Source: an optimization exercise on an open RTL-to-GDS flow (aim: small area and a short achievable clock period). Production flows keep margins and buffers that such runs may drop.
At most, simulation tests tie the RTL to the original design; equivalence was not proved.
Some runs may be left out. An edit can pass the tests and still lose a function that they never use.
No functional check of the RTL was part of runs 1, 9, 12 and 13.
The clock cells of runs 1 to 12 come from the design's own scripts or RTL, not from TritonCTS.
The clock port is modelled as an ideal driver, which makes a skipped or thinned clock tree look cheaper than it is; a real chip needs a root buffer or a tree.

run_1/met1.png
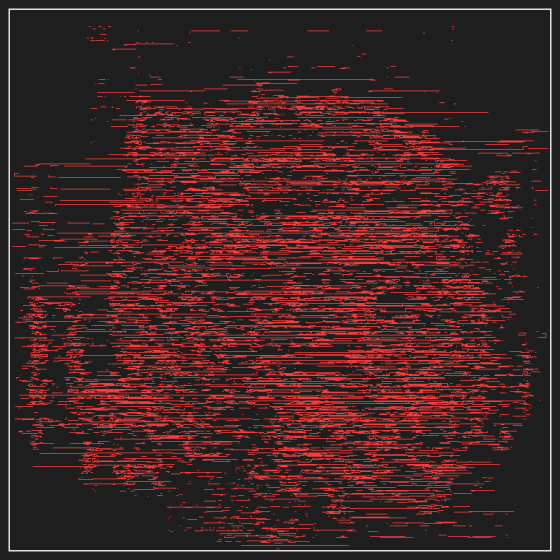
run_1/met2.png
The bar under the picture is 100 um long.
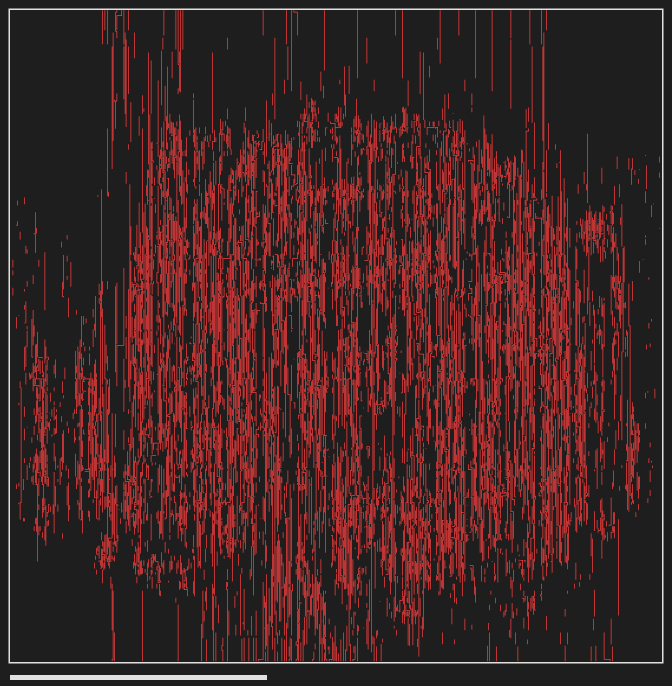
run_1/met3.png
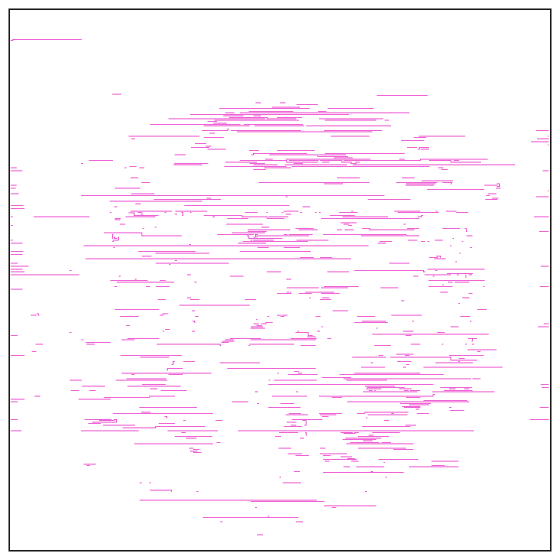
--- flow/design.v: outline only ---
// module mult_top: 22 lines
// module full_adder: 7 lines
// module half_adder: 7 lines
// module inverter: 6 lines
// module signed_array_mplier: 4693 lines
module mult_top (
    input             clk,
    input      [31:0] mplier,
    input      [31:0] mcand,
    output     [63:0] product
);
  // ...
==> flow/flow/run.sh <==
#!/bin/bash
# Own layout flow: the standard flow (standard.sh) with the standard
# synthesis unchanged, then the layout steps with
#  - plain buffers (buf_2) on the ports,
#  - a two-level balanced clock tree (flow/cts_own.tcl) in place of ORFS's CTS,
#  - repair_timing aiming at a slack margin below the fixed clock period, so
#    that it sizes and buffers the multiplier's critical paths.
# The output of each make run is in make_*.log here; each step's log is in
# orfs/logs/.
set -euo pipefail
export OWN_FLOW_DIR=$(pwd)/flow
bash standard.sh synth > make_synth.log 2>&1
bash standard.sh \
  SETUP_SLACK_MARGIN=21.45 \
  "BUFFER_PORTS_ARGS=-buffer_cell sky130_fd_sc_hd__buf_2" \
  PRE_CTS_TCL=$OWN_FLOW_DIR/cts_own.tcl \
  finish > make_finish.log 2>&1
==> flow/flow/cts_own.tcl <==
set own_l1 sky130_fd_sc_hd__clkbuf_8
set own_l2 sky130_fd_sc_hd__clkbuf_16
set db [ord::get_db]
set block [ord::get_db_block]
set clk_net [$block findNet clk]
set sinks {}
foreach it [$clk_net getITerms] {
  set inst [$it getInst]
  set bb [$inst getBBox]
  set x [expr {([$bb xMin] + [$bb xMax]) / 2}]
  set y [expr {([$bb yMin] + [$bb yMax]) / 2}]
  lappend sinks [list $it $x $y]
}
puts "own cts: [llength $sinks] clock sinks"

# split items (lists whose elements 1, 2 are x, y) into two halves of equal
# size along the longer side of their bounding box
proc own_halves {items} {
  set xs {}; set ys {}
  foreach s $items { lappend xs [lindex $s 1]; lappend ys [lindex $s 2] }
  set xs [lsort -integer $xs]; set ys [lsort -integer $ys]
  set idx [expr {([lindex $xs end] - [lindex $xs 0]) >= ([lindex $ys end] - [lindex $ys 0]) ? 1 : 2}]
  set sorted [lsort -integer -index $idx $items]
  set h [expr {[llength $sorted] / 2}]
  return [list [lrange $sorted 0 [expr {$h - 1}]] [lrange $sorted $h end]]
}
proc own_centroid {items} {
  set sx 0; set sy 0
  foreach s $items { incr sx [lindex $s 1]; incr sy [lindex $s 2] }
  return [list [expr {$sx / [llength $items]}] [expr {$sy / [llength $items]}]]
}
proc own_buffer {name master in_net cx cy} {
  set block [ord::get_db_block]
  set inst [odb::dbInst_create $block $master $name]
  set net [odb::dbNet_create $block "${name}_net"]
  $net setSigType CLOCK
  [$inst findITerm A] connect $in_net
  [$inst findITerm X] connect $net
  set m [$inst getMaster]
  $inst setLocation [expr {$cx - [$m getWidth] / 2}] [expr {$cy - [$m getHeight] / 2}]
  $inst setPlacementStatus PLACED
  return $net
}

set m1 [$db findMaster $own_l1]
set m2 [$db findMaster $own_l2]
set quarters {}
foreach h [own_halves $sinks] { foreach q [own_halves $h] { lappend quarters $q } }
set qi 0
foreach q $quarters {
  set eighths [own_halves $q]
  set leaves {}
  foreach e $eighths { lappend leaves [concat [own_centroid $e]] }
  # first-level buffer midway between its two second-level buffers
  set c1 [own_centroid [list [concat x [lindex $leaves 0]] [concat x [lindex $leaves 1]]]]
  set n1 [own_buffer "clkbuf_own_l1_$qi" $m1 $clk_net [lindex $c1 0] [lindex $c1 1]]
  set ei 0
  foreach e $eighths {
    set c2 [own_centroid $e]
    set n2 [own_buffer "clkbuf_own_l2_${qi}_$ei" $m2 $n1 [lindex $c2 0] [lindex $c2 1]]
    foreach s $e {
      set it [lindex $s 0]
      $it disconnect
      $it connect $n2
    }
    puts "own cts: clkbuf_own_l2_${qi}_$ei drives [llength $e] registers"
    incr ei
  }
  incr qi
}
set_propagated_clock [all_clocks]
rename clock_tree_synthesis own_unused_clock_tree_synthesis
proc clock_tree_synthesis {args} {
  puts "own cts: ORFS clock_tree_synthesis skipped, two-level tree built by flow/cts_own.tcl"
}
==> flow/standard.sh <==
#!/bin/bash
# synth_recipe.tcl (not shown) runs the flow's synth.tcl, then flattens the netlist and writes it again
# the make line also repeats each setting of config.mk as NAME=value (left out here)
make -C /OpenROAD-flow-scripts/flow DESIGN_CONFIG=/design/flow/config.mk WORK_HOME=/design/flow/orfs CLKGATE_MAP_FILE= SYNTH_SCRIPT=/design/flow/synth_recipe.tcl "${@:-finish}"
==> flow/config.mk <==
export PLATFORM = sky130hd
export DESIGN_NAME = mult_top
export DESIGN_NICKNAME = mult_top
export VERILOG_FILES = /design/flow/design.v
export SDC_FILE = /design/flow/constraint.sdc
export NUM_CORES = 4
export LEC_CHECK = 0
export ABC_AREA = 1
export CAP_MARGIN = 20
export CORE_MARGIN = 2
export CORE_UTILIZATION = 40
export SLEW_MARGIN = 20
export SYNTH_HIERARCHICAL = 1
export SYNTH_MINIMUM_KEEP_SIZE = 0
==> flow/constraint.sdc <==
create_clock -name core_clock -period 28.0 [get_ports {clk}]
set_input_delay 5.6000 -clock core_clock [delete_from_list [all_inputs] [get_ports {clk}]]
set_output_delay 5.6000 -clock core_clock [all_outputs]
set_load 0.01 [all_outputs]
==> results.yml, run 1 <==
placed_design:
  post-dp-hpwl_um: 59600
  port_buffers: 128
global_routing:
  wire_length_of_the_first_global_routing_pass_um: 125000
  number_of_global_route_vias_before_repair: 21600
  use_met3_pct: 4.31
  global_route.usage.met2_pct: 42.5
logic_synthesis:
  ys_seq_area_share_pct: 10.2
  synthXorXnorAreaFrac_pct: 19.3
  dominant_combinational_cell_family_by_area_after_synthesis: "adder cells"
  post_synth_fa_ha_maj_area_fraction_pct: 40.3
  synth_simple_gate_area_share_pct: 6.43
  synth_mux_area_share_pct: 0
  synth_seq_cells: 128
  syn_area_sq_um: 25000
drt:
  detail_route.first_pass.iterations: 5
  routedWlPerCell_um: 23.4
  met2RoutedLength_um: 38600
  highest_routed_layer: "met5"
critical_path:
  timing.critical_path.max_delay_family: "flip-flops"
  cpPeakStageDelay_ns: 0.35
  endpoint_kind: "primary output"
  arrival_ns: 0.80
  cp.required_ns: 22.40
  cell_by_cell_listing_of_the_critical_path: "buf_2"
  cp_slowest_cell: "sky130_fd_sc_hd__dfxtp_1"
  cp-start-kind: "flip-flop"
  cp_max_fo: 1
  worst-setup-path-type: "flip-flop to primary output"
layout:
  n_all_inverters: 167
  layout.filler_cells: 5988
  seq_cells: 128
  synthToLayoutAreaGrowth_pct: 5.46
  most_common_library_cell_in_the_layout_ignoring_fill_and_taps: "sky130_fd_sc_hd__xnor2_1"
  multiInputGateArea_sq_um: 20300
  register_area_sq_um: 2590
  biggestCellCategory: "multi-input combinational cells"
  area.share.sequential_pct: 9.83
  largest_register_ff_count: 64
  nets: 3199
timing:
  period_minus_slack_ns: 6.40
  setup_violations: 0
  rsz_0062_raised_after_global_routing: "no"
  timing.final.hold_violations: 0
  slew_headroom_pct: 51.2
  clock_skew_ns: 0.0448
  fmax_mhz: 156
  final_min_period_over_clock_period_pct: 22.9
floorplanning:
  tap_cells: 837
  die_h_um: 254
  floorplan.rows: 91
clocking:
  cts_repair_resize_count: 27
  cts.repair_timing.setup_buffer_count: 3
status:
  run_status: "timing/DRC/antenna clean"
## Picture notes: met1.png
wire length on this layer: 31.2 mm
main direction: horizontal
nets with wire on the layer: 2,981
share of all routed wire: 39%
longest straight run: 86.5 um

## Picture notes: met2.png
share of all routed wire: 48%
nets with wire on the layer: 2,816
longest straight run: 97.6 um
wire length on this layer: 38.6 mm

## Picture notes: met3.png
wire length on this layer: 6,630 um
longest straight run: 143 um
nets with wire on the layer: 332
share of all routed wire: 8.3%

==> run 1: metrics by stage <==
step	utilization, %	setup slack (ns)	instances
after floorplan	-	22.07	2652
after global placement	41.5	20.40	3388
after detailed placement	41.5	20.35	3388
after CTS	42.2	21.46	3404
after global routing	42.7	21.45	3418
final	42.7	21.60	3418
==> run 1: cells in the mapped netlist (all sizes together) <==
cell type  number  area [sq um]
a21boi          5          37.5
a21o            3          22.5
a21oi          44           258
a221oi          1          8.76
a31o            3          26.3
a31oi           1          6.26
buf           257          1470
clkbuf         45           169
clkinv          2          7.51
dfxtp         128          2560
fa            427          8550
ha            124          1550
inv           164           616
nand2         224           936
nand3          30           155
nand3b          1          7.51
nand4           2          12.5
nor2           84           330
nor3            5          36.3
o21ai          11          55.1
o21bai         13          97.6
o22ai         505          3160
or2            21           131
xnor2         517          4530
xor2           35           307
run_1/met4.png
Cells faint in the background.
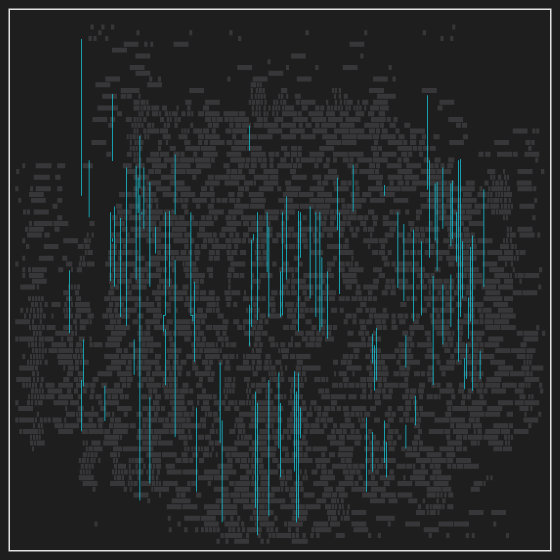

==> run 2: too many edits to list; what changed since run 1 <==
flow/design.v: 4736 -> 4832 lines; modules unchanged: 4
  signed_array_mplier: edited, 4693 -> 4789 lines
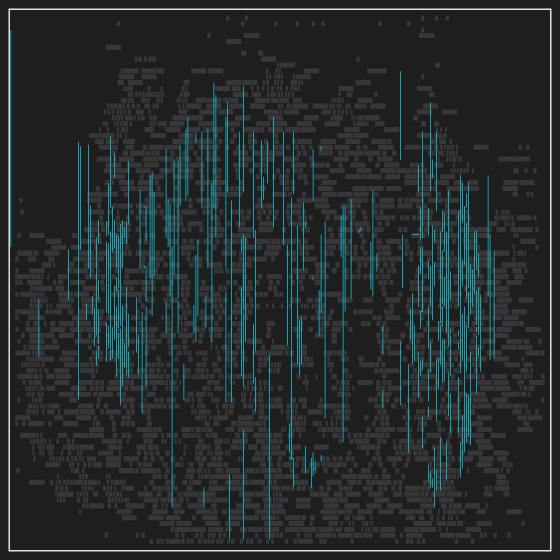
run_2/met4.png
Cells faint in the background.
main direction: vertical
longest straight run: 120 um
nets with wire on the layer: 158
wire length on this layer: 6,420 um
share of all routed wire: 6.8%

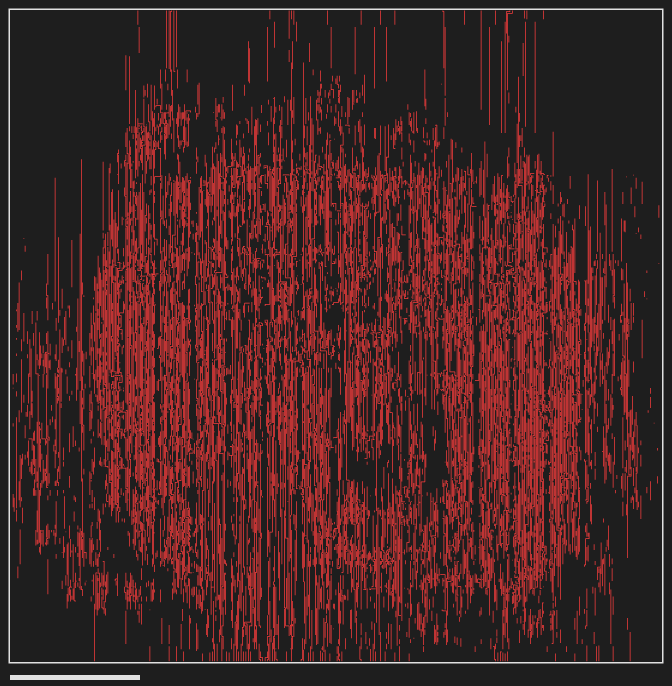
run_2/met2.png
The bar under the picture is 50 um long.
longest straight run: 123 um
nets with wire on the layer: 2,927
share of all routed wire: 45%

==> run 2 against run 1 <==
Against the previous run:
- global-route usage is 4.5 points higher
- wire length grew 18%
- area after synthesis decreased by 3.4%
- critical endpoint is now product_q[52]
- largest cell class unchanged
==> results.yml, run 2 <==
placed_design:
  port_buffers: 128
  placed_cells_incl_taps: 3385
timing:
  final_min_period_over_clock_period_pct: 22.9
  slew_headroom_pct: 22.2
  fmax_mhz: 156
  timing.final.hold_violations: 0
  setup_violations: 0
  clock_skew_ns: 0.0750
  rsz_0062_raised_after_global_routing: "yes"
  period_minus_slack_ns: 6.43
drt:
  routedWlPerCell_um: 27.2
  detail_route.first_pass.iterations: 8
  met2RoutedLength_um: 42600
logic_synthesis:
  synth_most_common_cell: "sky130_fd_sc_hd__o22ai_1"
  synthFlopType: "sky130_fd_sc_hd__dfxtp_1"
  ys_seq_area_share_pct: 10.6
  synth_edf_count: 0
  synth_top_area_share_pct: 35.4
  ys_top_cells_by_count: "sky130_fd_sc_hd__o22ai_1 (945), sky130_fd_sc_hd__fa_1 (427), sky130_fd_sc_hd__clkbuf_1 (327)"
  synth_warnings: 7
  syn_area_sq_um: 24200
layout:
  final_standard_cell_count_with_taps_included_and_fillers_excluded: 3455
  largest_register_ff_count: 64
  nets: 3306
  register_area_sq_um: 2580
  synthToLayoutAreaGrowth_pct: 5.65
  layout.filler_cells: 6015
critical_path:
  timing.critical_path.max_delay_family: "adder cells"
  cp_slowest_cell: "sky130_fd_sc_hd__dfxtp_2"
  cpPeakStageDelay_ns: 0.67
  cp_max_fo: 17
  cp.required_ns: 28.21
  arrival_ns: 6.64
  cp-start-kind: "flip-flop"
  endpoint_kind: "flip-flop"
global_routing:
  number_of_global_route_vias_before_repair: 24700
  wire_length_of_the_first_global_routing_pass_um: 144000
  global_route.usage.met2_pct: 47.4
  use_met3_pct: 7.34
floorplanning:
  floorplan.rows: 90
  die_h_um: 250
clocking:
  cts.repair_timing.setup_buffer_count: 1
status:
  run_status: "timing/DRC/antenna clean"
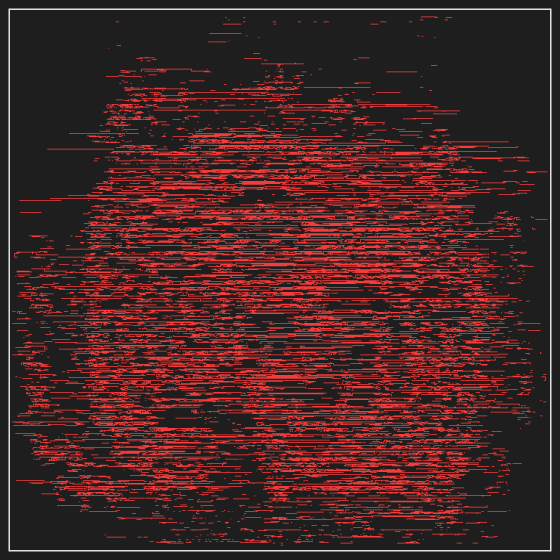
run_2/met1.png
main direction: horizontal
share of all routed wire: 36%
wire length on this layer: 34.3 mm
longest straight run: 93.4 um
nets with wire on the layer: 3,090

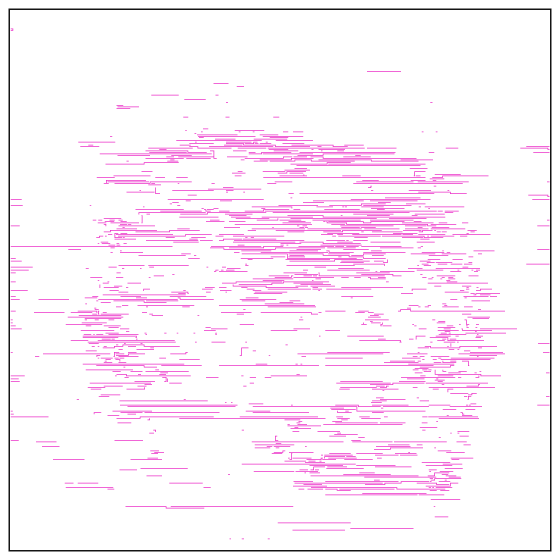
run_2/met3.png
longest straight run: 79.4 um
share of all routed wire: 12%
main direction: horizontal
wire length on this layer: 10,800 um
nets with wire on the layer: 486

-- run 2: changes by cell type in the layout (fill, tap and decap cells not counted), sizes merged, moves of 30 or more --
cell   delta
nand2    -32
xnor2   -492
o32ai    +30
buf      +40
o22ai   +440
nor2     +87
-- run 2: per-stage QoR --
stage	hold WS (ns)	area [sq um]	setup slack [ns]	util, %
5_1_grt	0.796	25500	21.38	42.6
3_5_place_dp	0.890	24500	20.93	40.9
3_3_place_gp	0.901	24500	21.05	40.9
6_report	0.790	25500	21.57	42.6
4_1_cts	0.817	24900	21.48	41.5
2_1_floorplan	0.594	24200	22.07	-
-- run 2: cell families (layout without fill, tap and decap cells) --
family | after synthesis | count (layout) | share of synthesized area [%]
buf+inv | 617 | 474 | 10.7
flops | 128 | 128 | 10.6
xor+xnor | 40 | 40 | 1.45
fa+ha+maj | 566 | 566 | 42.6
compound gates | 1059 | 1059 | 27.7
simple gates | 405 | 406 | 6.96
-- run 2: layout make-up --
type                    instances  share of cell area [%]
plain buffers                  12                   0.999
inverters                     200                    3.29
well taps                     782                    3.83
flip-flops and latches        128                    10.1
repair buffers                255                    6.75
multi-input cells            2071                    74.9
repair inverters                7                   0.147
==> run 2 -> run 3 <==
--- a/flow/flow/run.sh
+++ b/flow/flow/run.sh
@@ -11,7 +11,7 @@
 export OWN_FLOW_DIR=$(pwd)/flow
 bash standard.sh synth > make_synth.log 2>&1
 bash standard.sh \
-  SETUP_SLACK_MARGIN=21.45 \
+  SETUP_SLACK_MARGIN=21.6 \
   "BUFFER_PORTS_ARGS=-buffer_cell sky130_fd_sc_hd__buf_2" \
   PRE_CTS_TCL=$OWN_FLOW_DIR/cts_own.tcl \
   finish > make_finish.log 2>&1
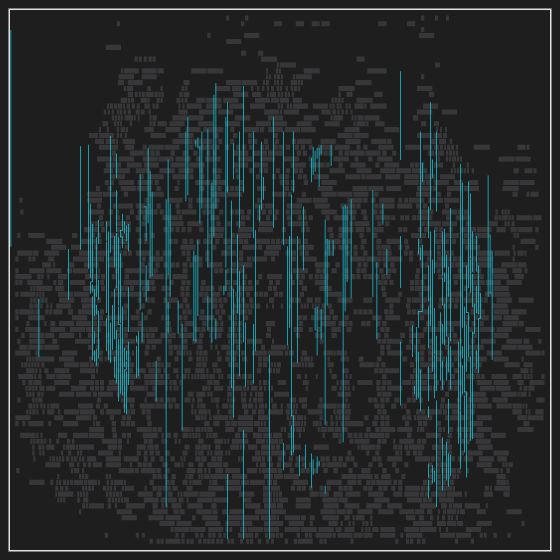
run_3/met4.png
Cells faint in the background.
longest straight run: 142 um
nets with wire on the layer: 153

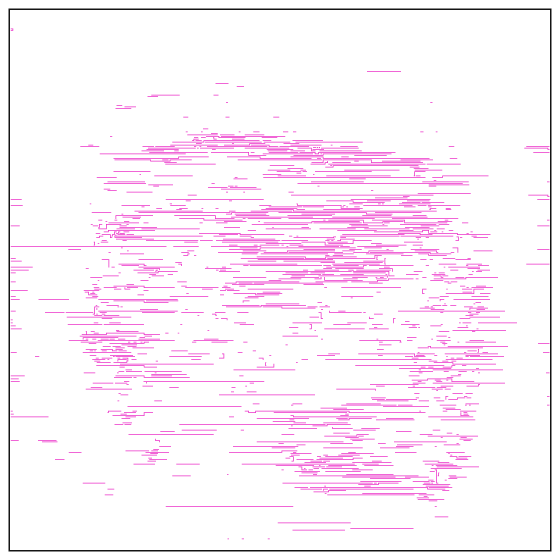
run_3/met3.png
nets with wire on the layer: 514
longest straight run: 76.1 um

==> run 3 against run 2 <==
Against the previous run:
- still clean on timing, DRC and antenna
- synthesized cell count is the same
- worst hold slack got worse by 0.013 ns
- setup slack improved by 0.027 ns
- largest cell class unchanged
==> results.yml, run 3 <==
status:
  run_status: "timing/DRC/antenna clean"
logic_synthesis:
  synth_most_common_cell: "sky130_fd_sc_hd__o22ai_1"
  syn_area_sq_um: 24200
  synth_compound_area_share_pct: 27.7
  ys_async_sr_fraction_pct: 0
  dominant_combinational_cell_family_by_area_after_synthesis: "adder cells"
  post_synth_fa_ha_maj_area_fraction_pct: 42.6
  synth_warnings: 7
  synthXorXnorAreaFrac_pct: 1.45
  synth_seq_cells: 128
  synth_edf_count: 0
  ys_top_cells_by_count: "sky130_fd_sc_hd__o22ai_1 (945), sky130_fd_sc_hd__fa_1 (427), sky130_fd_sc_hd__clkbuf_1 (327)"
  synth_mux_area_share_pct: 0
timing:
  timing.final.hold_violations: 0
  fmax_mhz: 156
  setup_violations: 0
  slew_headroom_pct: 32.3
  final_min_period_over_clock_period_pct: 22.9
  period_minus_slack_ns: 6.40
  clock_skew_ns: 0.0778
  rsz_0062_raised_after_global_routing: "yes"
critical_path:
  worst-setup-path-type: "flip-flop to primary output"
  cp_max_fo: 1
  cp-start-kind: "flip-flop"
  timing.critical_path.max_delay_family: "flip-flops"
  cp.required_ns: 22.40
  cp_slowest_cell: "sky130_fd_sc_hd__dfxtp_2"
  cell_by_cell_listing_of_the_critical_path: "buf_6"
global_routing:
  wire_length_of_the_first_global_routing_pass_um: 144000
  global_route.usage.met2_pct: 47.4
drt:
  routedWlPerCell_um: 27.2
  detail_route.first_pass.iterations: 8
  highest_routed_layer: "met4"
floorplanning:
  floorplan.rows: 90
  die_h_um: 250
layout:
  final_standard_cell_count_with_taps_included_and_fillers_excluded: 3462
  nets: 3313
  synthToLayoutAreaGrowth_pct: 6.78
placed_design:
  post-dp-hpwl_um: 68900
  placed_cells_incl_taps: 3385
  port_buffers: 128
clocking:
  cts.repair_timing.setup_buffer_count: 2
  cts_repair_resize_count: 41
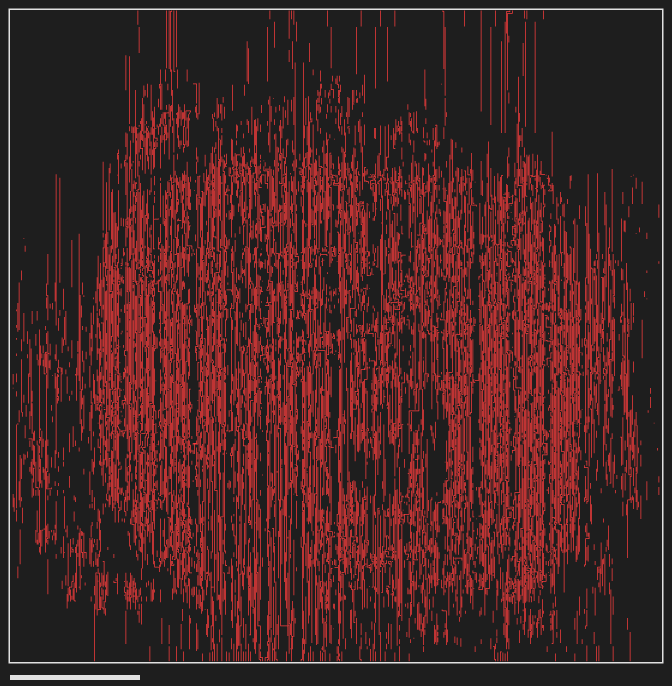
run_3/met2.png
The bar under the picture is 50 um long.
wire length on this layer: 42.8 mm
main direction: vertical

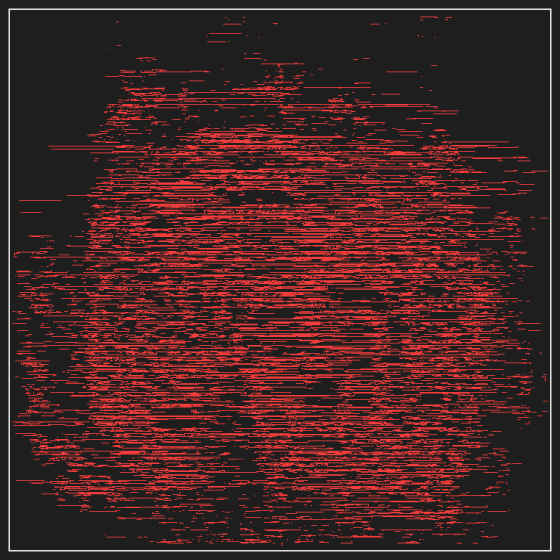
run_3/met1.png
nets with wire on the layer: 3,087
main direction: horizontal

==> run 3: cell counts after synthesis <==
Identical to the previous run, type by type.
==> run 3: stage by stage <==
step / setup WS, ns / util, % / instance area [sq um] / hold slack [ns]
CTS: 21.59 / 41.6 / 25000 / 0.823
floorplan: 22.07 / - / 24200 / 0.594
finish: 21.60 / 43.0 / 25800 / 0.777
global placement: 21.05 / 40.9 / 24500 / 0.901
detailed placement: 20.93 / 40.9 / 24500 / 0.890
global route: 21.55 / 43.0 / 25800 / 0.796
==> run 3: cell type report <==
cell class | instances | area (sq um) | share of cell area [%]
inverters | 200 | 848 | 3.29
well taps | 782 | 978 | 3.79
flip-flops and latches | 128 | 2600 | 10.1
multi-input cells | 2070 | 19200 | 74.2
repair buffers | 260 | 1910 | 7.41
repair inverters | 10 | 60.1 | 0.233
plain buffers | 12 | 255 | 0.989
==> run 3 -> run 4 <==
--- a/flow/flow/run.sh
+++ b/flow/flow/run.sh
@@ -11,7 +11,7 @@
 export OWN_FLOW_DIR=$(pwd)/flow
 bash standard.sh synth > make_synth.log 2>&1
 bash standard.sh \
-  SETUP_SLACK_MARGIN=21.6 \
+  SETUP_SLACK_MARGIN=21.5 \
   "BUFFER_PORTS_ARGS=-buffer_cell sky130_fd_sc_hd__buf_2" \
   PRE_CTS_TCL=$OWN_FLOW_DIR/cts_own.tcl \
   finish > make_finish.log 2>&1
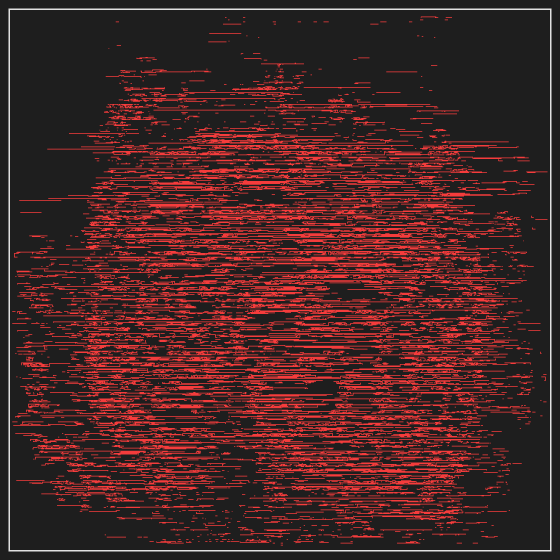
run_4/met1.png
longest straight run: 84.2 um
wire length on this layer: 34.4 mm
main direction: horizontal
nets with wire on the layer: 3,094

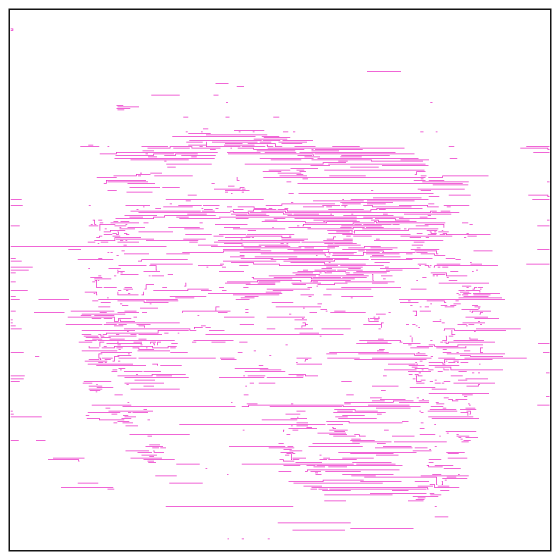
run_4/met3.png
share of all routed wire: 12%
main direction: horizontal
wire length on this layer: 11,100 um
longest straight run: 76.1 um
nets with wire on the layer: 494

==> run 4 against run 3 <==
Against the previous run:
- still clean on timing, DRC and antenna
- final area is 0.67% lower
- setup slack worse by 0.013 ns
- area after synthesis stayed put
- wire length is 0.50% higher
- core utilization is 0.29 points lower
- register-to-register slack worse by 0.14 ns
- via count stayed put
- die area stayed put
- synthesized cell count stayed put
==> results.yml, run 4 <==
logic_synthesis:
  synth.area.top_cells: "sky130_fd_sc_hd__fa_1 (35%), sky130_fd_sc_hd__o22ai_1 (24%), sky130_fd_sc_hd__dfxtp_1 (11%), sky130_fd_sc_hd__ha_1 (7.2%), sky130_fd_sc_hd__clkbuf_1 (5.1%)"
  synth_most_common_cell: "sky130_fd_sc_hd__o22ai_1"
  syn_area_sq_um: 24200
  synth_top_area_share_pct: 35.4
  ys_seq_area_share_pct: 10.6
drt:
  met2RoutedLength_um: 43000
timing:
  clock_skew_ns: 0.0798
  fmax_mhz: 156
  setup_violations: 0
  period_minus_slack_ns: 6.41
  rsz_0062_raised_after_global_routing: "no"
  setup_slack_ns: 21.59
  final_min_period_over_clock_period_pct: 22.9
  slew_headroom_pct: 32.4
floorplanning:
  floorplan.rows: 90
critical_path:
  cell_by_cell_listing_of_the_critical_path: "buf_2"
  endpoint_kind: "primary output"
  worst-setup-path-type: "flip-flop to primary output"
status:
  run_status: "timing/DRC/antenna clean"
global_routing:
  wire_length_of_the_first_global_routing_pass_um: 144000
  number_of_global_route_vias_before_repair: 24800
  global_route.usage.met2_pct: 47.4
layout:
  largest_register_ff_count: 64
  most_common_library_cell_in_the_layout_ignoring_fill_and_taps: "sky130_fd_sc_hd__o22ai_1"
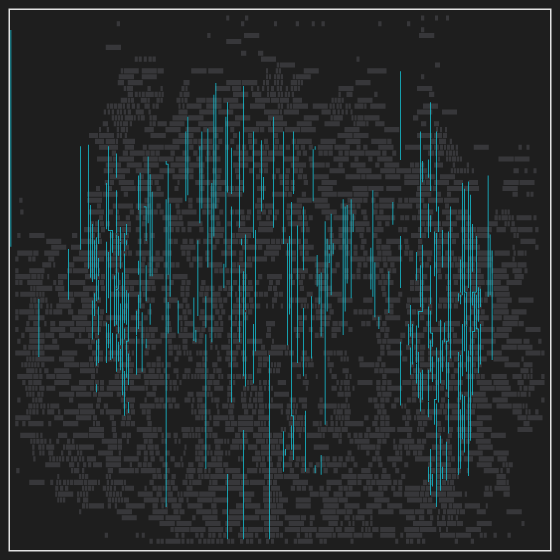
run_4/met4.png
Cells faint in the background.
nets with wire on the layer: 152
longest straight run: 142 um
share of all routed wire: 6.5%
wire length on this layer: 6,140 um

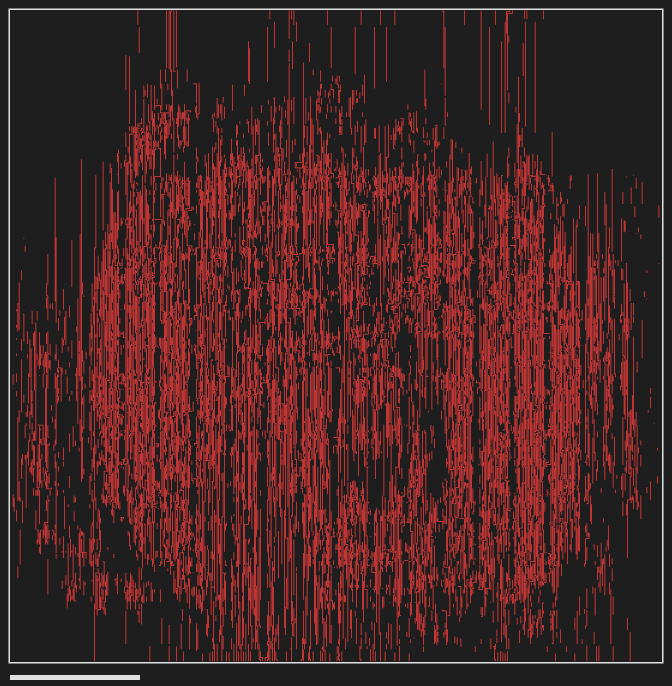
run_4/met2.png
The bar under the picture is 50 um long.
longest straight run: 123 um
share of all routed wire: 45%
main direction: vertical

[run 4: cell counts after synthesis]
Identical to the previous run, type by type.
[run 4: layout make-up]
type                            instances  area (sq um)  share of cell area [%]
Timing Repair Buffer                  258          1780                    6.92
Sequential cell                       128          2580                    10.1
Timing Repair inverter                  9          50.0                   0.195
Tap cell                              782           978                    3.82
Buffer                                 12           255                   0.996
Multi-Input combinational cell       2071         19200                    74.7
Inverter                              200           845                    3.29
[run 4: logic make-up (layout without fill, tap and decap cells)]
group	after synthesis	after routing	share of synthesized area (%)
compound gates	1059	1059	27.7
xor+xnor	40	40	1.45
fa+ha+maj	566	566	42.6
buf+inv	617	479	10.7
flops	128	128	10.6
simple gates	405	406	6.96
[run 4: what timing repair did]
item	in CTS	in global routing
gates cloned	7	5
gates resized for setup	31	59
pin swaps	0	4
endpoints found under the hold margin	0	0
setup buffers	1	49
endpoints found under the setup margin	33	30
==> run 4 -> run 5 <==
--- a/flow/flow/run.sh
+++ b/flow/flow/run.sh
@@ -11,7 +11,7 @@
 export OWN_FLOW_DIR=$(pwd)/flow
 bash standard.sh synth > make_synth.log 2>&1
 bash standard.sh \
-  SETUP_SLACK_MARGIN=21.5 \
+  SETUP_SLACK_MARGIN=21.35 \
   "BUFFER_PORTS_ARGS=-buffer_cell sky130_fd_sc_hd__buf_2" \
   PRE_CTS_TCL=$OWN_FLOW_DIR/cts_own.tcl \
   finish > make_finish.log 2>&1
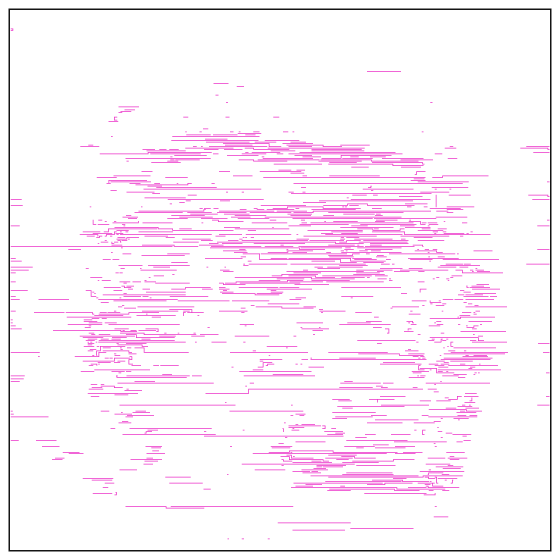
run_5/met3.png
share of all routed wire: 12%
main direction: horizontal
longest straight run: 80.5 um

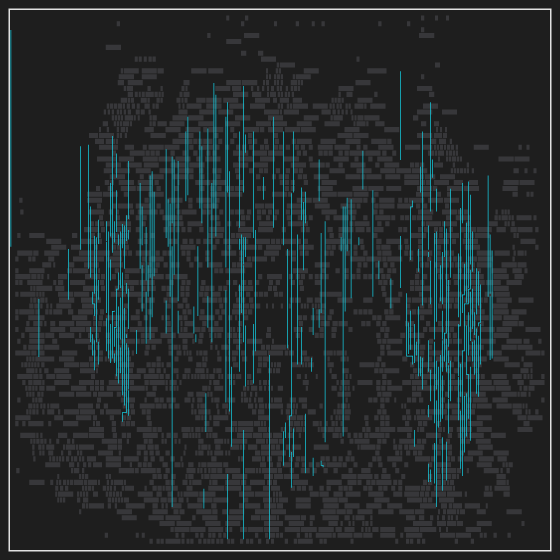
run_5/met4.png
Cells faint in the background.
wire length on this layer: 6,340 um
main direction: vertical
share of all routed wire: 6.8%
longest straight run: 120 um
nets with wire on the layer: 146

==> run 5 against run 4 <==
Against the previous run:
- first-iteration DRC count shrank 7.0%
- maximum frequency shrank 1.0%
- final cell count shrank 1.0%
- highest routed layer unchanged
- wire length shrank 1.4%
- final area shrank 1.9%
- core utilization shrank 0.79 points
==> results.yml, run 5 <==
critical_path:
  cp_slowest_cell: "sky130_fd_sc_hd__inv_1"
  cell_by_cell_listing_of_the_critical_path: "buf_4 -> inv_1 -> nor2_1 -> o32ai_1 -> fa_1 -> fa_1 -> fa_1 -> fa_1 -> fa_1 -> fa_1 -> ha_1 -> nand2_1 -> inv_1 -> nand2_1 -> nand2_1 -> a21oi_2 -> nand2_4 -> nand2_2 -> nand2_4 -> buf_4 -> nand2_1 -> nand2_1 -> nand2_1 -> nand2_1"
  worst-setup-path-type: "flip-flop to flip-flop"
  cp-start-kind: "flip-flop"
  endpoint_kind: "flip-flop"
  cp_max_fo: 17
  cpPeakStageDelay_ns: 0.56
  timing.critical_path.max_delay_family: "adder cells"
  arrival_ns: 6.69
  cp.required_ns: 28.21
layout:
  layout.filler_cells: 6035
  synthToLayoutAreaGrowth_pct: 4.09
  multiInputGateArea_sq_um: 19100
  register_area_sq_um: 2580
  nets: 3276
  most_common_library_cell_in_the_layout_ignoring_fill_and_taps: "sky130_fd_sc_hd__o22ai_1"
  largest_register_ff_count: 64
timing:
  hold-worst-slack_ns: 0.784
  rsz_0062_raised_after_global_routing: "no"
  final_min_period_over_clock_period_pct: 23.1
  setup_violations: 0
  period_minus_slack_ns: 6.48
  timing.final.hold_violations: 0
  fmax_mhz: 154
  clock_skew_ns: 0.0734
  slew_headroom_pct: 28.0
logic_synthesis:
  synth_seq_cells: 128
  synth.area.top_cells: "sky130_fd_sc_hd__fa_1 (35%), sky130_fd_sc_hd__o22ai_1 (24%), sky130_fd_sc_hd__dfxtp_1 (11%), sky130_fd_sc_hd__ha_1 (7.2%), sky130_fd_sc_hd__clkbuf_1 (5.1%)"
  synth_cell_types: 42
  synth_mux_area_share_pct: 0
  synth_top_area_share_pct: 35.4
  synthFlopType: "sky130_fd_sc_hd__dfxtp_1"
  dominant_combinational_cell_family_by_area_after_synthesis: "adder cells"
  post_synth_fa_ha_maj_area_fraction_pct: 42.6
  ys_top_cells_by_count: "sky130_fd_sc_hd__o22ai_1 (945), sky130_fd_sc_hd__fa_1 (427), sky130_fd_sc_hd__clkbuf_1 (327)"
  ys_seq_area_share_pct: 10.6
  synth_largest_area_cell: "sky130_fd_sc_hd__fa_1"
  synth_simple_gate_area_share_pct: 6.96
  synth_warnings: 7
  synth_edf_count: 0
  ys_async_sr_fraction_pct: 0
  synth_most_common_cell: "sky130_fd_sc_hd__o22ai_1"
  synthXorXnorAreaFrac_pct: 1.45
  synth_compound_area_share_pct: 27.7
  syn_area_sq_um: 24200
placed_design:
  post-dp-hpwl_um: 68900
  placed_cells_incl_taps: 3385
  port_buffers: 128
drt:
  detail_route.first_pass.iterations: 8
  routedWlPerCell_um: 27.2
status:
  run_status: "timing/DRC/antenna clean"
floorplanning:
  die_h_um: 250
  floorplan.rows: 90
global_routing:
  number_of_global_route_vias_before_repair: 24700
  wire_length_of_the_first_global_routing_pass_um: 143000
clocking:
  clk-insertion-delay-late_ns: 0.35
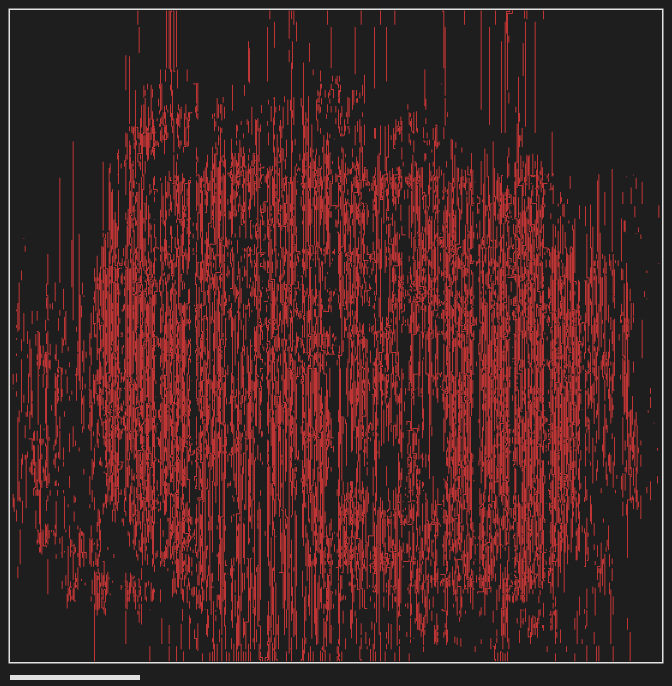
run_5/met2.png
The bar under the picture is 50 um long.
wire length on this layer: 42.0 mm
main direction: vertical
nets with wire on the layer: 2,890
share of all routed wire: 45%
longest straight run: 93.2 um

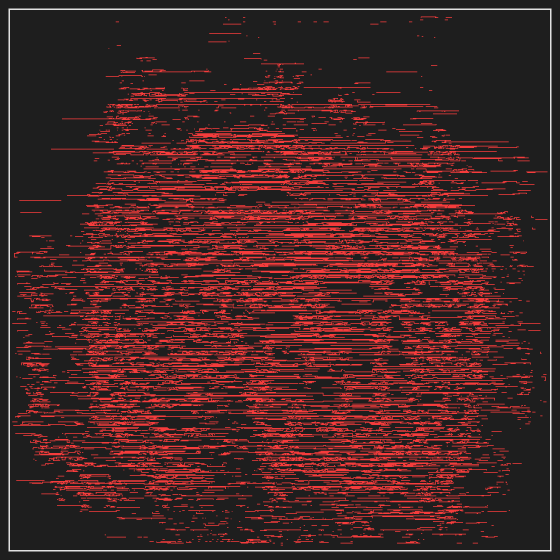
run_5/met1.png
nets with wire on the layer: 3,067
wire length on this layer: 34.0 mm
longest straight run: 94.8 um
main direction: horizontal
share of all routed wire: 36%

[run 5: layer usage]
layer  GRT usage, %  up-vias  part of all wire (%)
met5              0        -                     0
met1           35.5    11600                    36
met2           47.2     1889                    45
met4           15.9        0                   6.8
met3           7.19      489                    12
li1               -     9829                     -
[run 5: cell type report]
| type | count | share of cell area [%] |
|---|---|---|
| well taps | 782 | 3.89 |
| plain buffers | 12 | 1.01 |
| inverters | 200 | 3.15 |
| multi-input cells | 2070 | 75.8 |
| flip-flops and latches | 128 | 10.2 |
| repair inverters | 6 | 0.119 |
| repair buffers | 227 | 5.80 |
[run 5: what timing repair did]
action / in CTS / in global routing
endpoints found under the setup margin: 31 / 33
pin swaps: 0 / 1
cloned: 2 / 4
hold buffers: 0 / 0
buffers inserted: 1 / 20
resized for setup: 13 / 37
[run 5: through the flow]
step	util, %	instance area (sq um)
3_5_place_dp	40.9	24500
4_1_cts	41.4	24800
3_3_place_gp	40.9	24500
5_1_grt	41.9	25200
2_1_floorplan	-	24200
6_report	41.9	25200
==> run 5 -> run 6 <==
--- a/flow/flow/run.sh
+++ b/flow/flow/run.sh
@@ -11,7 +11,7 @@
 export OWN_FLOW_DIR=$(pwd)/flow
 bash standard.sh synth > make_synth.log 2>&1
 bash standard.sh \
-  SETUP_SLACK_MARGIN=21.35 \
+  SETUP_SLACK_MARGIN=21.55 \
   "BUFFER_PORTS_ARGS=-buffer_cell sky130_fd_sc_hd__buf_2" \
   PRE_CTS_TCL=$OWN_FLOW_DIR/cts_own.tcl \
   finish > make_finish.log 2>&1
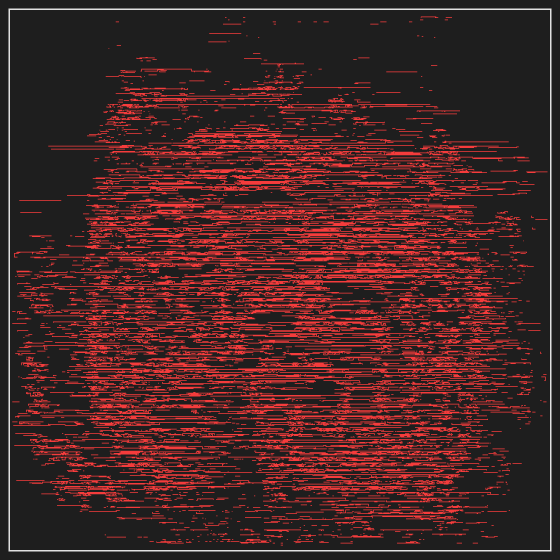
run_6/met1.png
share of all routed wire: 36%
nets with wire on the layer: 3,070

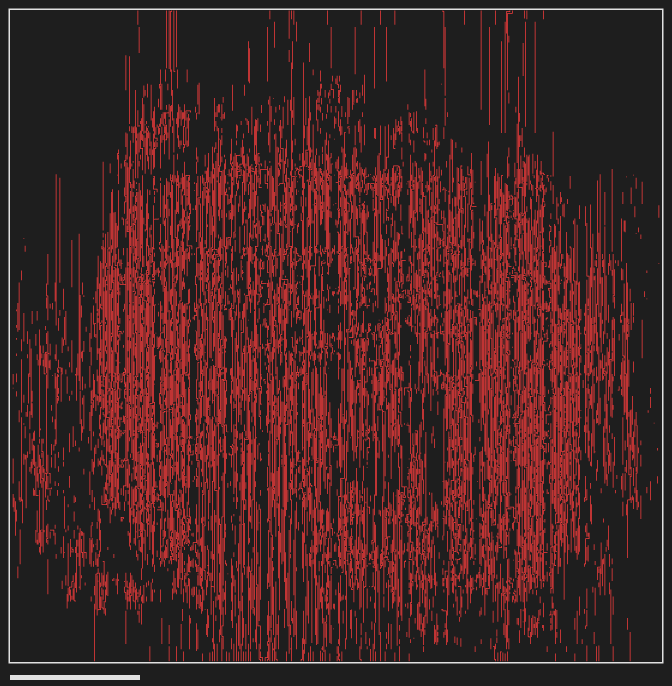
run_6/met2.png
The bar under the picture is 50 um long.
main direction: vertical
longest straight run: 83.3 um
share of all routed wire: 45%
nets with wire on the layer: 2,920

==> run 6 against run 5 <==
Against the previous run:
- final area rose by 1.3%
- clock skew rose by 0.0024 ns
- critical path depth fell by 23
- sequential share of layout area fell by 0.12 points
- highest routed layer unchanged
==> results.yml, run 6 <==
clocking:
  cts.repair_timing.setup_buffer_count: 2
  cts_repair_resize_count: 32
critical_path:
  endpoint_kind: "primary output"
  cp-start-kind: "flip-flop"
  cpPeakStageDelay_ns: 0.33
  cp.required_ns: 22.40
  worst-setup-path-type: "flip-flop to primary output"
  timing.critical_path.max_delay_family: "flip-flops"
timing:
  slew_headroom_pct: 32.1
  final_min_period_over_clock_period_pct: 22.9
  rsz_0062_raised_after_global_routing: "yes"
  timing.final.hold_violations: 0
  fmax_mhz: 156
  setup_slack_ns: 21.60
drt:
  met3_wirelength_um: 11200
  routedWlPerCell_um: 27.2
  met2RoutedLength_um: 42500
  met1_length_um: 33800
  detail_route.first_pass.iterations: 6
  highest_routed_layer: "met4"
global_routing:
  global_route_layer_with_the_greatest_usage: "met2"
  global_route.usage.met2_pct: 47.4
  use_met3_pct: 7.15
  grt_util_met1_pct: 35.8
  number_of_global_route_vias_before_repair: 24800
logic_synthesis:
  ys_top_cells_by_count: "sky130_fd_sc_hd__o22ai_1 (945), sky130_fd_sc_hd__fa_1 (427), sky130_fd_sc_hd__clkbuf_1 (327)"
  ys_async_sr_fraction_pct: 0
  synthFlopType: "sky130_fd_sc_hd__dfxtp_1"
  synth_seq_cells: 128
  synth_most_common_cell: "sky130_fd_sc_hd__o22ai_1"
  ys_seq_area_share_pct: 10.6
  synth_cell_types: 42
  synth_largest_area_cell: "sky130_fd_sc_hd__fa_1"
layout:
  most_common_library_cell_in_the_layout_ignoring_fill_and_taps: "sky130_fd_sc_hd__o22ai_1"
  largest_register_ff_count: 64
  synthToLayoutAreaGrowth_pct: 5.48
floorplanning:
  die_h_um: 250
placed_design:
  post-dp-hpwl_um: 68900
  pre_cts_slack_ns: 20.93
status:
  run_status: "timing/DRC/antenna clean"
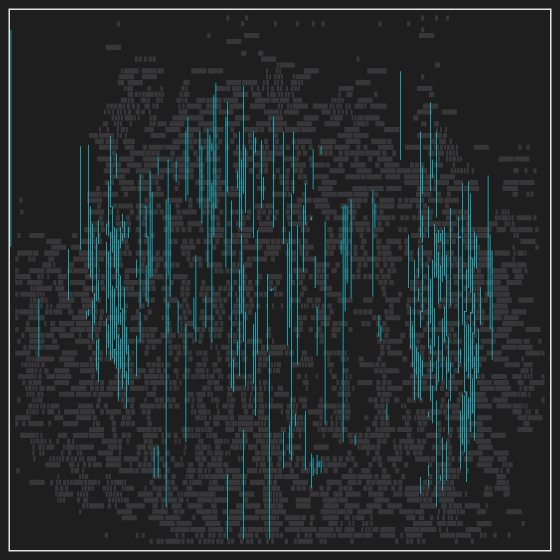
run_6/met4.png
Cells faint in the background.
longest straight run: 142 um
share of all routed wire: 6.6%
main direction: vertical
wire length on this layer: 6,190 um
nets with wire on the layer: 156

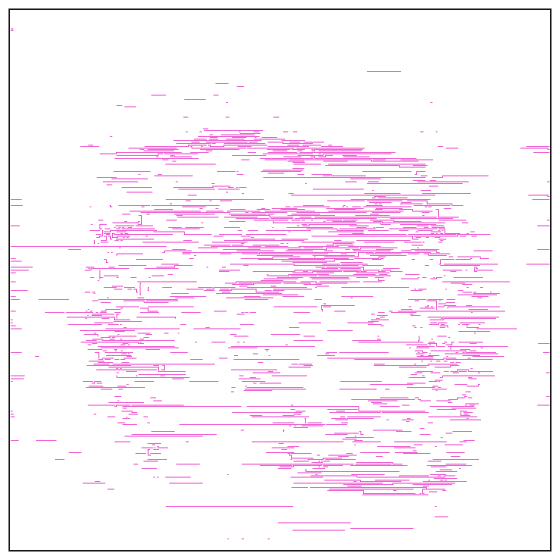
run_6/met3.png
nets with wire on the layer: 501
wire length on this layer: 11,200 um
main direction: horizontal

run 6: changes by cell type in the layout (fill, tap and decap cells not counted), sizes merged:
| cell | change |
|---|---|
| buf | +16 |
| clkbuf | +1 |
| clkinvlp | +15 |
| inv | -12 |
run 6: cell families after synthesis:
family,share of synthesized area (%)
buffers and inverters,10.7
and+or+nand+nor,6.96
AOI/OAI and AO/OA,27.7
xor gates and xnor gates,1.45
adders and majority gates,42.6
DFF,10.6
run 6: metrics by stage:
step	hold WS, ns	std cells	util (%)	cell area [sq um]
after CTS	0.823	3406	41.6	25000
final	0.789	3445	42.5	25500
after global placement	0.901	3385	40.9	24500
after floorplan	0.594	2815	-	24200
after global routing	0.796	3445	42.5	25500
after detailed placement	0.890	3385	40.9	24500
run 6: cell type report:
type / count / area, sq um
fill: 6014 / 34500
multi-input combinational: 2070 / 19100
sequential: 128 / 2580
timing repair buffer: 244 / 1670
tap: 782 / 978
inverter: 200 / 837
buffer: 12 / 255
timing repair inverter: 9 / 52.6
==> run 6 -> run 7 <==
--- a/flow/flow/run.sh
+++ b/flow/flow/run.sh
@@ -14,4 +14,5 @@
   SETUP_SLACK_MARGIN=21.55 \
   "BUFFER_PORTS_ARGS=-buffer_cell sky130_fd_sc_hd__buf_2" \
   PRE_CTS_TCL=$OWN_FLOW_DIR/cts_own.tcl \
+  SKIP_GATE_CLONING=1 \
   finish > make_finish.log 2>&1
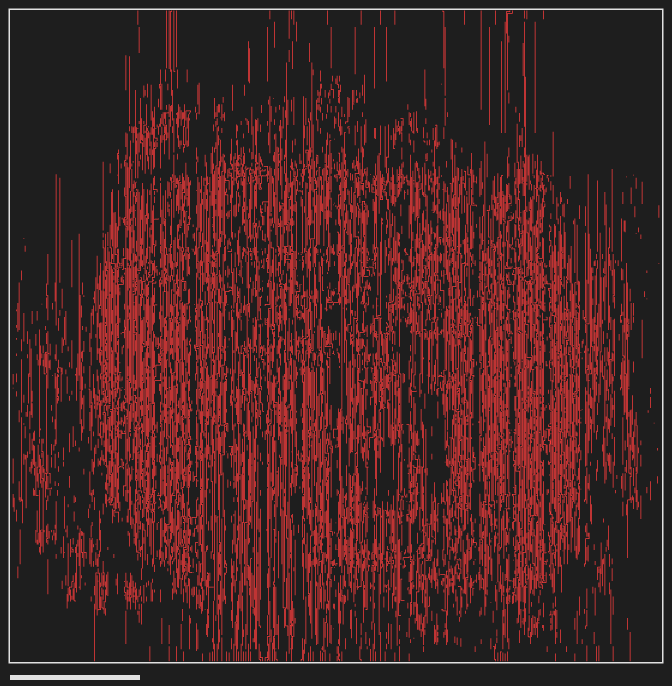
run_7/met2.png
The bar under the picture is 50 um long.
nets with wire on the layer: 2,935
share of all routed wire: 45%
longest straight run: 62.0 um
main direction: vertical
wire length on this layer: 42.6 mm

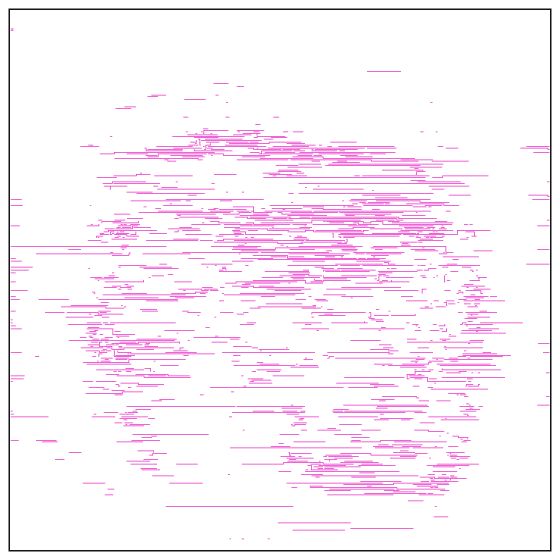
run_7/met3.png
share of all routed wire: 12%
wire length on this layer: 11,000 um

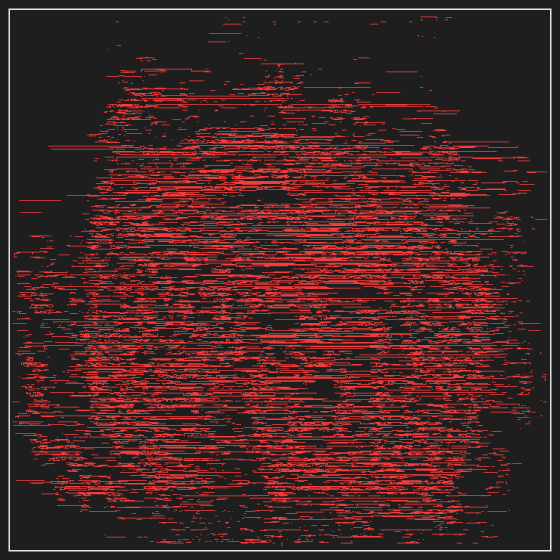
run_7/met1.png
wire length on this layer: 34.2 mm
main direction: horizontal
share of all routed wire: 36%
longest straight run: 84.2 um
nets with wire on the layer: 3,086

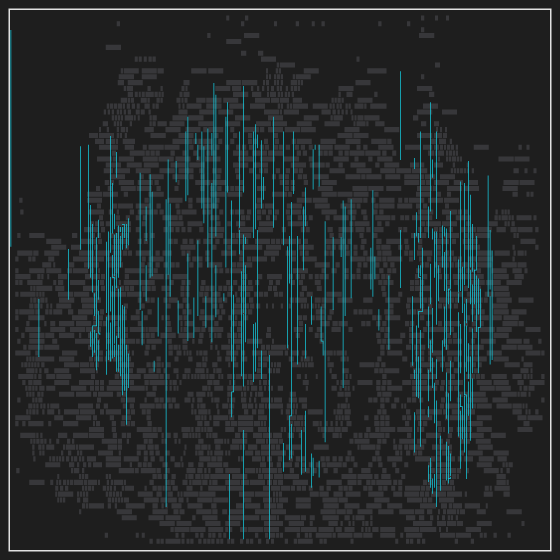
run_7/met4.png
Cells faint in the background.
share of all routed wire: 6.6%
wire length on this layer: 6,220 um
nets with wire on the layer: 149
longest straight run: 142 um

==> run 7 against run 6 <==
Against the previous run:
- still clean
- final area up 0.24%
- via count down 0.25%
- final cell count up 0.20%
- critical endpoint unchanged
- area after synthesis unchanged
- global-route usage about the same
- largest cell class unchanged
- critical path depth unchanged
==> results.yml, run 7 <==
status:
  run_status: "timing/DRC/antenna clean"
global_routing:
  global_route_layer_with_the_greatest_usage: "met2"
  wire_length_of_the_first_global_routing_pass_um: 144000
  number_of_global_route_vias_before_repair: 24700
  global_route.usage.met2_pct: 47.6
  grt_util_met1_pct: 35.7
logic_synthesis:
  synth_cell_types: 42
  synth_seq_cells: 128
  synth_largest_area_cell: "sky130_fd_sc_hd__fa_1"
  synth_edf_count: 0
  ys_top_cells_by_count: "sky130_fd_sc_hd__o22ai_1 (945), sky130_fd_sc_hd__fa_1 (427), sky130_fd_sc_hd__clkbuf_1 (327)"
  syn_area_sq_um: 24200
  synthFlopType: "sky130_fd_sc_hd__dfxtp_1"
  synth_warnings: 7
  synth.area.top_cells: "sky130_fd_sc_hd__fa_1 (35%), sky130_fd_sc_hd__o22ai_1 (24%), sky130_fd_sc_hd__dfxtp_1 (11%), sky130_fd_sc_hd__ha_1 (7.2%), sky130_fd_sc_hd__clkbuf_1 (5.1%)"
  ys_seq_area_share_pct: 10.6
  ys_async_sr_fraction_pct: 0
  synth_top_area_share_pct: 35.4
layout:
  multiInputGateArea_sq_um: 19100
  most_common_library_cell_in_the_layout_ignoring_fill_and_taps: "sky130_fd_sc_hd__o22ai_1"
  final_standard_cell_count_with_taps_included_and_fillers_excluded: 3452
  multi_input_gate_share_of_total_cell_area_pct: 74.8
  utilization_pct: 42.6
  multi_input_comb_cells: 2070
  register_area_sq_um: 2580
  biggestCellCategory: "multi-input combinational cells"
  largest_register_ff_count: 64
  nets: 3303
  area.share.sequential_pct: 10.1
drt:
  met1_length_um: 34200
  highest_routed_layer: "met4"
  routedWlPerCell_um: 27.2
timing:
  setup_slack_ns: 21.60
  rsz_0062_raised_after_global_routing: "yes"
  fmax_mhz: 156
  clock_skew_ns: 0.0741
  timing.final.hold_violations: 0
  period_minus_slack_ns: 6.40
  hold-worst-slack_ns: 0.953
  slew_headroom_pct: 30.7
  setup_violations: 0
critical_path:
  arrival_ns: 0.80
  cp-start-kind: "flip-flop"
  timing.critical_path.max_delay_family: "flip-flops"
  worst-setup-path-type: "flip-flop to primary output"
  cp_slowest_cell: "sky130_fd_sc_hd__dfxtp_1"
  cell_by_cell_listing_of_the_critical_path: "buf_2"
  endpoint_kind: "primary output"
placed_design:
  port_buffers: 128
  post_dp_cell_area_sq_um: 24500
  post-dp-hpwl_um: 68900
floorplanning:
  floorplan.rows: 90
  die_h_um: 250
==> run 7: what timing repair did <==
item,4_1_cts,5_1_grt
resized for setup,28,47
hold buffers,0,0
pin swaps,1,0
endpoints found under the setup margin,33,35
gates cloned,0,0
buffers inserted,9,45
==> run 7: tightest hold or removal path, delay by kind of cell, from the launching register on <==
| kind | cells | cell delay [ns] |
|---|---|---|
| buffers and inverters | 2 | 0.39 |
| DFF | 1 | 0.37 |
| adders and majority gates | 1 | 0.16 |
==> run 7: logic make-up (layout without fill, tap and decap cells) <==
kind of cell | after synthesis | in the layout | synth area share (%)
buffers and inverters | 617 | 472 | 10.7
XOR/XNOR | 40 | 40 | 1.45
AO/OA/AOI/OAI | 1059 | 1059 | 27.7
AND/OR/NAND/NOR | 405 | 405 | 6.96
adder cells (fa/ha/maj) | 566 | 566 | 42.6
flip-flops | 128 | 128 | 10.6
==> run 7 -> run 8 <==
--- a/flow/flow/run.sh
+++ b/flow/flow/run.sh
@@ -14,5 +14,4 @@
   SETUP_SLACK_MARGIN=21.55 \
   "BUFFER_PORTS_ARGS=-buffer_cell sky130_fd_sc_hd__buf_2" \
   PRE_CTS_TCL=$OWN_FLOW_DIR/cts_own.tcl \
-  SKIP_GATE_CLONING=1 \
   finish > make_finish.log 2>&1
--- a/flow/config.mk
+++ b/flow/config.mk
@@ -8,7 +8,7 @@
 export ABC_AREA = 1
 export CAP_MARGIN = 20
 export CORE_MARGIN = 2
-export CORE_UTILIZATION = 40
+export CORE_UTILIZATION = 50
 export SLEW_MARGIN = 20
 export SYNTH_HIERARCHICAL = 1
 export SYNTH_MINIMUM_KEEP_SIZE = 0
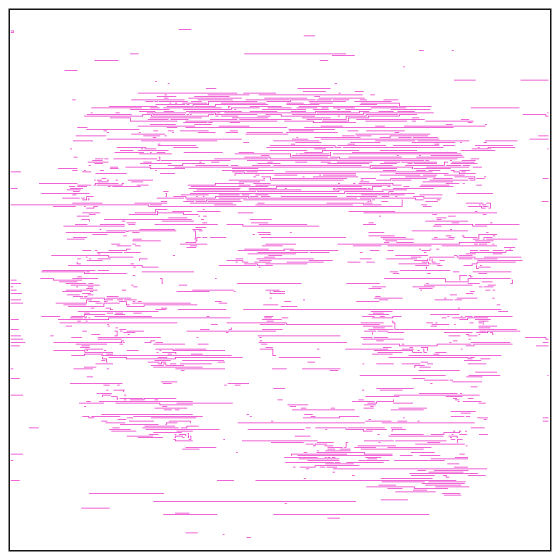
run_8/met3.png
longest straight run: 107 um
share of all routed wire: 13%
nets with wire on the layer: 495

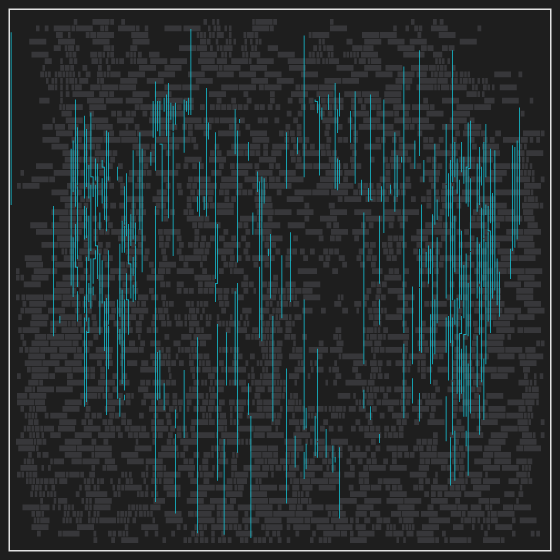
run_8/met4.png
Cells faint in the background.
longest straight run: 122 um
main direction: vertical
wire length on this layer: 6,300 um
share of all routed wire: 6.7%
nets with wire on the layer: 163

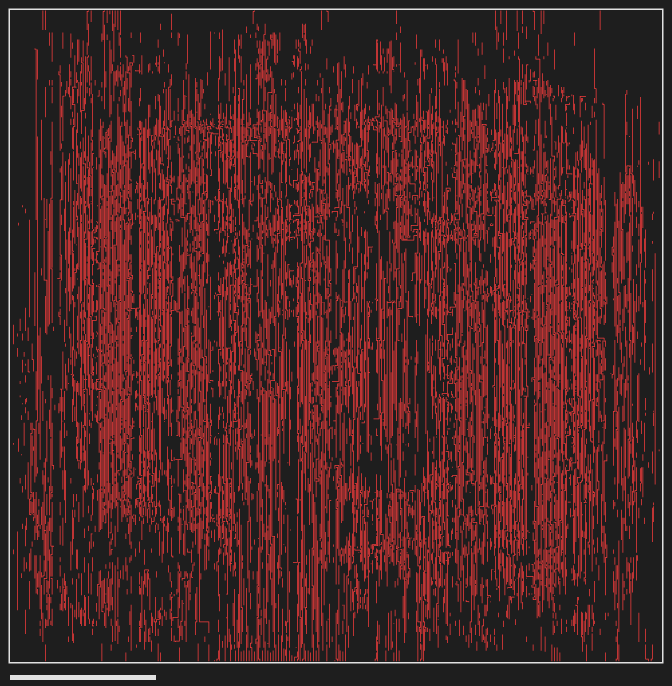
run_8/met2.png
The bar under the picture is 50 um long.
nets with wire on the layer: 2,920
main direction: vertical
wire length on this layer: 41.9 mm
longest straight run: 97.6 um

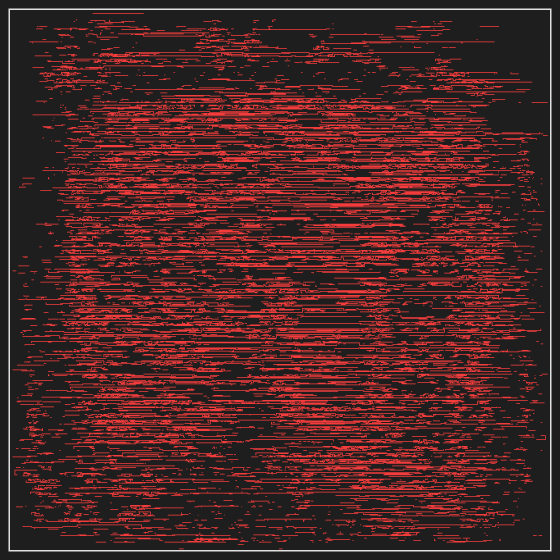
run_8/met1.png
longest straight run: 82.3 um
share of all routed wire: 36%

==> run 8 against run 7 <==
Against the previous run:
- die area down 20%
- sequential share of layout area up 0.063 points
- via count about the same
- register-to-register slack about the same
- wire length about the same
- clock skew down 0.017 ns
- maximum frequency up 0.29%
- setup slack better by 0.019 ns
==> results.yml, run 8 <==
global_routing:
  grt_util_met1_pct: 46.2
  number_of_global_route_vias_before_repair: 24600
  use_met3_pct: 11.6
  global_route.usage.met2_pct: 59.2
layout:
  utilization_pct: 53.0
  most_common_library_cell_in_the_layout_ignoring_fill_and_taps: "sky130_fd_sc_hd__o22ai_1"
  synthToLayoutAreaGrowth_pct: 4.77
  largest_register_ff_count: 64
critical_path:
  cp-start-kind: "flip-flop"
  endpoint_kind: "primary output"
  cp_slowest_cell: "sky130_fd_sc_hd__dfxtp_1"
  arrival_ns: 0.78
  cell_by_cell_listing_of_the_critical_path: "buf_2"
  worst-setup-path-type: "flip-flop to primary output"
  cp.required_ns: 22.40
status:
  run_status: "timing/DRC/antenna clean"
drt:
  met3_wirelength_um: 12100
  detail_route.first_pass.iterations: 7
logic_synthesis:
  synth_largest_area_cell: "sky130_fd_sc_hd__fa_1"
  ys_top_cells_by_count: "sky130_fd_sc_hd__o22ai_1 (945), sky130_fd_sc_hd__fa_1 (427), sky130_fd_sc_hd__clkbuf_1 (327)"
  synthFlopType: "sky130_fd_sc_hd__dfxtp_1"
  synth_compound_area_share_pct: 27.7
  dominant_combinational_cell_family_by_area_after_synthesis: "adder cells"
  ys_seq_area_share_pct: 10.6
  post_synth_fa_ha_maj_area_fraction_pct: 42.6
  syn_area_sq_um: 24200
  synth_seq_cells: 128
  synth_edf_count: 0
  synth_simple_gate_area_share_pct: 6.96
  ys_async_sr_fraction_pct: 0
timing:
  hold-worst-slack_ns: 0.887
  setup_violations: 0
  rsz_0062_raised_after_global_routing: "no"
clocking:
  clk-insertion-delay-late_ns: 0.34
  cts_hold_repair.buffers: 0
floorplanning:
  die_h_um: 224
## run 8: cell counts after synthesis
No cell type changed its count.
## run 8: timing repair
item | CTS | global route
gates resized for setup | 21 | 70
cloned | 5 | 2
setup buffers | 6 | 29
endpoints found under the setup margin | 24 | 36
pin swaps | 1 | 4
endpoints found under the hold margin | 0 | 0
## run 8: final cells by class
class                           instances  area [sq um]  share of cell area (%)
Sequential cell                       128          2570                    10.2
Buffer                                 12           255                    1.01
Antenna cell                            1          2.50                 0.00988
Tap cell                              615           769                    3.04
Timing Repair Buffer                  249          1750                    6.91
Timing Repair inverter                  5          32.5                   0.128
Multi-Input combinational cell       2070         19100                    75.5
Inverter                              200           818                    3.23
## run 8: stage by stage
step                cells  setup slack (ns)
finish               3280             21.62
global route         3279             21.56
CTS                  3247             21.57
detailed placement   3224             21.14
global placement     3224             21.28
floorplan            2815             22.07
==> run 8 -> run 9 <==
--- a/flow/design.v
+++ b/flow/design.v
@@ -48,6 +48,21 @@
     input  [N-1:0]   mcand,
     output [2*N-1:0] product
 );
+    generate
+        if (N == 32) begin : g32
+            booth_mult32 u_mult (.mplier(mplier), .mcand(mcand), .product(product));
+        end else begin : gn
+            assign product = $signed(mplier) * $signed(mcand);
+        end
+    endgenerate
+endmodule
+module booth_mult32 #(
+    parameter N = 32
+) (
+    input  [N-1:0]   mplier,
+    input  [N-1:0]   mcand,
+    output [2*N-1:0] product
+);
     wire xn0;
     wire xn1;
     wire xn2;
--- a/flow/config.mk
+++ b/flow/config.mk
@@ -8,7 +8,7 @@
 export ABC_AREA = 1
 export CAP_MARGIN = 20
 export CORE_MARGIN = 2
-export CORE_UTILIZATION = 50
+export CORE_UTILIZATION = 40
 export SLEW_MARGIN = 20
 export SYNTH_HIERARCHICAL = 1
 export SYNTH_MINIMUM_KEEP_SIZE = 0
==> run 9 against run 8 <==
Against the previous run:
- critical endpoint is now product[29]
- setup slack worse by 0.021 ns
- synthesized cell count stayed put
- critical path depth stayed put
- highest routed layer unchanged
- largest cell class unchanged
- critical path type unchanged
- still clean
==> results.yml, run 9 <==
logic_synthesis:
  synth_warnings: 7
  ys_top_cells_by_count: "sky130_fd_sc_hd__o22ai_1 (945), sky130_fd_sc_hd__fa_1 (427), sky130_fd_sc_hd__clkbuf_1 (327)"
  ys_async_sr_fraction_pct: 0
  synth_top_area_share_pct: 35.4
  ys_seq_area_share_pct: 10.6
  synth_most_common_cell: "sky130_fd_sc_hd__o22ai_1"
  synth_cell_types: 42
status:
  run_status: "timing/DRC/antenna clean"
critical_path:
  cp.required_ns: 22.40
  timing.critical_path.max_delay_family: "flip-flops"
  cp_slowest_cell: "sky130_fd_sc_hd__dfxtp_1"
  endpoint_kind: "primary output"
  cp-start-kind: "flip-flop"
timing:
  clock_skew_ns: 0.0757
  timing.final.hold_violations: 0
  fmax_mhz: 156
  period_minus_slack_ns: 6.40
layout:
  multiInputGateArea_sq_um: 19100
  antennaDiodeCount: 0
  utilization_pct: 42.5
  layout.filler_cells: 6014
drt:
  detail_route.first_pass.iterations: 6
  highest_routed_layer: "met4"
  met2RoutedLength_um: 42500
global_routing:
  wire_length_of_the_first_global_routing_pass_um: 144000
  use_met3_pct: 7.15
floorplanning:
  die_h_um: 250
placed_design:
  post-dp-hpwl_um: 68900
  placed_cells_incl_taps: 3385
clocking:
  cts_hold_repair.buffers: 0
## run 9: cell counts after synthesis
No cell type changed its count.
## run 9: final cells by class
| type | count | area share [%] |
|---|---|---|
| Multi-Input combinational cell | 2070 | 75.0 |
| Sequential cell | 128 | 10.1 |
| Timing Repair Buffer | 244 | 6.54 |
| Tap cell | 782 | 3.84 |
| Inverter | 200 | 3.28 |
| Buffer | 12 | 1.00 |
| Timing Repair inverter | 9 | 0.206 |
## run 9: cell families after synthesis
logic type,count (synthesis),synth area share (%)
compound gates,1059,27.7
xor+xnor,40,1.45
fa+ha+maj,566,42.6
buf+inv,617,10.7
flops,128,10.6
simple gates,405,6.96
## run 9: repair_timing
action	CTS	global route
pin swaps	1	1
resized for setup	32	51
setup buffers	2	35
endpoints found under the setup margin	33	31
cloned	7	3
## run 9: per-stage QoR
step,cell area [sq um]
finish,25500
global route,25500
CTS,25000
detailed placement,24500
global placement,24500
floorplan,24200
==> run 9 -> run 10 <==
--- a/flow/design.v
+++ b/flow/design.v
@@ -52,7 +52,9 @@
         if (N == 32) begin : g32
             booth_mult32 u_mult (.mplier(mplier), .mcand(mcand), .product(product));
         end else begin : gn
-            assign product = $signed(mplier) * $signed(mcand);
+            wire [2*N-1:0] a_ext = {{N{mplier[N-1]}}, mplier};
+            wire [2*N-1:0] b_ext = {{N{mcand[N-1]}}, mcand};
+            assign product = a_ext * b_ext;
         end
     endgenerate
 endmodule
==> run 10 against run 9 <==
Against the previous run:
- still clean
- final cell count unchanged
- sequential cell count unchanged
- critical path depth is the same
- core utilization did not move
- wire length did not move
- worst hold slack stayed put
- critical path type unchanged
==> results.yml, run 10 <==
logic_synthesis:
  ys_top_cells_by_count: "sky130_fd_sc_hd__o22ai_1 (945), sky130_fd_sc_hd__fa_1 (427), sky130_fd_sc_hd__clkbuf_1 (327)"
  synth.area.top_cells: "sky130_fd_sc_hd__fa_1 (35%), sky130_fd_sc_hd__o22ai_1 (24%), sky130_fd_sc_hd__dfxtp_1 (11%), sky130_fd_sc_hd__ha_1 (7.2%), sky130_fd_sc_hd__clkbuf_1 (5.1%)"
  synth_most_common_cell: "sky130_fd_sc_hd__o22ai_1"
  synth_top_area_share_pct: 35.4
  syn_area_sq_um: 24200
  synth_warnings: 7
  synth_edf_count: 0
  synthFlopType: "sky130_fd_sc_hd__dfxtp_1"
  synth_cell_types: 42
  ys_async_sr_fraction_pct: 0
layout:
  biggestCellCategory: "multi-input combinational cells"
  synthToLayoutAreaGrowth_pct: 5.48
  final_standard_cell_count_with_taps_included_and_fillers_excluded: 3445
  area.share.sequential_pct: 10.1
  most_common_library_cell_in_the_layout_ignoring_fill_and_taps: "sky130_fd_sc_hd__o22ai_1"
  multi_input_comb_cells: 2070
  layout.filler_cells: 6014
  postLayoutCellArea_sq_um: 25500
  utilization_pct: 42.5
  multi_input_gate_share_of_total_cell_area_pct: 75.0
  seq_cells: 128
  register_area_sq_um: 2580
  nets: 3296
critical_path:
  cpPeakStageDelay_ns: 0.33
  cp.required_ns: 22.40
  timing.critical_path.max_delay_family: "flip-flops"
  endpoint_kind: "primary output"
  cp-start-kind: "flip-flop"
  cp_max_fo: 1
  cp_slowest_cell: "sky130_fd_sc_hd__dfxtp_1"
  worst-setup-path-type: "flip-flop to primary output"
placed_design:
  post_dp_cell_area_sq_um: 24500
  post-dp-hpwl_um: 68900
  port_buffers: 128
  pre_cts_slack_ns: 20.93
  placed_cells_incl_taps: 3385
global_routing:
  wire_length_of_the_first_global_routing_pass_um: 144000
  number_of_global_route_vias_before_repair: 24800
timing:
  final_min_period_over_clock_period_pct: 22.9
  hold-worst-slack_ns: 0.789
  rsz_0062_raised_after_global_routing: "yes"
  slew_headroom_pct: 32.1
  setup_violations: 0
  clock_skew_ns: 0.0757
  fmax_mhz: 156
  setup_slack_ns: 21.60
  timing.final.hold_violations: 0
  period_minus_slack_ns: 6.40
status:
  run_status: "timing/DRC/antenna clean"
clocking:
  clk-insertion-delay-late_ns: 0.35
floorplanning:
  floorplan.rows: 90
[run 10: cell families after synthesis]
group / count (synthesis) / share of synthesized area (%)
buffers and inverters: 617 / 10.7
xor gates and xnor gates: 40 / 1.45
AOI/OAI and AO/OA: 1059 / 27.7
DFF: 128 / 10.6
adders and majority gates: 566 / 42.6
and+or+nand+nor: 405 / 6.96
[run 10: repair_timing]
item / 4_1_cts / 5_1_grt
setup endpoints to repair: 33 / 31
gates cloned: 7 / 3
gates resized for setup: 32 / 51
pin swaps: 1 / 1
hold buffers: 0 / 0
buffers inserted: 2 / 35
[run 10: per-layer routing]
metal  share of wire, %  track usage (%)
met4                6.6             16.0
met3                 12             7.15
met2                 45             47.4
met5                  0                0
met1                 36             35.8
==> run 10 -> run 11 <==
--- a/flow/design.v
+++ b/flow/design.v
@@ -48,23 +48,6 @@
     input  [N-1:0]   mcand,
     output [2*N-1:0] product
 );
-    generate
-        if (N == 32) begin : g32
-            booth_mult32 u_mult (.mplier(mplier), .mcand(mcand), .product(product));
-        end else begin : gn
-            wire [2*N-1:0] a_ext = {{N{mplier[N-1]}}, mplier};
-            wire [2*N-1:0] b_ext = {{N{mcand[N-1]}}, mcand};
-            assign product = a_ext * b_ext;
-        end
-    endgenerate
-endmodule
-module booth_mult32 #(
-    parameter N = 32
-) (
-    input  [N-1:0]   mplier,
-    input  [N-1:0]   mcand,
-    output [2*N-1:0] product
-);
     wire xn0;
     wire xn1;
     wire xn2;
--- a/flow/flow/run.sh
+++ b/flow/flow/run.sh
@@ -1,7 +1,8 @@
 #!/bin/bash
 # Own layout flow: the standard flow (standard.sh) with the standard
 # synthesis unchanged, then the layout steps with
-#  - plain buffers (buf_2) on the ports,
+#  - plain buffers on the ports: buf_2 on the outputs, buf_1 on the inputs
+#    (flow/inbuf.tcl),
 #  - a two-level balanced clock tree (flow/cts_own.tcl) in place of ORFS's CTS,
 #  - repair_timing aiming at a slack margin below the fixed clock period, so
 #    that it sizes and buffers the multiplier's critical paths.
@@ -14,4 +15,5 @@
   SETUP_SLACK_MARGIN=21.55 \
   "BUFFER_PORTS_ARGS=-buffer_cell sky130_fd_sc_hd__buf_2" \
   PRE_CTS_TCL=$OWN_FLOW_DIR/cts_own.tcl \
+  PRE_RESIZE_TCL=$OWN_FLOW_DIR/inbuf.tcl \
   finish > make_finish.log 2>&1
==> flow/flow/inbuf.tcl (new file) <==
# Own flow (sourced as PRE_RESIZE_TCL): the input ports keep their buffer, but
# the smallest one (buf_1): the paths from the inputs have a lot of slack.
set own_n 0
foreach inst [[ord::get_db_block] getInsts] {
  if {[string match "input*" [$inst getName]] && [[$inst getMaster] getName] eq "sky130_fd_sc_hd__buf_2"} {
    replace_cell [$inst getName] sky130_fd_sc_hd__buf_1
    incr own_n
  }
}
puts "own flow: $own_n input port buffers set to buf_1"
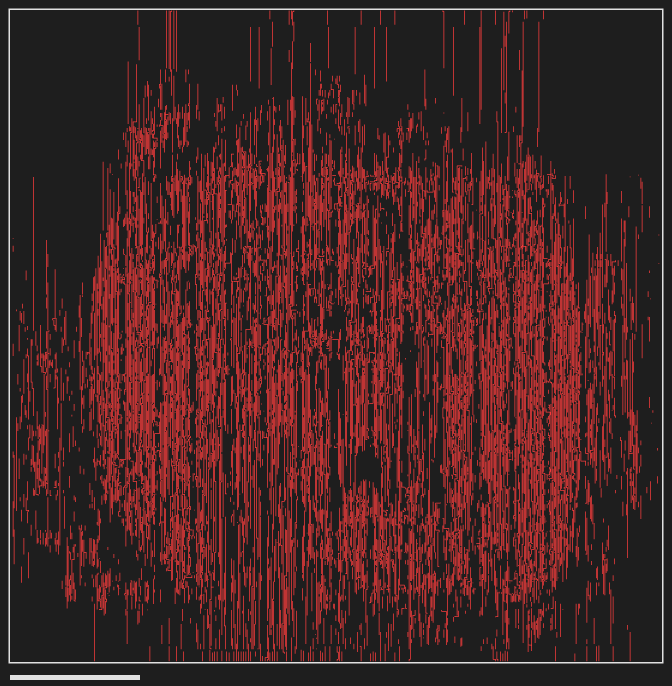
run_11/met2.png
The bar under the picture is 50 um long.
main direction: vertical
wire length on this layer: 42.3 mm
longest straight run: 92.6 um
share of all routed wire: 45%

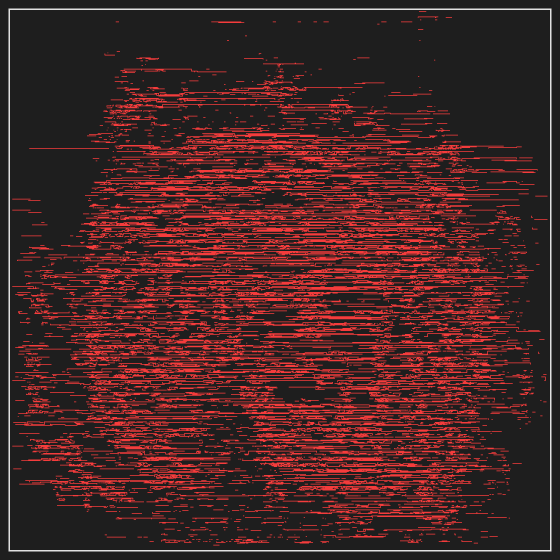
run_11/met1.png
main direction: horizontal
share of all routed wire: 36%

==> run 11 against run 10 <==
Against the previous run:
- worst hold slack better by 0.0042 ns
- maximum frequency decreased by 0.18%
- setup slack worse by 0.011 ns
- clock skew about the same
- still clean
- area after synthesis unchanged
- first-iteration DRC count down 2.7%
- sequential cell count did not move
- highest routed layer is now met5
==> results.yml, run 11 <==
layout:
  postLayoutCellArea_sq_um: 25500
  largest_register_ff_count: 64
  final_standard_cell_count_with_taps_included_and_fillers_excluded: 3452
  nets: 3303
status:
  run_status: "timing/DRC/antenna clean"
drt:
  highest_routed_layer: "met5"
  met2RoutedLength_um: 42300
  detail_route.first_pass.iterations: 9
  met3_wirelength_um: 11200
placed_design:
  post_dp_cell_area_sq_um: 24500
  post-dp-hpwl_um: 68900
  port_buffers: 128
critical_path:
  endpoint_kind: "primary output"
  cp_slowest_cell: "sky130_fd_sc_hd__dfxtp_1"
  arrival_ns: 0.82
  cp-start-kind: "flip-flop"
  worst-setup-path-type: "flip-flop to primary output"
  cpPeakStageDelay_ns: 0.34
  cp.required_ns: 22.40
timing:
  clock_skew_ns: 0.0755
  setup_violations: 0
  period_minus_slack_ns: 6.42
  hold-worst-slack_ns: 0.794
clocking:
  cts_repair_resize_count: 42
  cts.repair_timing.setup_buffer_count: 3
logic_synthesis:
  ys_async_sr_fraction_pct: 0
  synth_edf_count: 0
  synth.area.top_cells: "sky130_fd_sc_hd__fa_1 (35%), sky130_fd_sc_hd__o22ai_1 (24%), sky130_fd_sc_hd__dfxtp_1 (11%), sky130_fd_sc_hd__ha_1 (7.2%), sky130_fd_sc_hd__clkbuf_1 (5.1%)"
  synth_seq_cells: 128
  ys_seq_area_share_pct: 10.6
  synthFlopType: "sky130_fd_sc_hd__dfxtp_1"
  synth_cell_types: 42
  synth_warnings: 7
global_routing:
  grt_util_met1_pct: 36.1
  use_met3_pct: 7.44
  wire_length_of_the_first_global_routing_pass_um: 145000
  global_route.usage.met2_pct: 47.9
floorplanning:
  floorplan.rows: 90
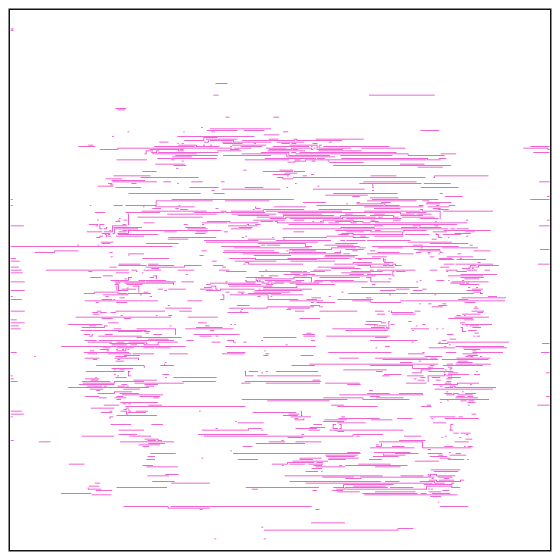
run_11/met3.png
share of all routed wire: 12%
nets with wire on the layer: 501

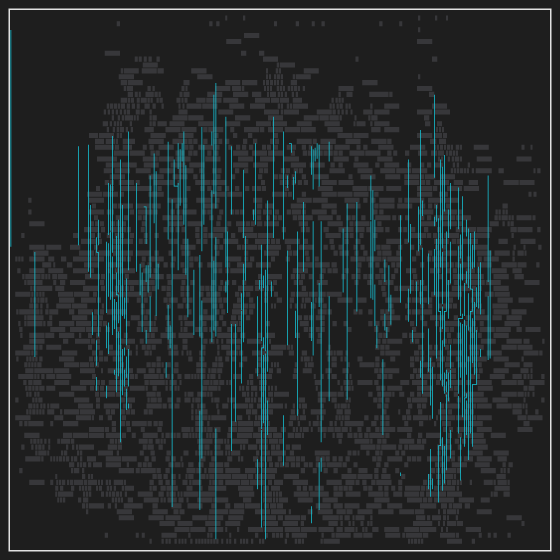
run_11/met4.png
Cells faint in the background.
longest straight run: 142 um
share of all routed wire: 6.8%
wire length on this layer: 6,430 um

[run 11: cell counts after synthesis]
No cell type changed its count.
[run 11: per-stage QoR]
stage / setup slack [ns] / util, %
finish: 21.58 / 42.5
detailed placement: 20.93 / 40.7
global route: 21.53 / 42.5
floorplan: 22.07 / -
CTS: 21.56 / 41.5
global placement: 21.05 / 40.9
[run 11: kinds of logic after synthesis]
family                     share of synthesized area [%]
xor gates and xnor gates                            1.45
buffers and inverters                               10.7
AOI/OAI and AO/OA                                   27.7
adders and majority gates                           42.6
and+or+nand+nor                                     6.96
DFF                                                 10.6
[run 11: final cells by class]
cell class,count,area [sq um],share of cell area (%)
Sequential cell,128,2580,10.1
Timing Repair Buffer,249,1680,6.57
Multi-Input combinational cell,2070,19100,74.9
Tap cell,782,978,3.83
Timing Repair inverter,11,65.1,0.255
Inverter,200,847,3.32
Buffer,12,255,1.00
==> run 11 -> run 12 <==
--- a/flow/design.v
+++ b/flow/design.v
@@ -4328,68 +4328,130 @@
     full_adder fa426 (.a(pp15_29), .b(s837), .c(c836), .sum(s952), .cout(c953));
     full_adder fa427 (.a(ns14), .b(pp15_30), .c(pp14_31), .sum(s954), .cout(c955));
     assign s956 = ~pp15_31;
-    half_adder pg0 (.a(neg0), .b(pp0_0), .sum(p958), .cout(g957));
-    half_adder pg2 (.a(pp1_0), .b(s838), .sum(p960), .cout(g959));
-    half_adder pg3 (.a(c839), .b(s840), .sum(p962), .cout(g961));
-    half_adder pg4 (.a(c841), .b(s842), .sum(p964), .cout(g963));
-    half_adder pg5 (.a(c843), .b(s844), .sum(p966), .cout(g965));
-    half_adder pg6 (.a(c845), .b(s846), .sum(p968), .cout(g967));
-    half_adder pg7 (.a(c847), .b(s848), .sum(p970), .cout(g969));
-    half_adder pg8 (.a(c849), .b(s850), .sum(p972), .cout(g971));
-    half_adder pg9 (.a(c851), .b(s852), .sum(p974), .cout(g973));
-    half_adder pg10 (.a(c853), .b(s854), .sum(p976), .cout(g975));
-    half_adder pg11 (.a(c855), .b(s856), .sum(p978), .cout(g977));
-    half_adder pg12 (.a(c857), .b(s858), .sum(p980), .cout(g979));
-    half_adder pg13 (.a(c859), .b(s860), .sum(p982), .cout(g981));
-    half_adder pg14 (.a(c861), .b(s862), .sum(p984), .cout(g983));
-    half_adder pg15 (.a(c863), .b(s864), .sum(p986), .cout(g985));
-    half_adder pg16 (.a(c865), .b(s866), .sum(p988), .cout(g987));
-    half_adder pg17 (.a(c867), .b(s868), .sum(p990), .cout(g989));
-    half_adder pg18 (.a(c869), .b(s870), .sum(p992), .cout(g991));
-    half_adder pg19 (.a(c871), .b(s872), .sum(p994), .cout(g993));
-    half_adder pg20 (.a(c873), .b(s874), .sum(p996), .cout(g995));
-    half_adder pg21 (.a(c875), .b(s876), .sum(p998), .cout(g997));
-    half_adder pg22 (.a(c877), .b(s878), .sum(p1000), .cout(g999));
-    half_adder pg23 (.a(c879), .b(s880), .sum(p1002), .cout(g1001));
-    half_adder pg24 (.a(c881), .b(s882), .sum(p1004), .cout(g1003));
-    half_adder pg25 (.a(c883), .b(s884), .sum(p1006), .cout(g1005));
-    half_adder pg26 (.a(c885), .b(s886), .sum(p1008), .cout(g1007));
-    half_adder pg27 (.a(c887), .b(s888), .sum(p1010), .cout(g1009));
-    half_adder pg28 (.a(c889), .b(s890), .sum(p1012), .cout(g1011));
-    half_adder pg29 (.a(c891), .b(s892), .sum(p1014), .cout(g1013));
-    half_adder pg30 (.a(c893), .b(s894), .sum(p1016), .cout(g1015));
-    half_adder pg31 (.a(c895), .b(s896), .sum(p1018), .cout(g1017));
-    half_adder pg32 (.a(c897), .b(s898), .sum(p1020), .cout(g1019));
-    half_adder pg33 (.a(c899), .b(s900), .sum(p1022), .cout(g1021));
-    half_adder pg34 (.a(c901), .b(s902), .sum(p1024), .cout(g1023));
-    half_adder pg35 (.a(c903), .b(s904), .sum(p1026), .cout(g1025));
-    half_adder pg36 (.a(c905), .b(s906), .sum(p1028), .cout(g1027));
-    half_adder pg37 (.a(c907), .b(s908), .sum(p1030), .cout(g1029));
-    half_adder pg38 (.a(c909), .b(s910), .sum(p1032), .cout(g1031));
-    half_adder pg39 (.a(c911), .b(s912), .sum(p1034), .cout(g1033));
-    half_adder pg40 (.a(c913), .b(s914), .sum(p1036), .cout(g1035));
-    half_adder pg41 (.a(s916), .b(c915), .sum(p1038), .cout(g1037));
-    half_adder pg42 (.a(s918), .b(c917), .sum(p1040), .cout(g1039));
-    half_adder pg43 (.a(c919), .b(s920), .sum(p1042), .cout(g1041));
-    half_adder pg44 (.a(c921), .b(s922), .sum(p1044), .cout(g1043));
-    half_adder pg45 (.a(c923), .b(s924), .sum(p1046), .cout(g1045));
-    half_adder pg46 (.a(c925), .b(s926), .sum(p1048), .cout(g1047));
-    half_adder pg47 (.a(c927), .b(s928), .sum(p1050), .cout(g1049));
-    half_adder pg48 (.a(c929), .b(s930), .sum(p1052), .cout(g1051));
-    half_adder pg49 (.a(c931), .b(s932), .sum(p1054), .cout(g1053));
-    half_adder pg50 (.a(s934), .b(c933), .sum(p1056), .cout(g1055));
-    half_adder pg51 (.a(c935), .b(s936), .sum(p1058), .cout(g1057));
-    half_adder pg52 (.a(c937), .b(s938), .sum(p1060), .cout(g1059));
-    half_adder pg53 (.a(c939), .b(s940), .sum(p1062), .cout(g1061));
-    half_adder pg54 (.a(c941), .b(s942), .sum(p1064), .cout(g1063));
-    half_adder pg55 (.a(s944), .b(c943), .sum(p1066), .cout(g1065));
-    half_adder pg56 (.a(c945), .b(s946), .sum(p1068), .cout(g1067));
-    half_adder pg57 (.a(s948), .b(c947), .sum(p1070), .cout(g1069));
-    half_adder pg58 (.a(s950), .b(c949), .sum(p1072), .cout(g1071));
-    half_adder pg59 (.a(c951), .b(s952), .sum(p1074), .cout(g1073));
-    half_adder pg60 (.a(s954), .b(c953), .sum(p1076), .cout(g1075));
-    half_adder pg61 (.a(s956), .b(c955), .sum(p1078), .cout(g1077));
-    half_adder pg62 (.a(ns15), .b(pp15_31), .sum(p1080), .cout(g1079));
+    assign g957 = neg0 & pp0_0;
+    assign p958 = neg0 ^ pp0_0;
+    assign g959 = pp1_0 & s838;
+    assign p960 = pp1_0 ^ s838;
+    assign g961 = c839 & s840;
+    assign p962 = c839 ^ s840;
+    assign g963 = c841 & s842;
+    assign p964 = c841 ^ s842;
+    assign g965 = c843 & s844;
+    assign p966 = c843 ^ s844;
+    assign g967 = c845 & s846;
+    assign p968 = c845 ^ s846;
+    assign g969 = c847 & s848;
+    assign p970 = c847 ^ s848;
+    assign g971 = c849 & s850;
+    assign p972 = c849 ^ s850;
+    assign g973 = c851 & s852;
+    assign p974 = c851 ^ s852;
+    assign g975 = c853 & s854;
+    assign p976 = c853 ^ s854;
+    assign g977 = c855 & s856;
+    assign p978 = c855 ^ s856;
+    assign g979 = c857 & s858;
+    assign p980 = c857 ^ s858;
+    assign g981 = c859 & s860;
+    assign p982 = c859 ^ s860;
+    assign g983 = c861 & s862;
+    assign p984 = c861 ^ s862;
+    assign g985 = c863 & s864;
+    assign p986 = c863 ^ s864;
+    assign g987 = c865 & s866;
+    assign p988 = c865 ^ s866;
+    assign g989 = c867 & s868;
+    assign p990 = c867 ^ s868;
+    assign g991 = c869 & s870;
+    assign p992 = c869 ^ s870;
+    assign g993 = c871 & s872;
+    assign p994 = c871 ^ s872;
+    assign g995 = c873 & s874;
+    assign p996 = c873 ^ s874;
+    assign g997 = c875 & s876;
+    assign p998 = c875 ^ s876;
+    assign g999 = c877 & s878;
+    assign p1000 = c877 ^ s878;
+    assign g1001 = c879 & s880;
+    assign p1002 = c879 ^ s880;
+    assign g1003 = c881 & s882;
+    assign p1004 = c881 ^ s882;
+    assign g1005 = c883 & s884;
+    assign p1006 = c883 ^ s884;
+    assign g1007 = c885 & s886;
+    assign p1008 = c885 ^ s886;
+    assign g1009 = c887 & s888;
+    assign p1010 = c887 ^ s888;
+    assign g1011 = c889 & s890;
+    assign p1012 = c889 ^ s890;
+    assign g1013 = c891 & s892;
+    assign p1014 = c891 ^ s892;
+    assign g1015 = c893 & s894;
+    assign p1016 = c893 ^ s894;
+    assign g1017 = c895 & s896;
+    assign p1018 = c895 ^ s896;
+    assign g1019 = c897 & s898;
+    assign p1020 = c897 ^ s898;
+    assign g1021 = c899 & s900;
+    assign p1022 = c899 ^ s900;
+    assign g1023 = c901 & s902;
+    assign p1024 = c901 ^ s902;
+    assign g1025 = c903 & s904;
+    assign p1026 = c903 ^ s904;
+    assign g1027 = c905 & s906;
+    assign p1028 = c905 ^ s906;
+    assign g1029 = c907 & s908;
+    assign p1030 = c907 ^ s908;
+    assign g1031 = c909 & s910;
+    assign p1032 = c909 ^ s910;
+    assign g1033 = c911 & s912;
+    assign p1034 = c911 ^ s912;
+    assign g1035 = c913 & s914;
+    assign p1036 = c913 ^ s914;
+    assign g1037 = s916 & c915;
+    assign p1038 = s916 ^ c915;
+    assign g1039 = s918 & c917;
+    assign p1040 = s918 ^ c917;
+    assign g1041 = c919 & s920;
+    assign p1042 = c919 ^ s920;
+    assign g1043 = c921 & s922;
+    assign p1044 = c921 ^ s922;
+    assign g1045 = c923 & s924;
+    assign p1046 = c923 ^ s924;
+    assign g1047 = c925 & s926;
+    assign p1048 = c925 ^ s926;
+    assign g1049 = c927 & s928;
+    assign p1050 = c927 ^ s928;
+    assign g1051 = c929 & s930;
+    assign p1052 = c929 ^ s930;
+    assign g1053 = c931 & s932;
+    assign p1054 = c931 ^ s932;
+    assign g1055 = s934 & c933;
+    assign p1056 = s934 ^ c933;
+    assign g1057 = c935 & s936;
+    assign p1058 = c935 ^ s936;
+    assign g1059 = c937 & s938;
+    assign p1060 = c937 ^ s938;
+    assign g1061 = c939 & s940;
+    assign p1062 = c939 ^ s940;
+    assign g1063 = c941 & s942;
+    assign p1064 = c941 ^ s942;
+    assign g1065 = s944 & c943;
+    assign p1066 = s944 ^ c943;
+    assign g1067 = c945 & s946;
+    assign p1068 = c945 ^ s946;
+    assign g1069 = s948 & c947;
+    assign p1070 = s948 ^ c947;
+    assign g1071 = s950 & c949;
+    assign p1072 = s950 ^ c949;
+    assign g1073 = c951 & s952;
+    assign p1074 = c951 ^ s952;
+    assign g1075 = s954 & c953;
+    assign p1076 = s954 ^ c953;
+    assign g1077 = s956 & c955;
+    assign p1078 = s956 ^ c955;
+    assign g1079 = ns15 & pp15_31;
+    assign p1080 = ns15 ^ pp15_31;
     assign G1081 = 1'b0 | (pp0_1 & g957);
     assign P1082 = pp0_1 & p958;
     assign G1083 = g961 | (p962 & g959);
==> flow/flow/run.sh (replaced) <==
#!/bin/bash
# Own layout flow: the standard flow (standard.sh) with the standard
# synthesis unchanged, then the layout steps with
#  - plain buffers (buf_2) on the ports,
#  - a two-level balanced clock tree (flow/cts_own.tcl) in place of ORFS's CTS,
#  - repair_timing aiming at a slack margin below the fixed clock period, so
#    that it sizes and buffers the multiplier's critical paths.
# The output of each make run is in make_*.log here; each step's log is in
# orfs/logs/.
set -euo pipefail
export OWN_FLOW_DIR=$(pwd)/flow
bash standard.sh synth > make_synth.log 2>&1
bash standard.sh \
  SETUP_SLACK_MARGIN=21.45 \
  "BUFFER_PORTS_ARGS=-buffer_cell sky130_fd_sc_hd__buf_2" \
  PRE_CTS_TCL=$OWN_FLOW_DIR/cts_own.tcl \
  finish > make_finish.log 2>&1
removed: flow/flow/inbuf.tcl
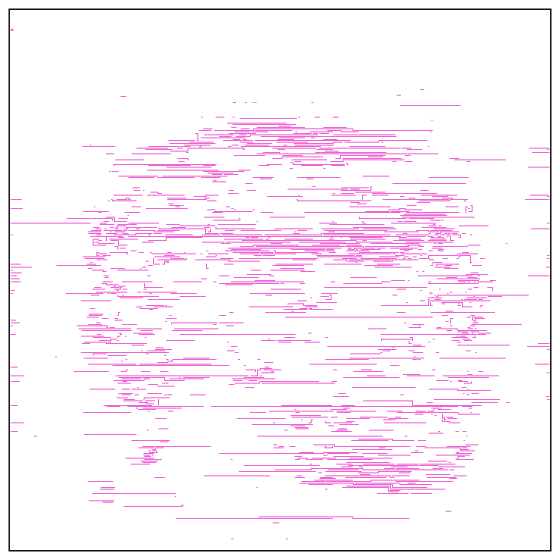
run_12/met3.png
wire length on this layer: 10,500 um
share of all routed wire: 11%

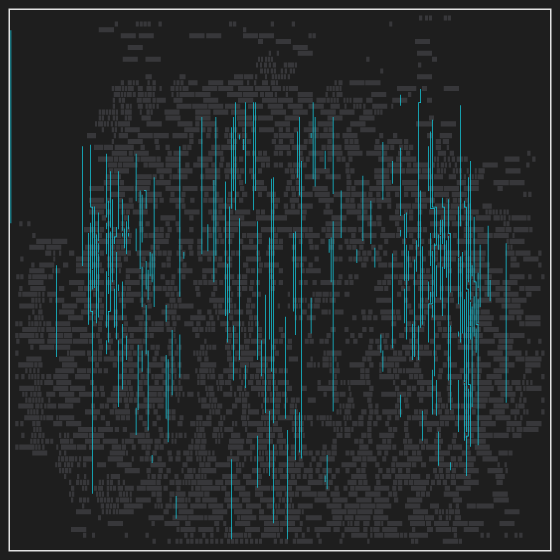
run_12/met4.png
Cells faint in the background.
wire length on this layer: 5,650 um
main direction: vertical
nets with wire on the layer: 136

==> run 12 against run 11 <==
Against the previous run:
- clock skew decreased by 0.020 ns
- maximum frequency rose by 0.38%
- worst hold slack gained 0.053 ns
- wire length rose by 0.12%
- area after synthesis is essentially flat
- final area is 1.7% higher
- setup slack better by 0.024 ns
- first-iteration DRC count shrank 2.3%
- critical endpoint is now product_q[48]
==> results.yml, run 12 <==
floorplanning:
  die_h_um: 250
  floorplan.rows: 90
  tap_cells: 782
timing:
  rsz_0062_raised_after_global_routing: "no"
  final_min_period_over_clock_period_pct: 22.8
  setup_violations: 0
  slew_headroom_pct: 32.8
  setup_slack_ns: 21.61
  hold-worst-slack_ns: 0.846
  period_minus_slack_ns: 6.39
global_routing:
  grt_util_met1_pct: 36.9
  global_route.usage.met2_pct: 47.6
  global_route_layer_with_the_greatest_usage: "met2"
  use_met3_pct: 6.78
  wire_length_of_the_first_global_routing_pass_um: 145000
logic_synthesis:
  synth_top_area_share_pct: 36.4
  synth_most_common_cell: "sky130_fd_sc_hd__o22ai_1"
  ys_top_cells_by_count: "sky130_fd_sc_hd__o22ai_1 (947), sky130_fd_sc_hd__fa_1 (440), sky130_fd_sc_hd__clkbuf_1 (335)"
  synthFlopType: "sky130_fd_sc_hd__dfxtp_1"
  synth_largest_area_cell: "sky130_fd_sc_hd__fa_1"
layout:
  largest_register_ff_count: 64
  final_standard_cell_count_with_taps_included_and_fillers_excluded: 3480
  most_common_library_cell_in_the_layout_ignoring_fill_and_taps: "sky130_fd_sc_hd__o22ai_1"
  multi_input_gate_share_of_total_cell_area_pct: 73.8
  utilization_pct: 43.3
  area.share.sequential_pct: 9.94
  nets: 3329
  antennaDiodeCount: 1
  seq_cells: 128
  synthToLayoutAreaGrowth_pct: 7.36
status:
  run_status: "timing/DRC/antenna clean"
placed_design:
  post_dp_cell_area_sq_um: 24600
  placed_cells_incl_taps: 3382
critical_path:
  cp.required_ns: 28.21
  arrival_ns: 6.60
  cell_by_cell_listing_of_the_critical_path: "buf_12 -> ha_1 -> inv_1 -> buf_12 -> nand2_2 -> buf_8 -> o22ai_2 -> fa_1 -> fa_1 -> fa_1 -> fa_1 -> fa_1 -> fa_1 -> ha_1 -> nand2_1 -> nor3_2 -> nand2_2 -> nand2_4 -> nand2_2 -> nand2_8 -> inv_1 -> fa_1 -> xnor2_1"
  cp-start-kind: "flip-flop"
  endpoint_kind: "flip-flop"
  cpPeakStageDelay_ns: 0.53
  cp_max_fo: 32
drt:
  highest_routed_layer: "met5"
  met2RoutedLength_um: 43100
  met1_length_um: 35100
clocking:
  cts_hold_repair.buffers: 0
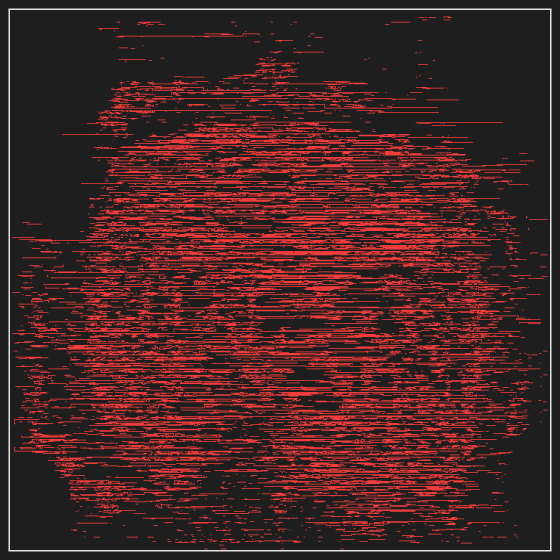
run_12/met1.png
main direction: horizontal
wire length on this layer: 35.1 mm
share of all routed wire: 37%

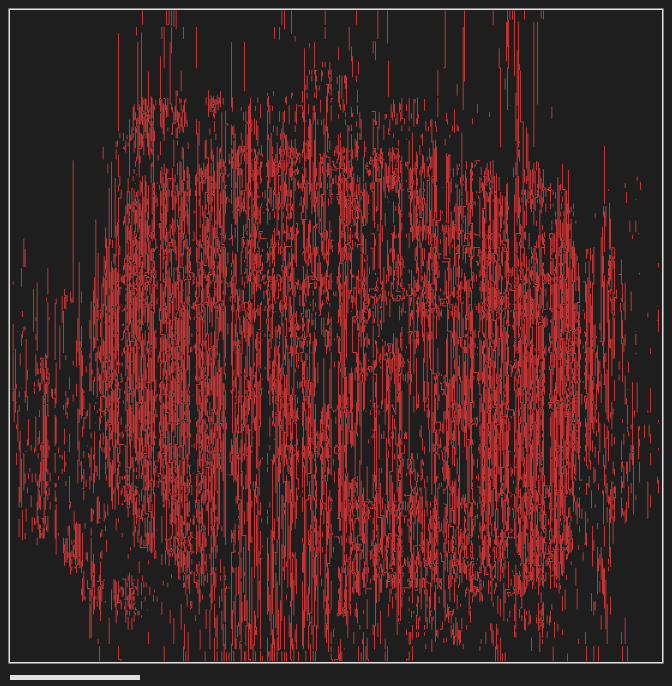
run_12/met2.png
The bar under the picture is 50 um long.
wire length on this layer: 43.1 mm
share of all routed wire: 46%
longest straight run: 66.6 um

==> run 12: timing repair <==
action                                  4_1_cts  5_1_grt
resized for setup                            35       75
pin swaps                                     0        3
buffers inserted                              4       72
cloned                                        5        4
endpoints found under the setup margin       33       23
==> run 12: logic make-up (layout without fill, tap and decap cells) <==
kind of cell | after synthesis | in the layout | share of synthesized area [%]
other | 0 | 1 | 0
and+or+nand+nor | 397 | 398 | 6.67
AOI/OAI and AO/OA | 1052 | 1052 | 27.5
xor gates and xnor gates | 43 | 43 | 1.56
adders and majority gates | 565 | 565 | 42.9
buffers and inverters | 625 | 511 | 10.8
DFF | 128 | 128 | 10.6
==> run 12: critical path: cells and delay by family, from the launching register on <==
kind,cells,cell delay (ns)
adder cells (fa/ha/maj),9,3.81
AND/OR/NAND/NOR,7,0.98
buffers and inverters,5,0.76
flip-flops,1,0.40
AO/OA/AOI/OAI,1,0.15
XOR/XNOR,1,0.14
==> run 12 -> run 13 <==
==> flow/flow/run.sh (replaced) <==
#!/bin/bash
# Own layout flow: the standard flow (standard.sh) with the standard
# synthesis unchanged, then the layout steps with
#  - the buffers ABC inserted removed at floorplan (the resizer rebuffers),
#  - plain buffers (buf_2) on the ports,
#  - repair_timing aiming at a slack margin below the fixed clock period, so
#    that it sizes and buffers the multiplier's critical paths.
# The output of each make run is in make_*.log here; each step's log is in
# orfs/logs/.
set -euo pipefail
bash standard.sh synth > make_synth.log 2>&1
bash standard.sh \
  SETUP_SLACK_MARGIN=21.3 \
  REMOVE_ABC_BUFFERS=1 \
  "BUFFER_PORTS_ARGS=-buffer_cell sky130_fd_sc_hd__buf_2" \
  finish > make_finish.log 2>&1
removed: flow/flow/cts_own.tcl
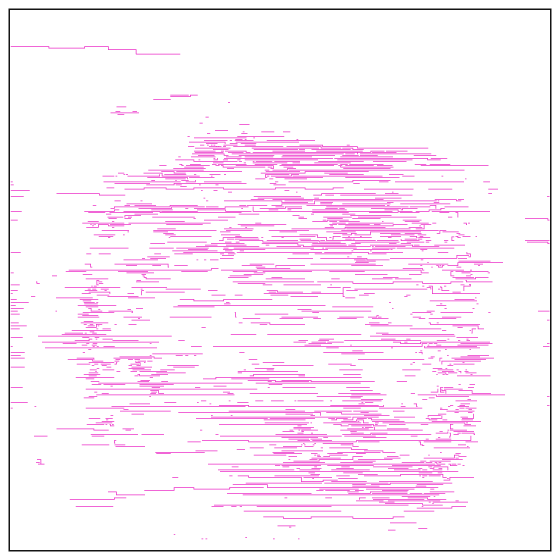
run_13/met3.png
share of all routed wire: 13%
nets with wire on the layer: 579

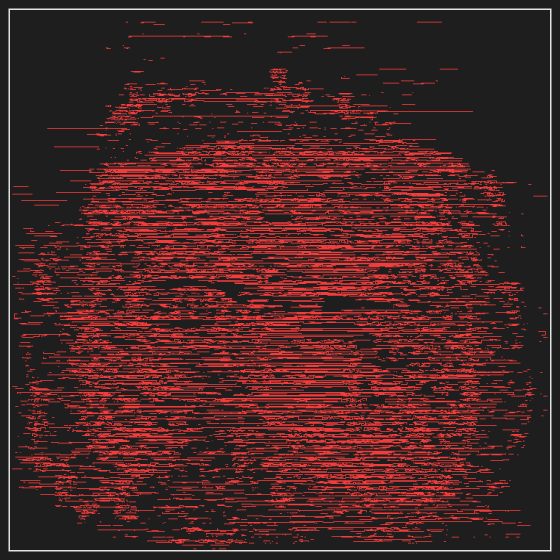
run_13/met1.png
share of all routed wire: 35%
nets with wire on the layer: 3,149
wire length on this layer: 36.1 mm

==> run 13 against run 12 <==
Against the previous run:
- still clean on timing, DRC and antenna
- critical path depth fell by 22
- clock skew down 0.029 ns
- sequential cell count did not move
- area after synthesis stayed put
- maximum frequency shrank 3.4%
- sequential share of layout area shrank 0.17 points
- final area is 2.1% higher
- worst hold slack gained 0.0097 ns
- first-iteration DRC count rose by 20%
- synthesized cell count unchanged
==> results.yml, run 13 <==
logic_synthesis:
  syn_area_sq_um: 24200
  synth_compound_area_share_pct: 27.5
  synth_cell_types: 38
  post_synth_fa_ha_maj_area_fraction_pct: 42.9
  synth_simple_gate_area_share_pct: 6.67
  synth_top_area_share_pct: 36.4
  synthFlopType: "sky130_fd_sc_hd__dfxtp_1"
  dominant_combinational_cell_family_by_area_after_synthesis: "adder cells"
  ys_seq_area_share_pct: 10.6
  synth_edf_count: 0
  synth.area.top_cells: "sky130_fd_sc_hd__fa_1 (36%), sky130_fd_sc_hd__o22ai_1 (24%), sky130_fd_sc_hd__dfxtp_1 (11%), sky130_fd_sc_hd__ha_1 (6.5%), sky130_fd_sc_hd__clkbuf_1 (5.2%)"
  synth_warnings: 7
  ys_async_sr_fraction_pct: 0
layout:
  multi_input_gate_share_of_total_cell_area_pct: 72.1
  multiInputGateArea_sq_um: 19100
  register_area_sq_um: 2590
  nets: 3339
  synthToLayoutAreaGrowth_pct: 9.63
  clock_tree_area_fraction_pct: 2.36
  final_standard_cell_count_with_taps_included_and_fillers_excluded: 3504
  multi_input_comb_cells: 2057
  n_all_inverters: 216
  buffers: 289
  most_common_library_cell_in_the_layout_ignoring_fill_and_taps: "sky130_fd_sc_hd__o22ai_1"
critical_path:
  arrival_ns: 1.01
  worst-setup-path-type: "flip-flop to primary output"
  critical_path_depth: 1
  timing.critical_path.max_delay_family: "flip-flops"
  cp.required_ns: 22.40
clocking:
  cts_hold_repair.buffers: 0
  clk-insertion-delay-late_ns: 0.51
  cts_repair_resize_count: 42
drt:
  highest_routed_layer: "met4"
  met1_length_um: 36100
  detail_route.first_pass.iterations: 10
  met2RoutedLength_um: 44800
  met3_wirelength_um: 13700
timing:
  rsz_0062_raised_after_global_routing: "no"
  fmax_mhz: 151
  setup_violations: 0
  hold-worst-slack_ns: 0.856
placed_design:
  post-dp-hpwl_um: 70700
  placed_cells_incl_taps: 3376
  port_buffers: 128
floorplanning:
  tap_cells: 782
  die_h_um: 250
  floorplan.rows: 90
global_routing:
  grt_util_met1_pct: 38.1
  wire_length_of_the_first_global_routing_pass_um: 153000
  use_met3_pct: 11.6
status:
  run_status: "timing/DRC/antenna clean"
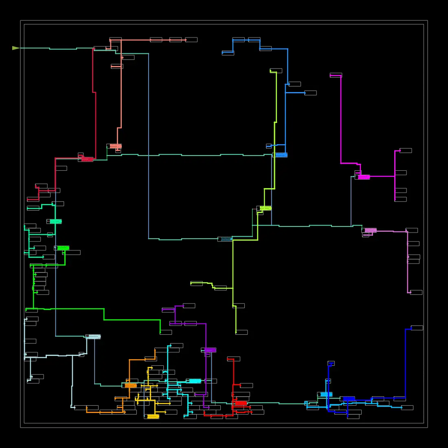
run_13/cts_layout.png
CTS sink cnt: 128
TritonCTS buffer count: 17
FFs & Latches: 128
Root Buffer: sky130_fd_sc_hd__clkbuf_16
level count of the clock H-tree: 4

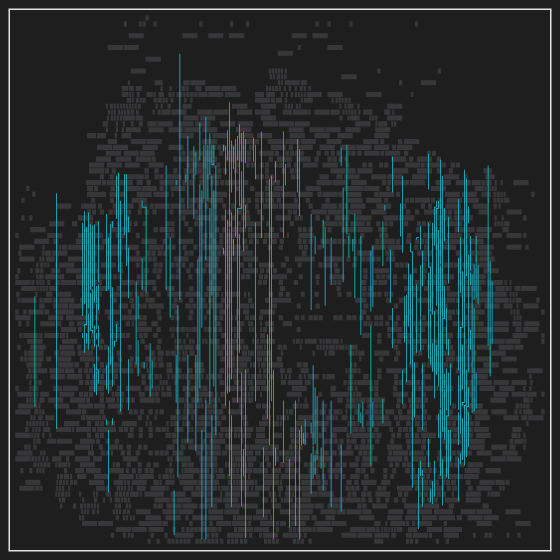
run_13/met4.png
Cells faint in the background.
longest straight run: 124 um
share of all routed wire: 7.7%
nets with wire on the layer: 183

-- run 13: cell counts after synthesis --
Identical to the previous run, type by type.
-- run 13: logic make-up (layout without fill, tap and decap cells) --
kind of cell             count (synthesis)  in the layout
buffers and inverters                  625            537
AO/OA/AOI/OAI                         1052           1052
flip-flops                             128            128
AND/OR/NAND/NOR                        397            397
XOR/XNOR                                43             43
adder cells (fa/ha/maj)                565            565
-- run 13: metrics by stage --
step / util [%] / instance area, sq um / setup WS (ns)
2_1_floorplan: - / 22400 / 20.95
3_3_place_gp: 40.9 / 24500 / 20.38
3_5_place_dp: 40.9 / 24500 / 20.14
4_1_cts: 42.6 / 25500 / 21.30
5_1_grt: 44.2 / 26500 / 21.28
6_report: 44.2 / 26500 / 21.39

re-timing with driven ports:
In the flow no input, the clock included, has a driving cell. The finished layouts below were timed again as built, in two steps.
Step 1: set_driving_cell puts a clkbuf_16 on clk and a buf_2 on each other input, an assumption about the parent block.
Step 2 times the ports against the registers' clock, not the clock port: input delays grow and output delays shrink by t, the midpoint of the rising clock arrivals with the driver on.
Slacks: ideal / step 1 / step 2; pairs: ideal / step 1.
run | t (ns) | slack for setup (ns) | hold WS [ns] | slew at the worst register clock pin (ns) | cell pins on the clock port's net
run 1 | 0.426 | 21.600 / 21.481 / 21.657 | 0.795 / 0.795 / 0.795 | 0.10 / 0.10 | 4
run 2 | 0.444 | 21.574 / 21.462 / 21.574 | 0.790 / 0.790 / 0.790 | 0.10 / 0.10 | 4
run 3 | 0.442 | 21.601 / 21.475 / 21.776 | 0.777 / 0.777 / 0.777 | 0.11 / 0.11 | 4
run 4 | 0.442 | 21.589 / 21.464 / 21.642 | 0.783 / 0.783 / 0.783 | 0.11 / 0.11 | 4
run 5 | 0.444 | 21.523 / 21.463 / 21.523 | 0.784 / 0.784 / 0.784 | 0.10 / 0.10 | 4
run 6 | 0.440 | 21.595 / 21.470 / 21.704 | 0.789 / 0.789 / 0.789 | 0.11 / 0.11 | 4
run 7 | 0.441 | 21.598 / 21.471 / 21.763 | 0.953 / 0.953 / 0.953 | 0.10 / 0.10 | 4
run 8 | 0.429 | 21.617 / 21.497 / 21.755 | 0.887 / 0.887 / 0.887 | 0.11 / 0.11 | 4
run 9 | 0.440 | 21.595 / 21.470 / 21.704 | 0.789 / 0.789 / 0.789 | 0.11 / 0.11 | 4
run 10 | 0.440 | 21.595 / 21.470 / 21.704 | 0.789 / 0.789 / 0.789 | 0.11 / 0.11 | 4
run 11 | 0.440 | 21.584 / 21.457 / 21.722 | 0.794 / 0.794 / 0.794 | 0.11 / 0.11 | 4
run 12 | 0.444 | 21.609 / 21.475 / 21.609 | 0.846 / 0.847 / 0.847 | 0.09 / 0.09 | 4
run 13 | 0.556 | 21.386 / 21.324 / 21.442 | 0.856 / 0.856 / 0.856 | 0.08 / 0.08 | 1
After both steps setup and hold are still met in every run listed.
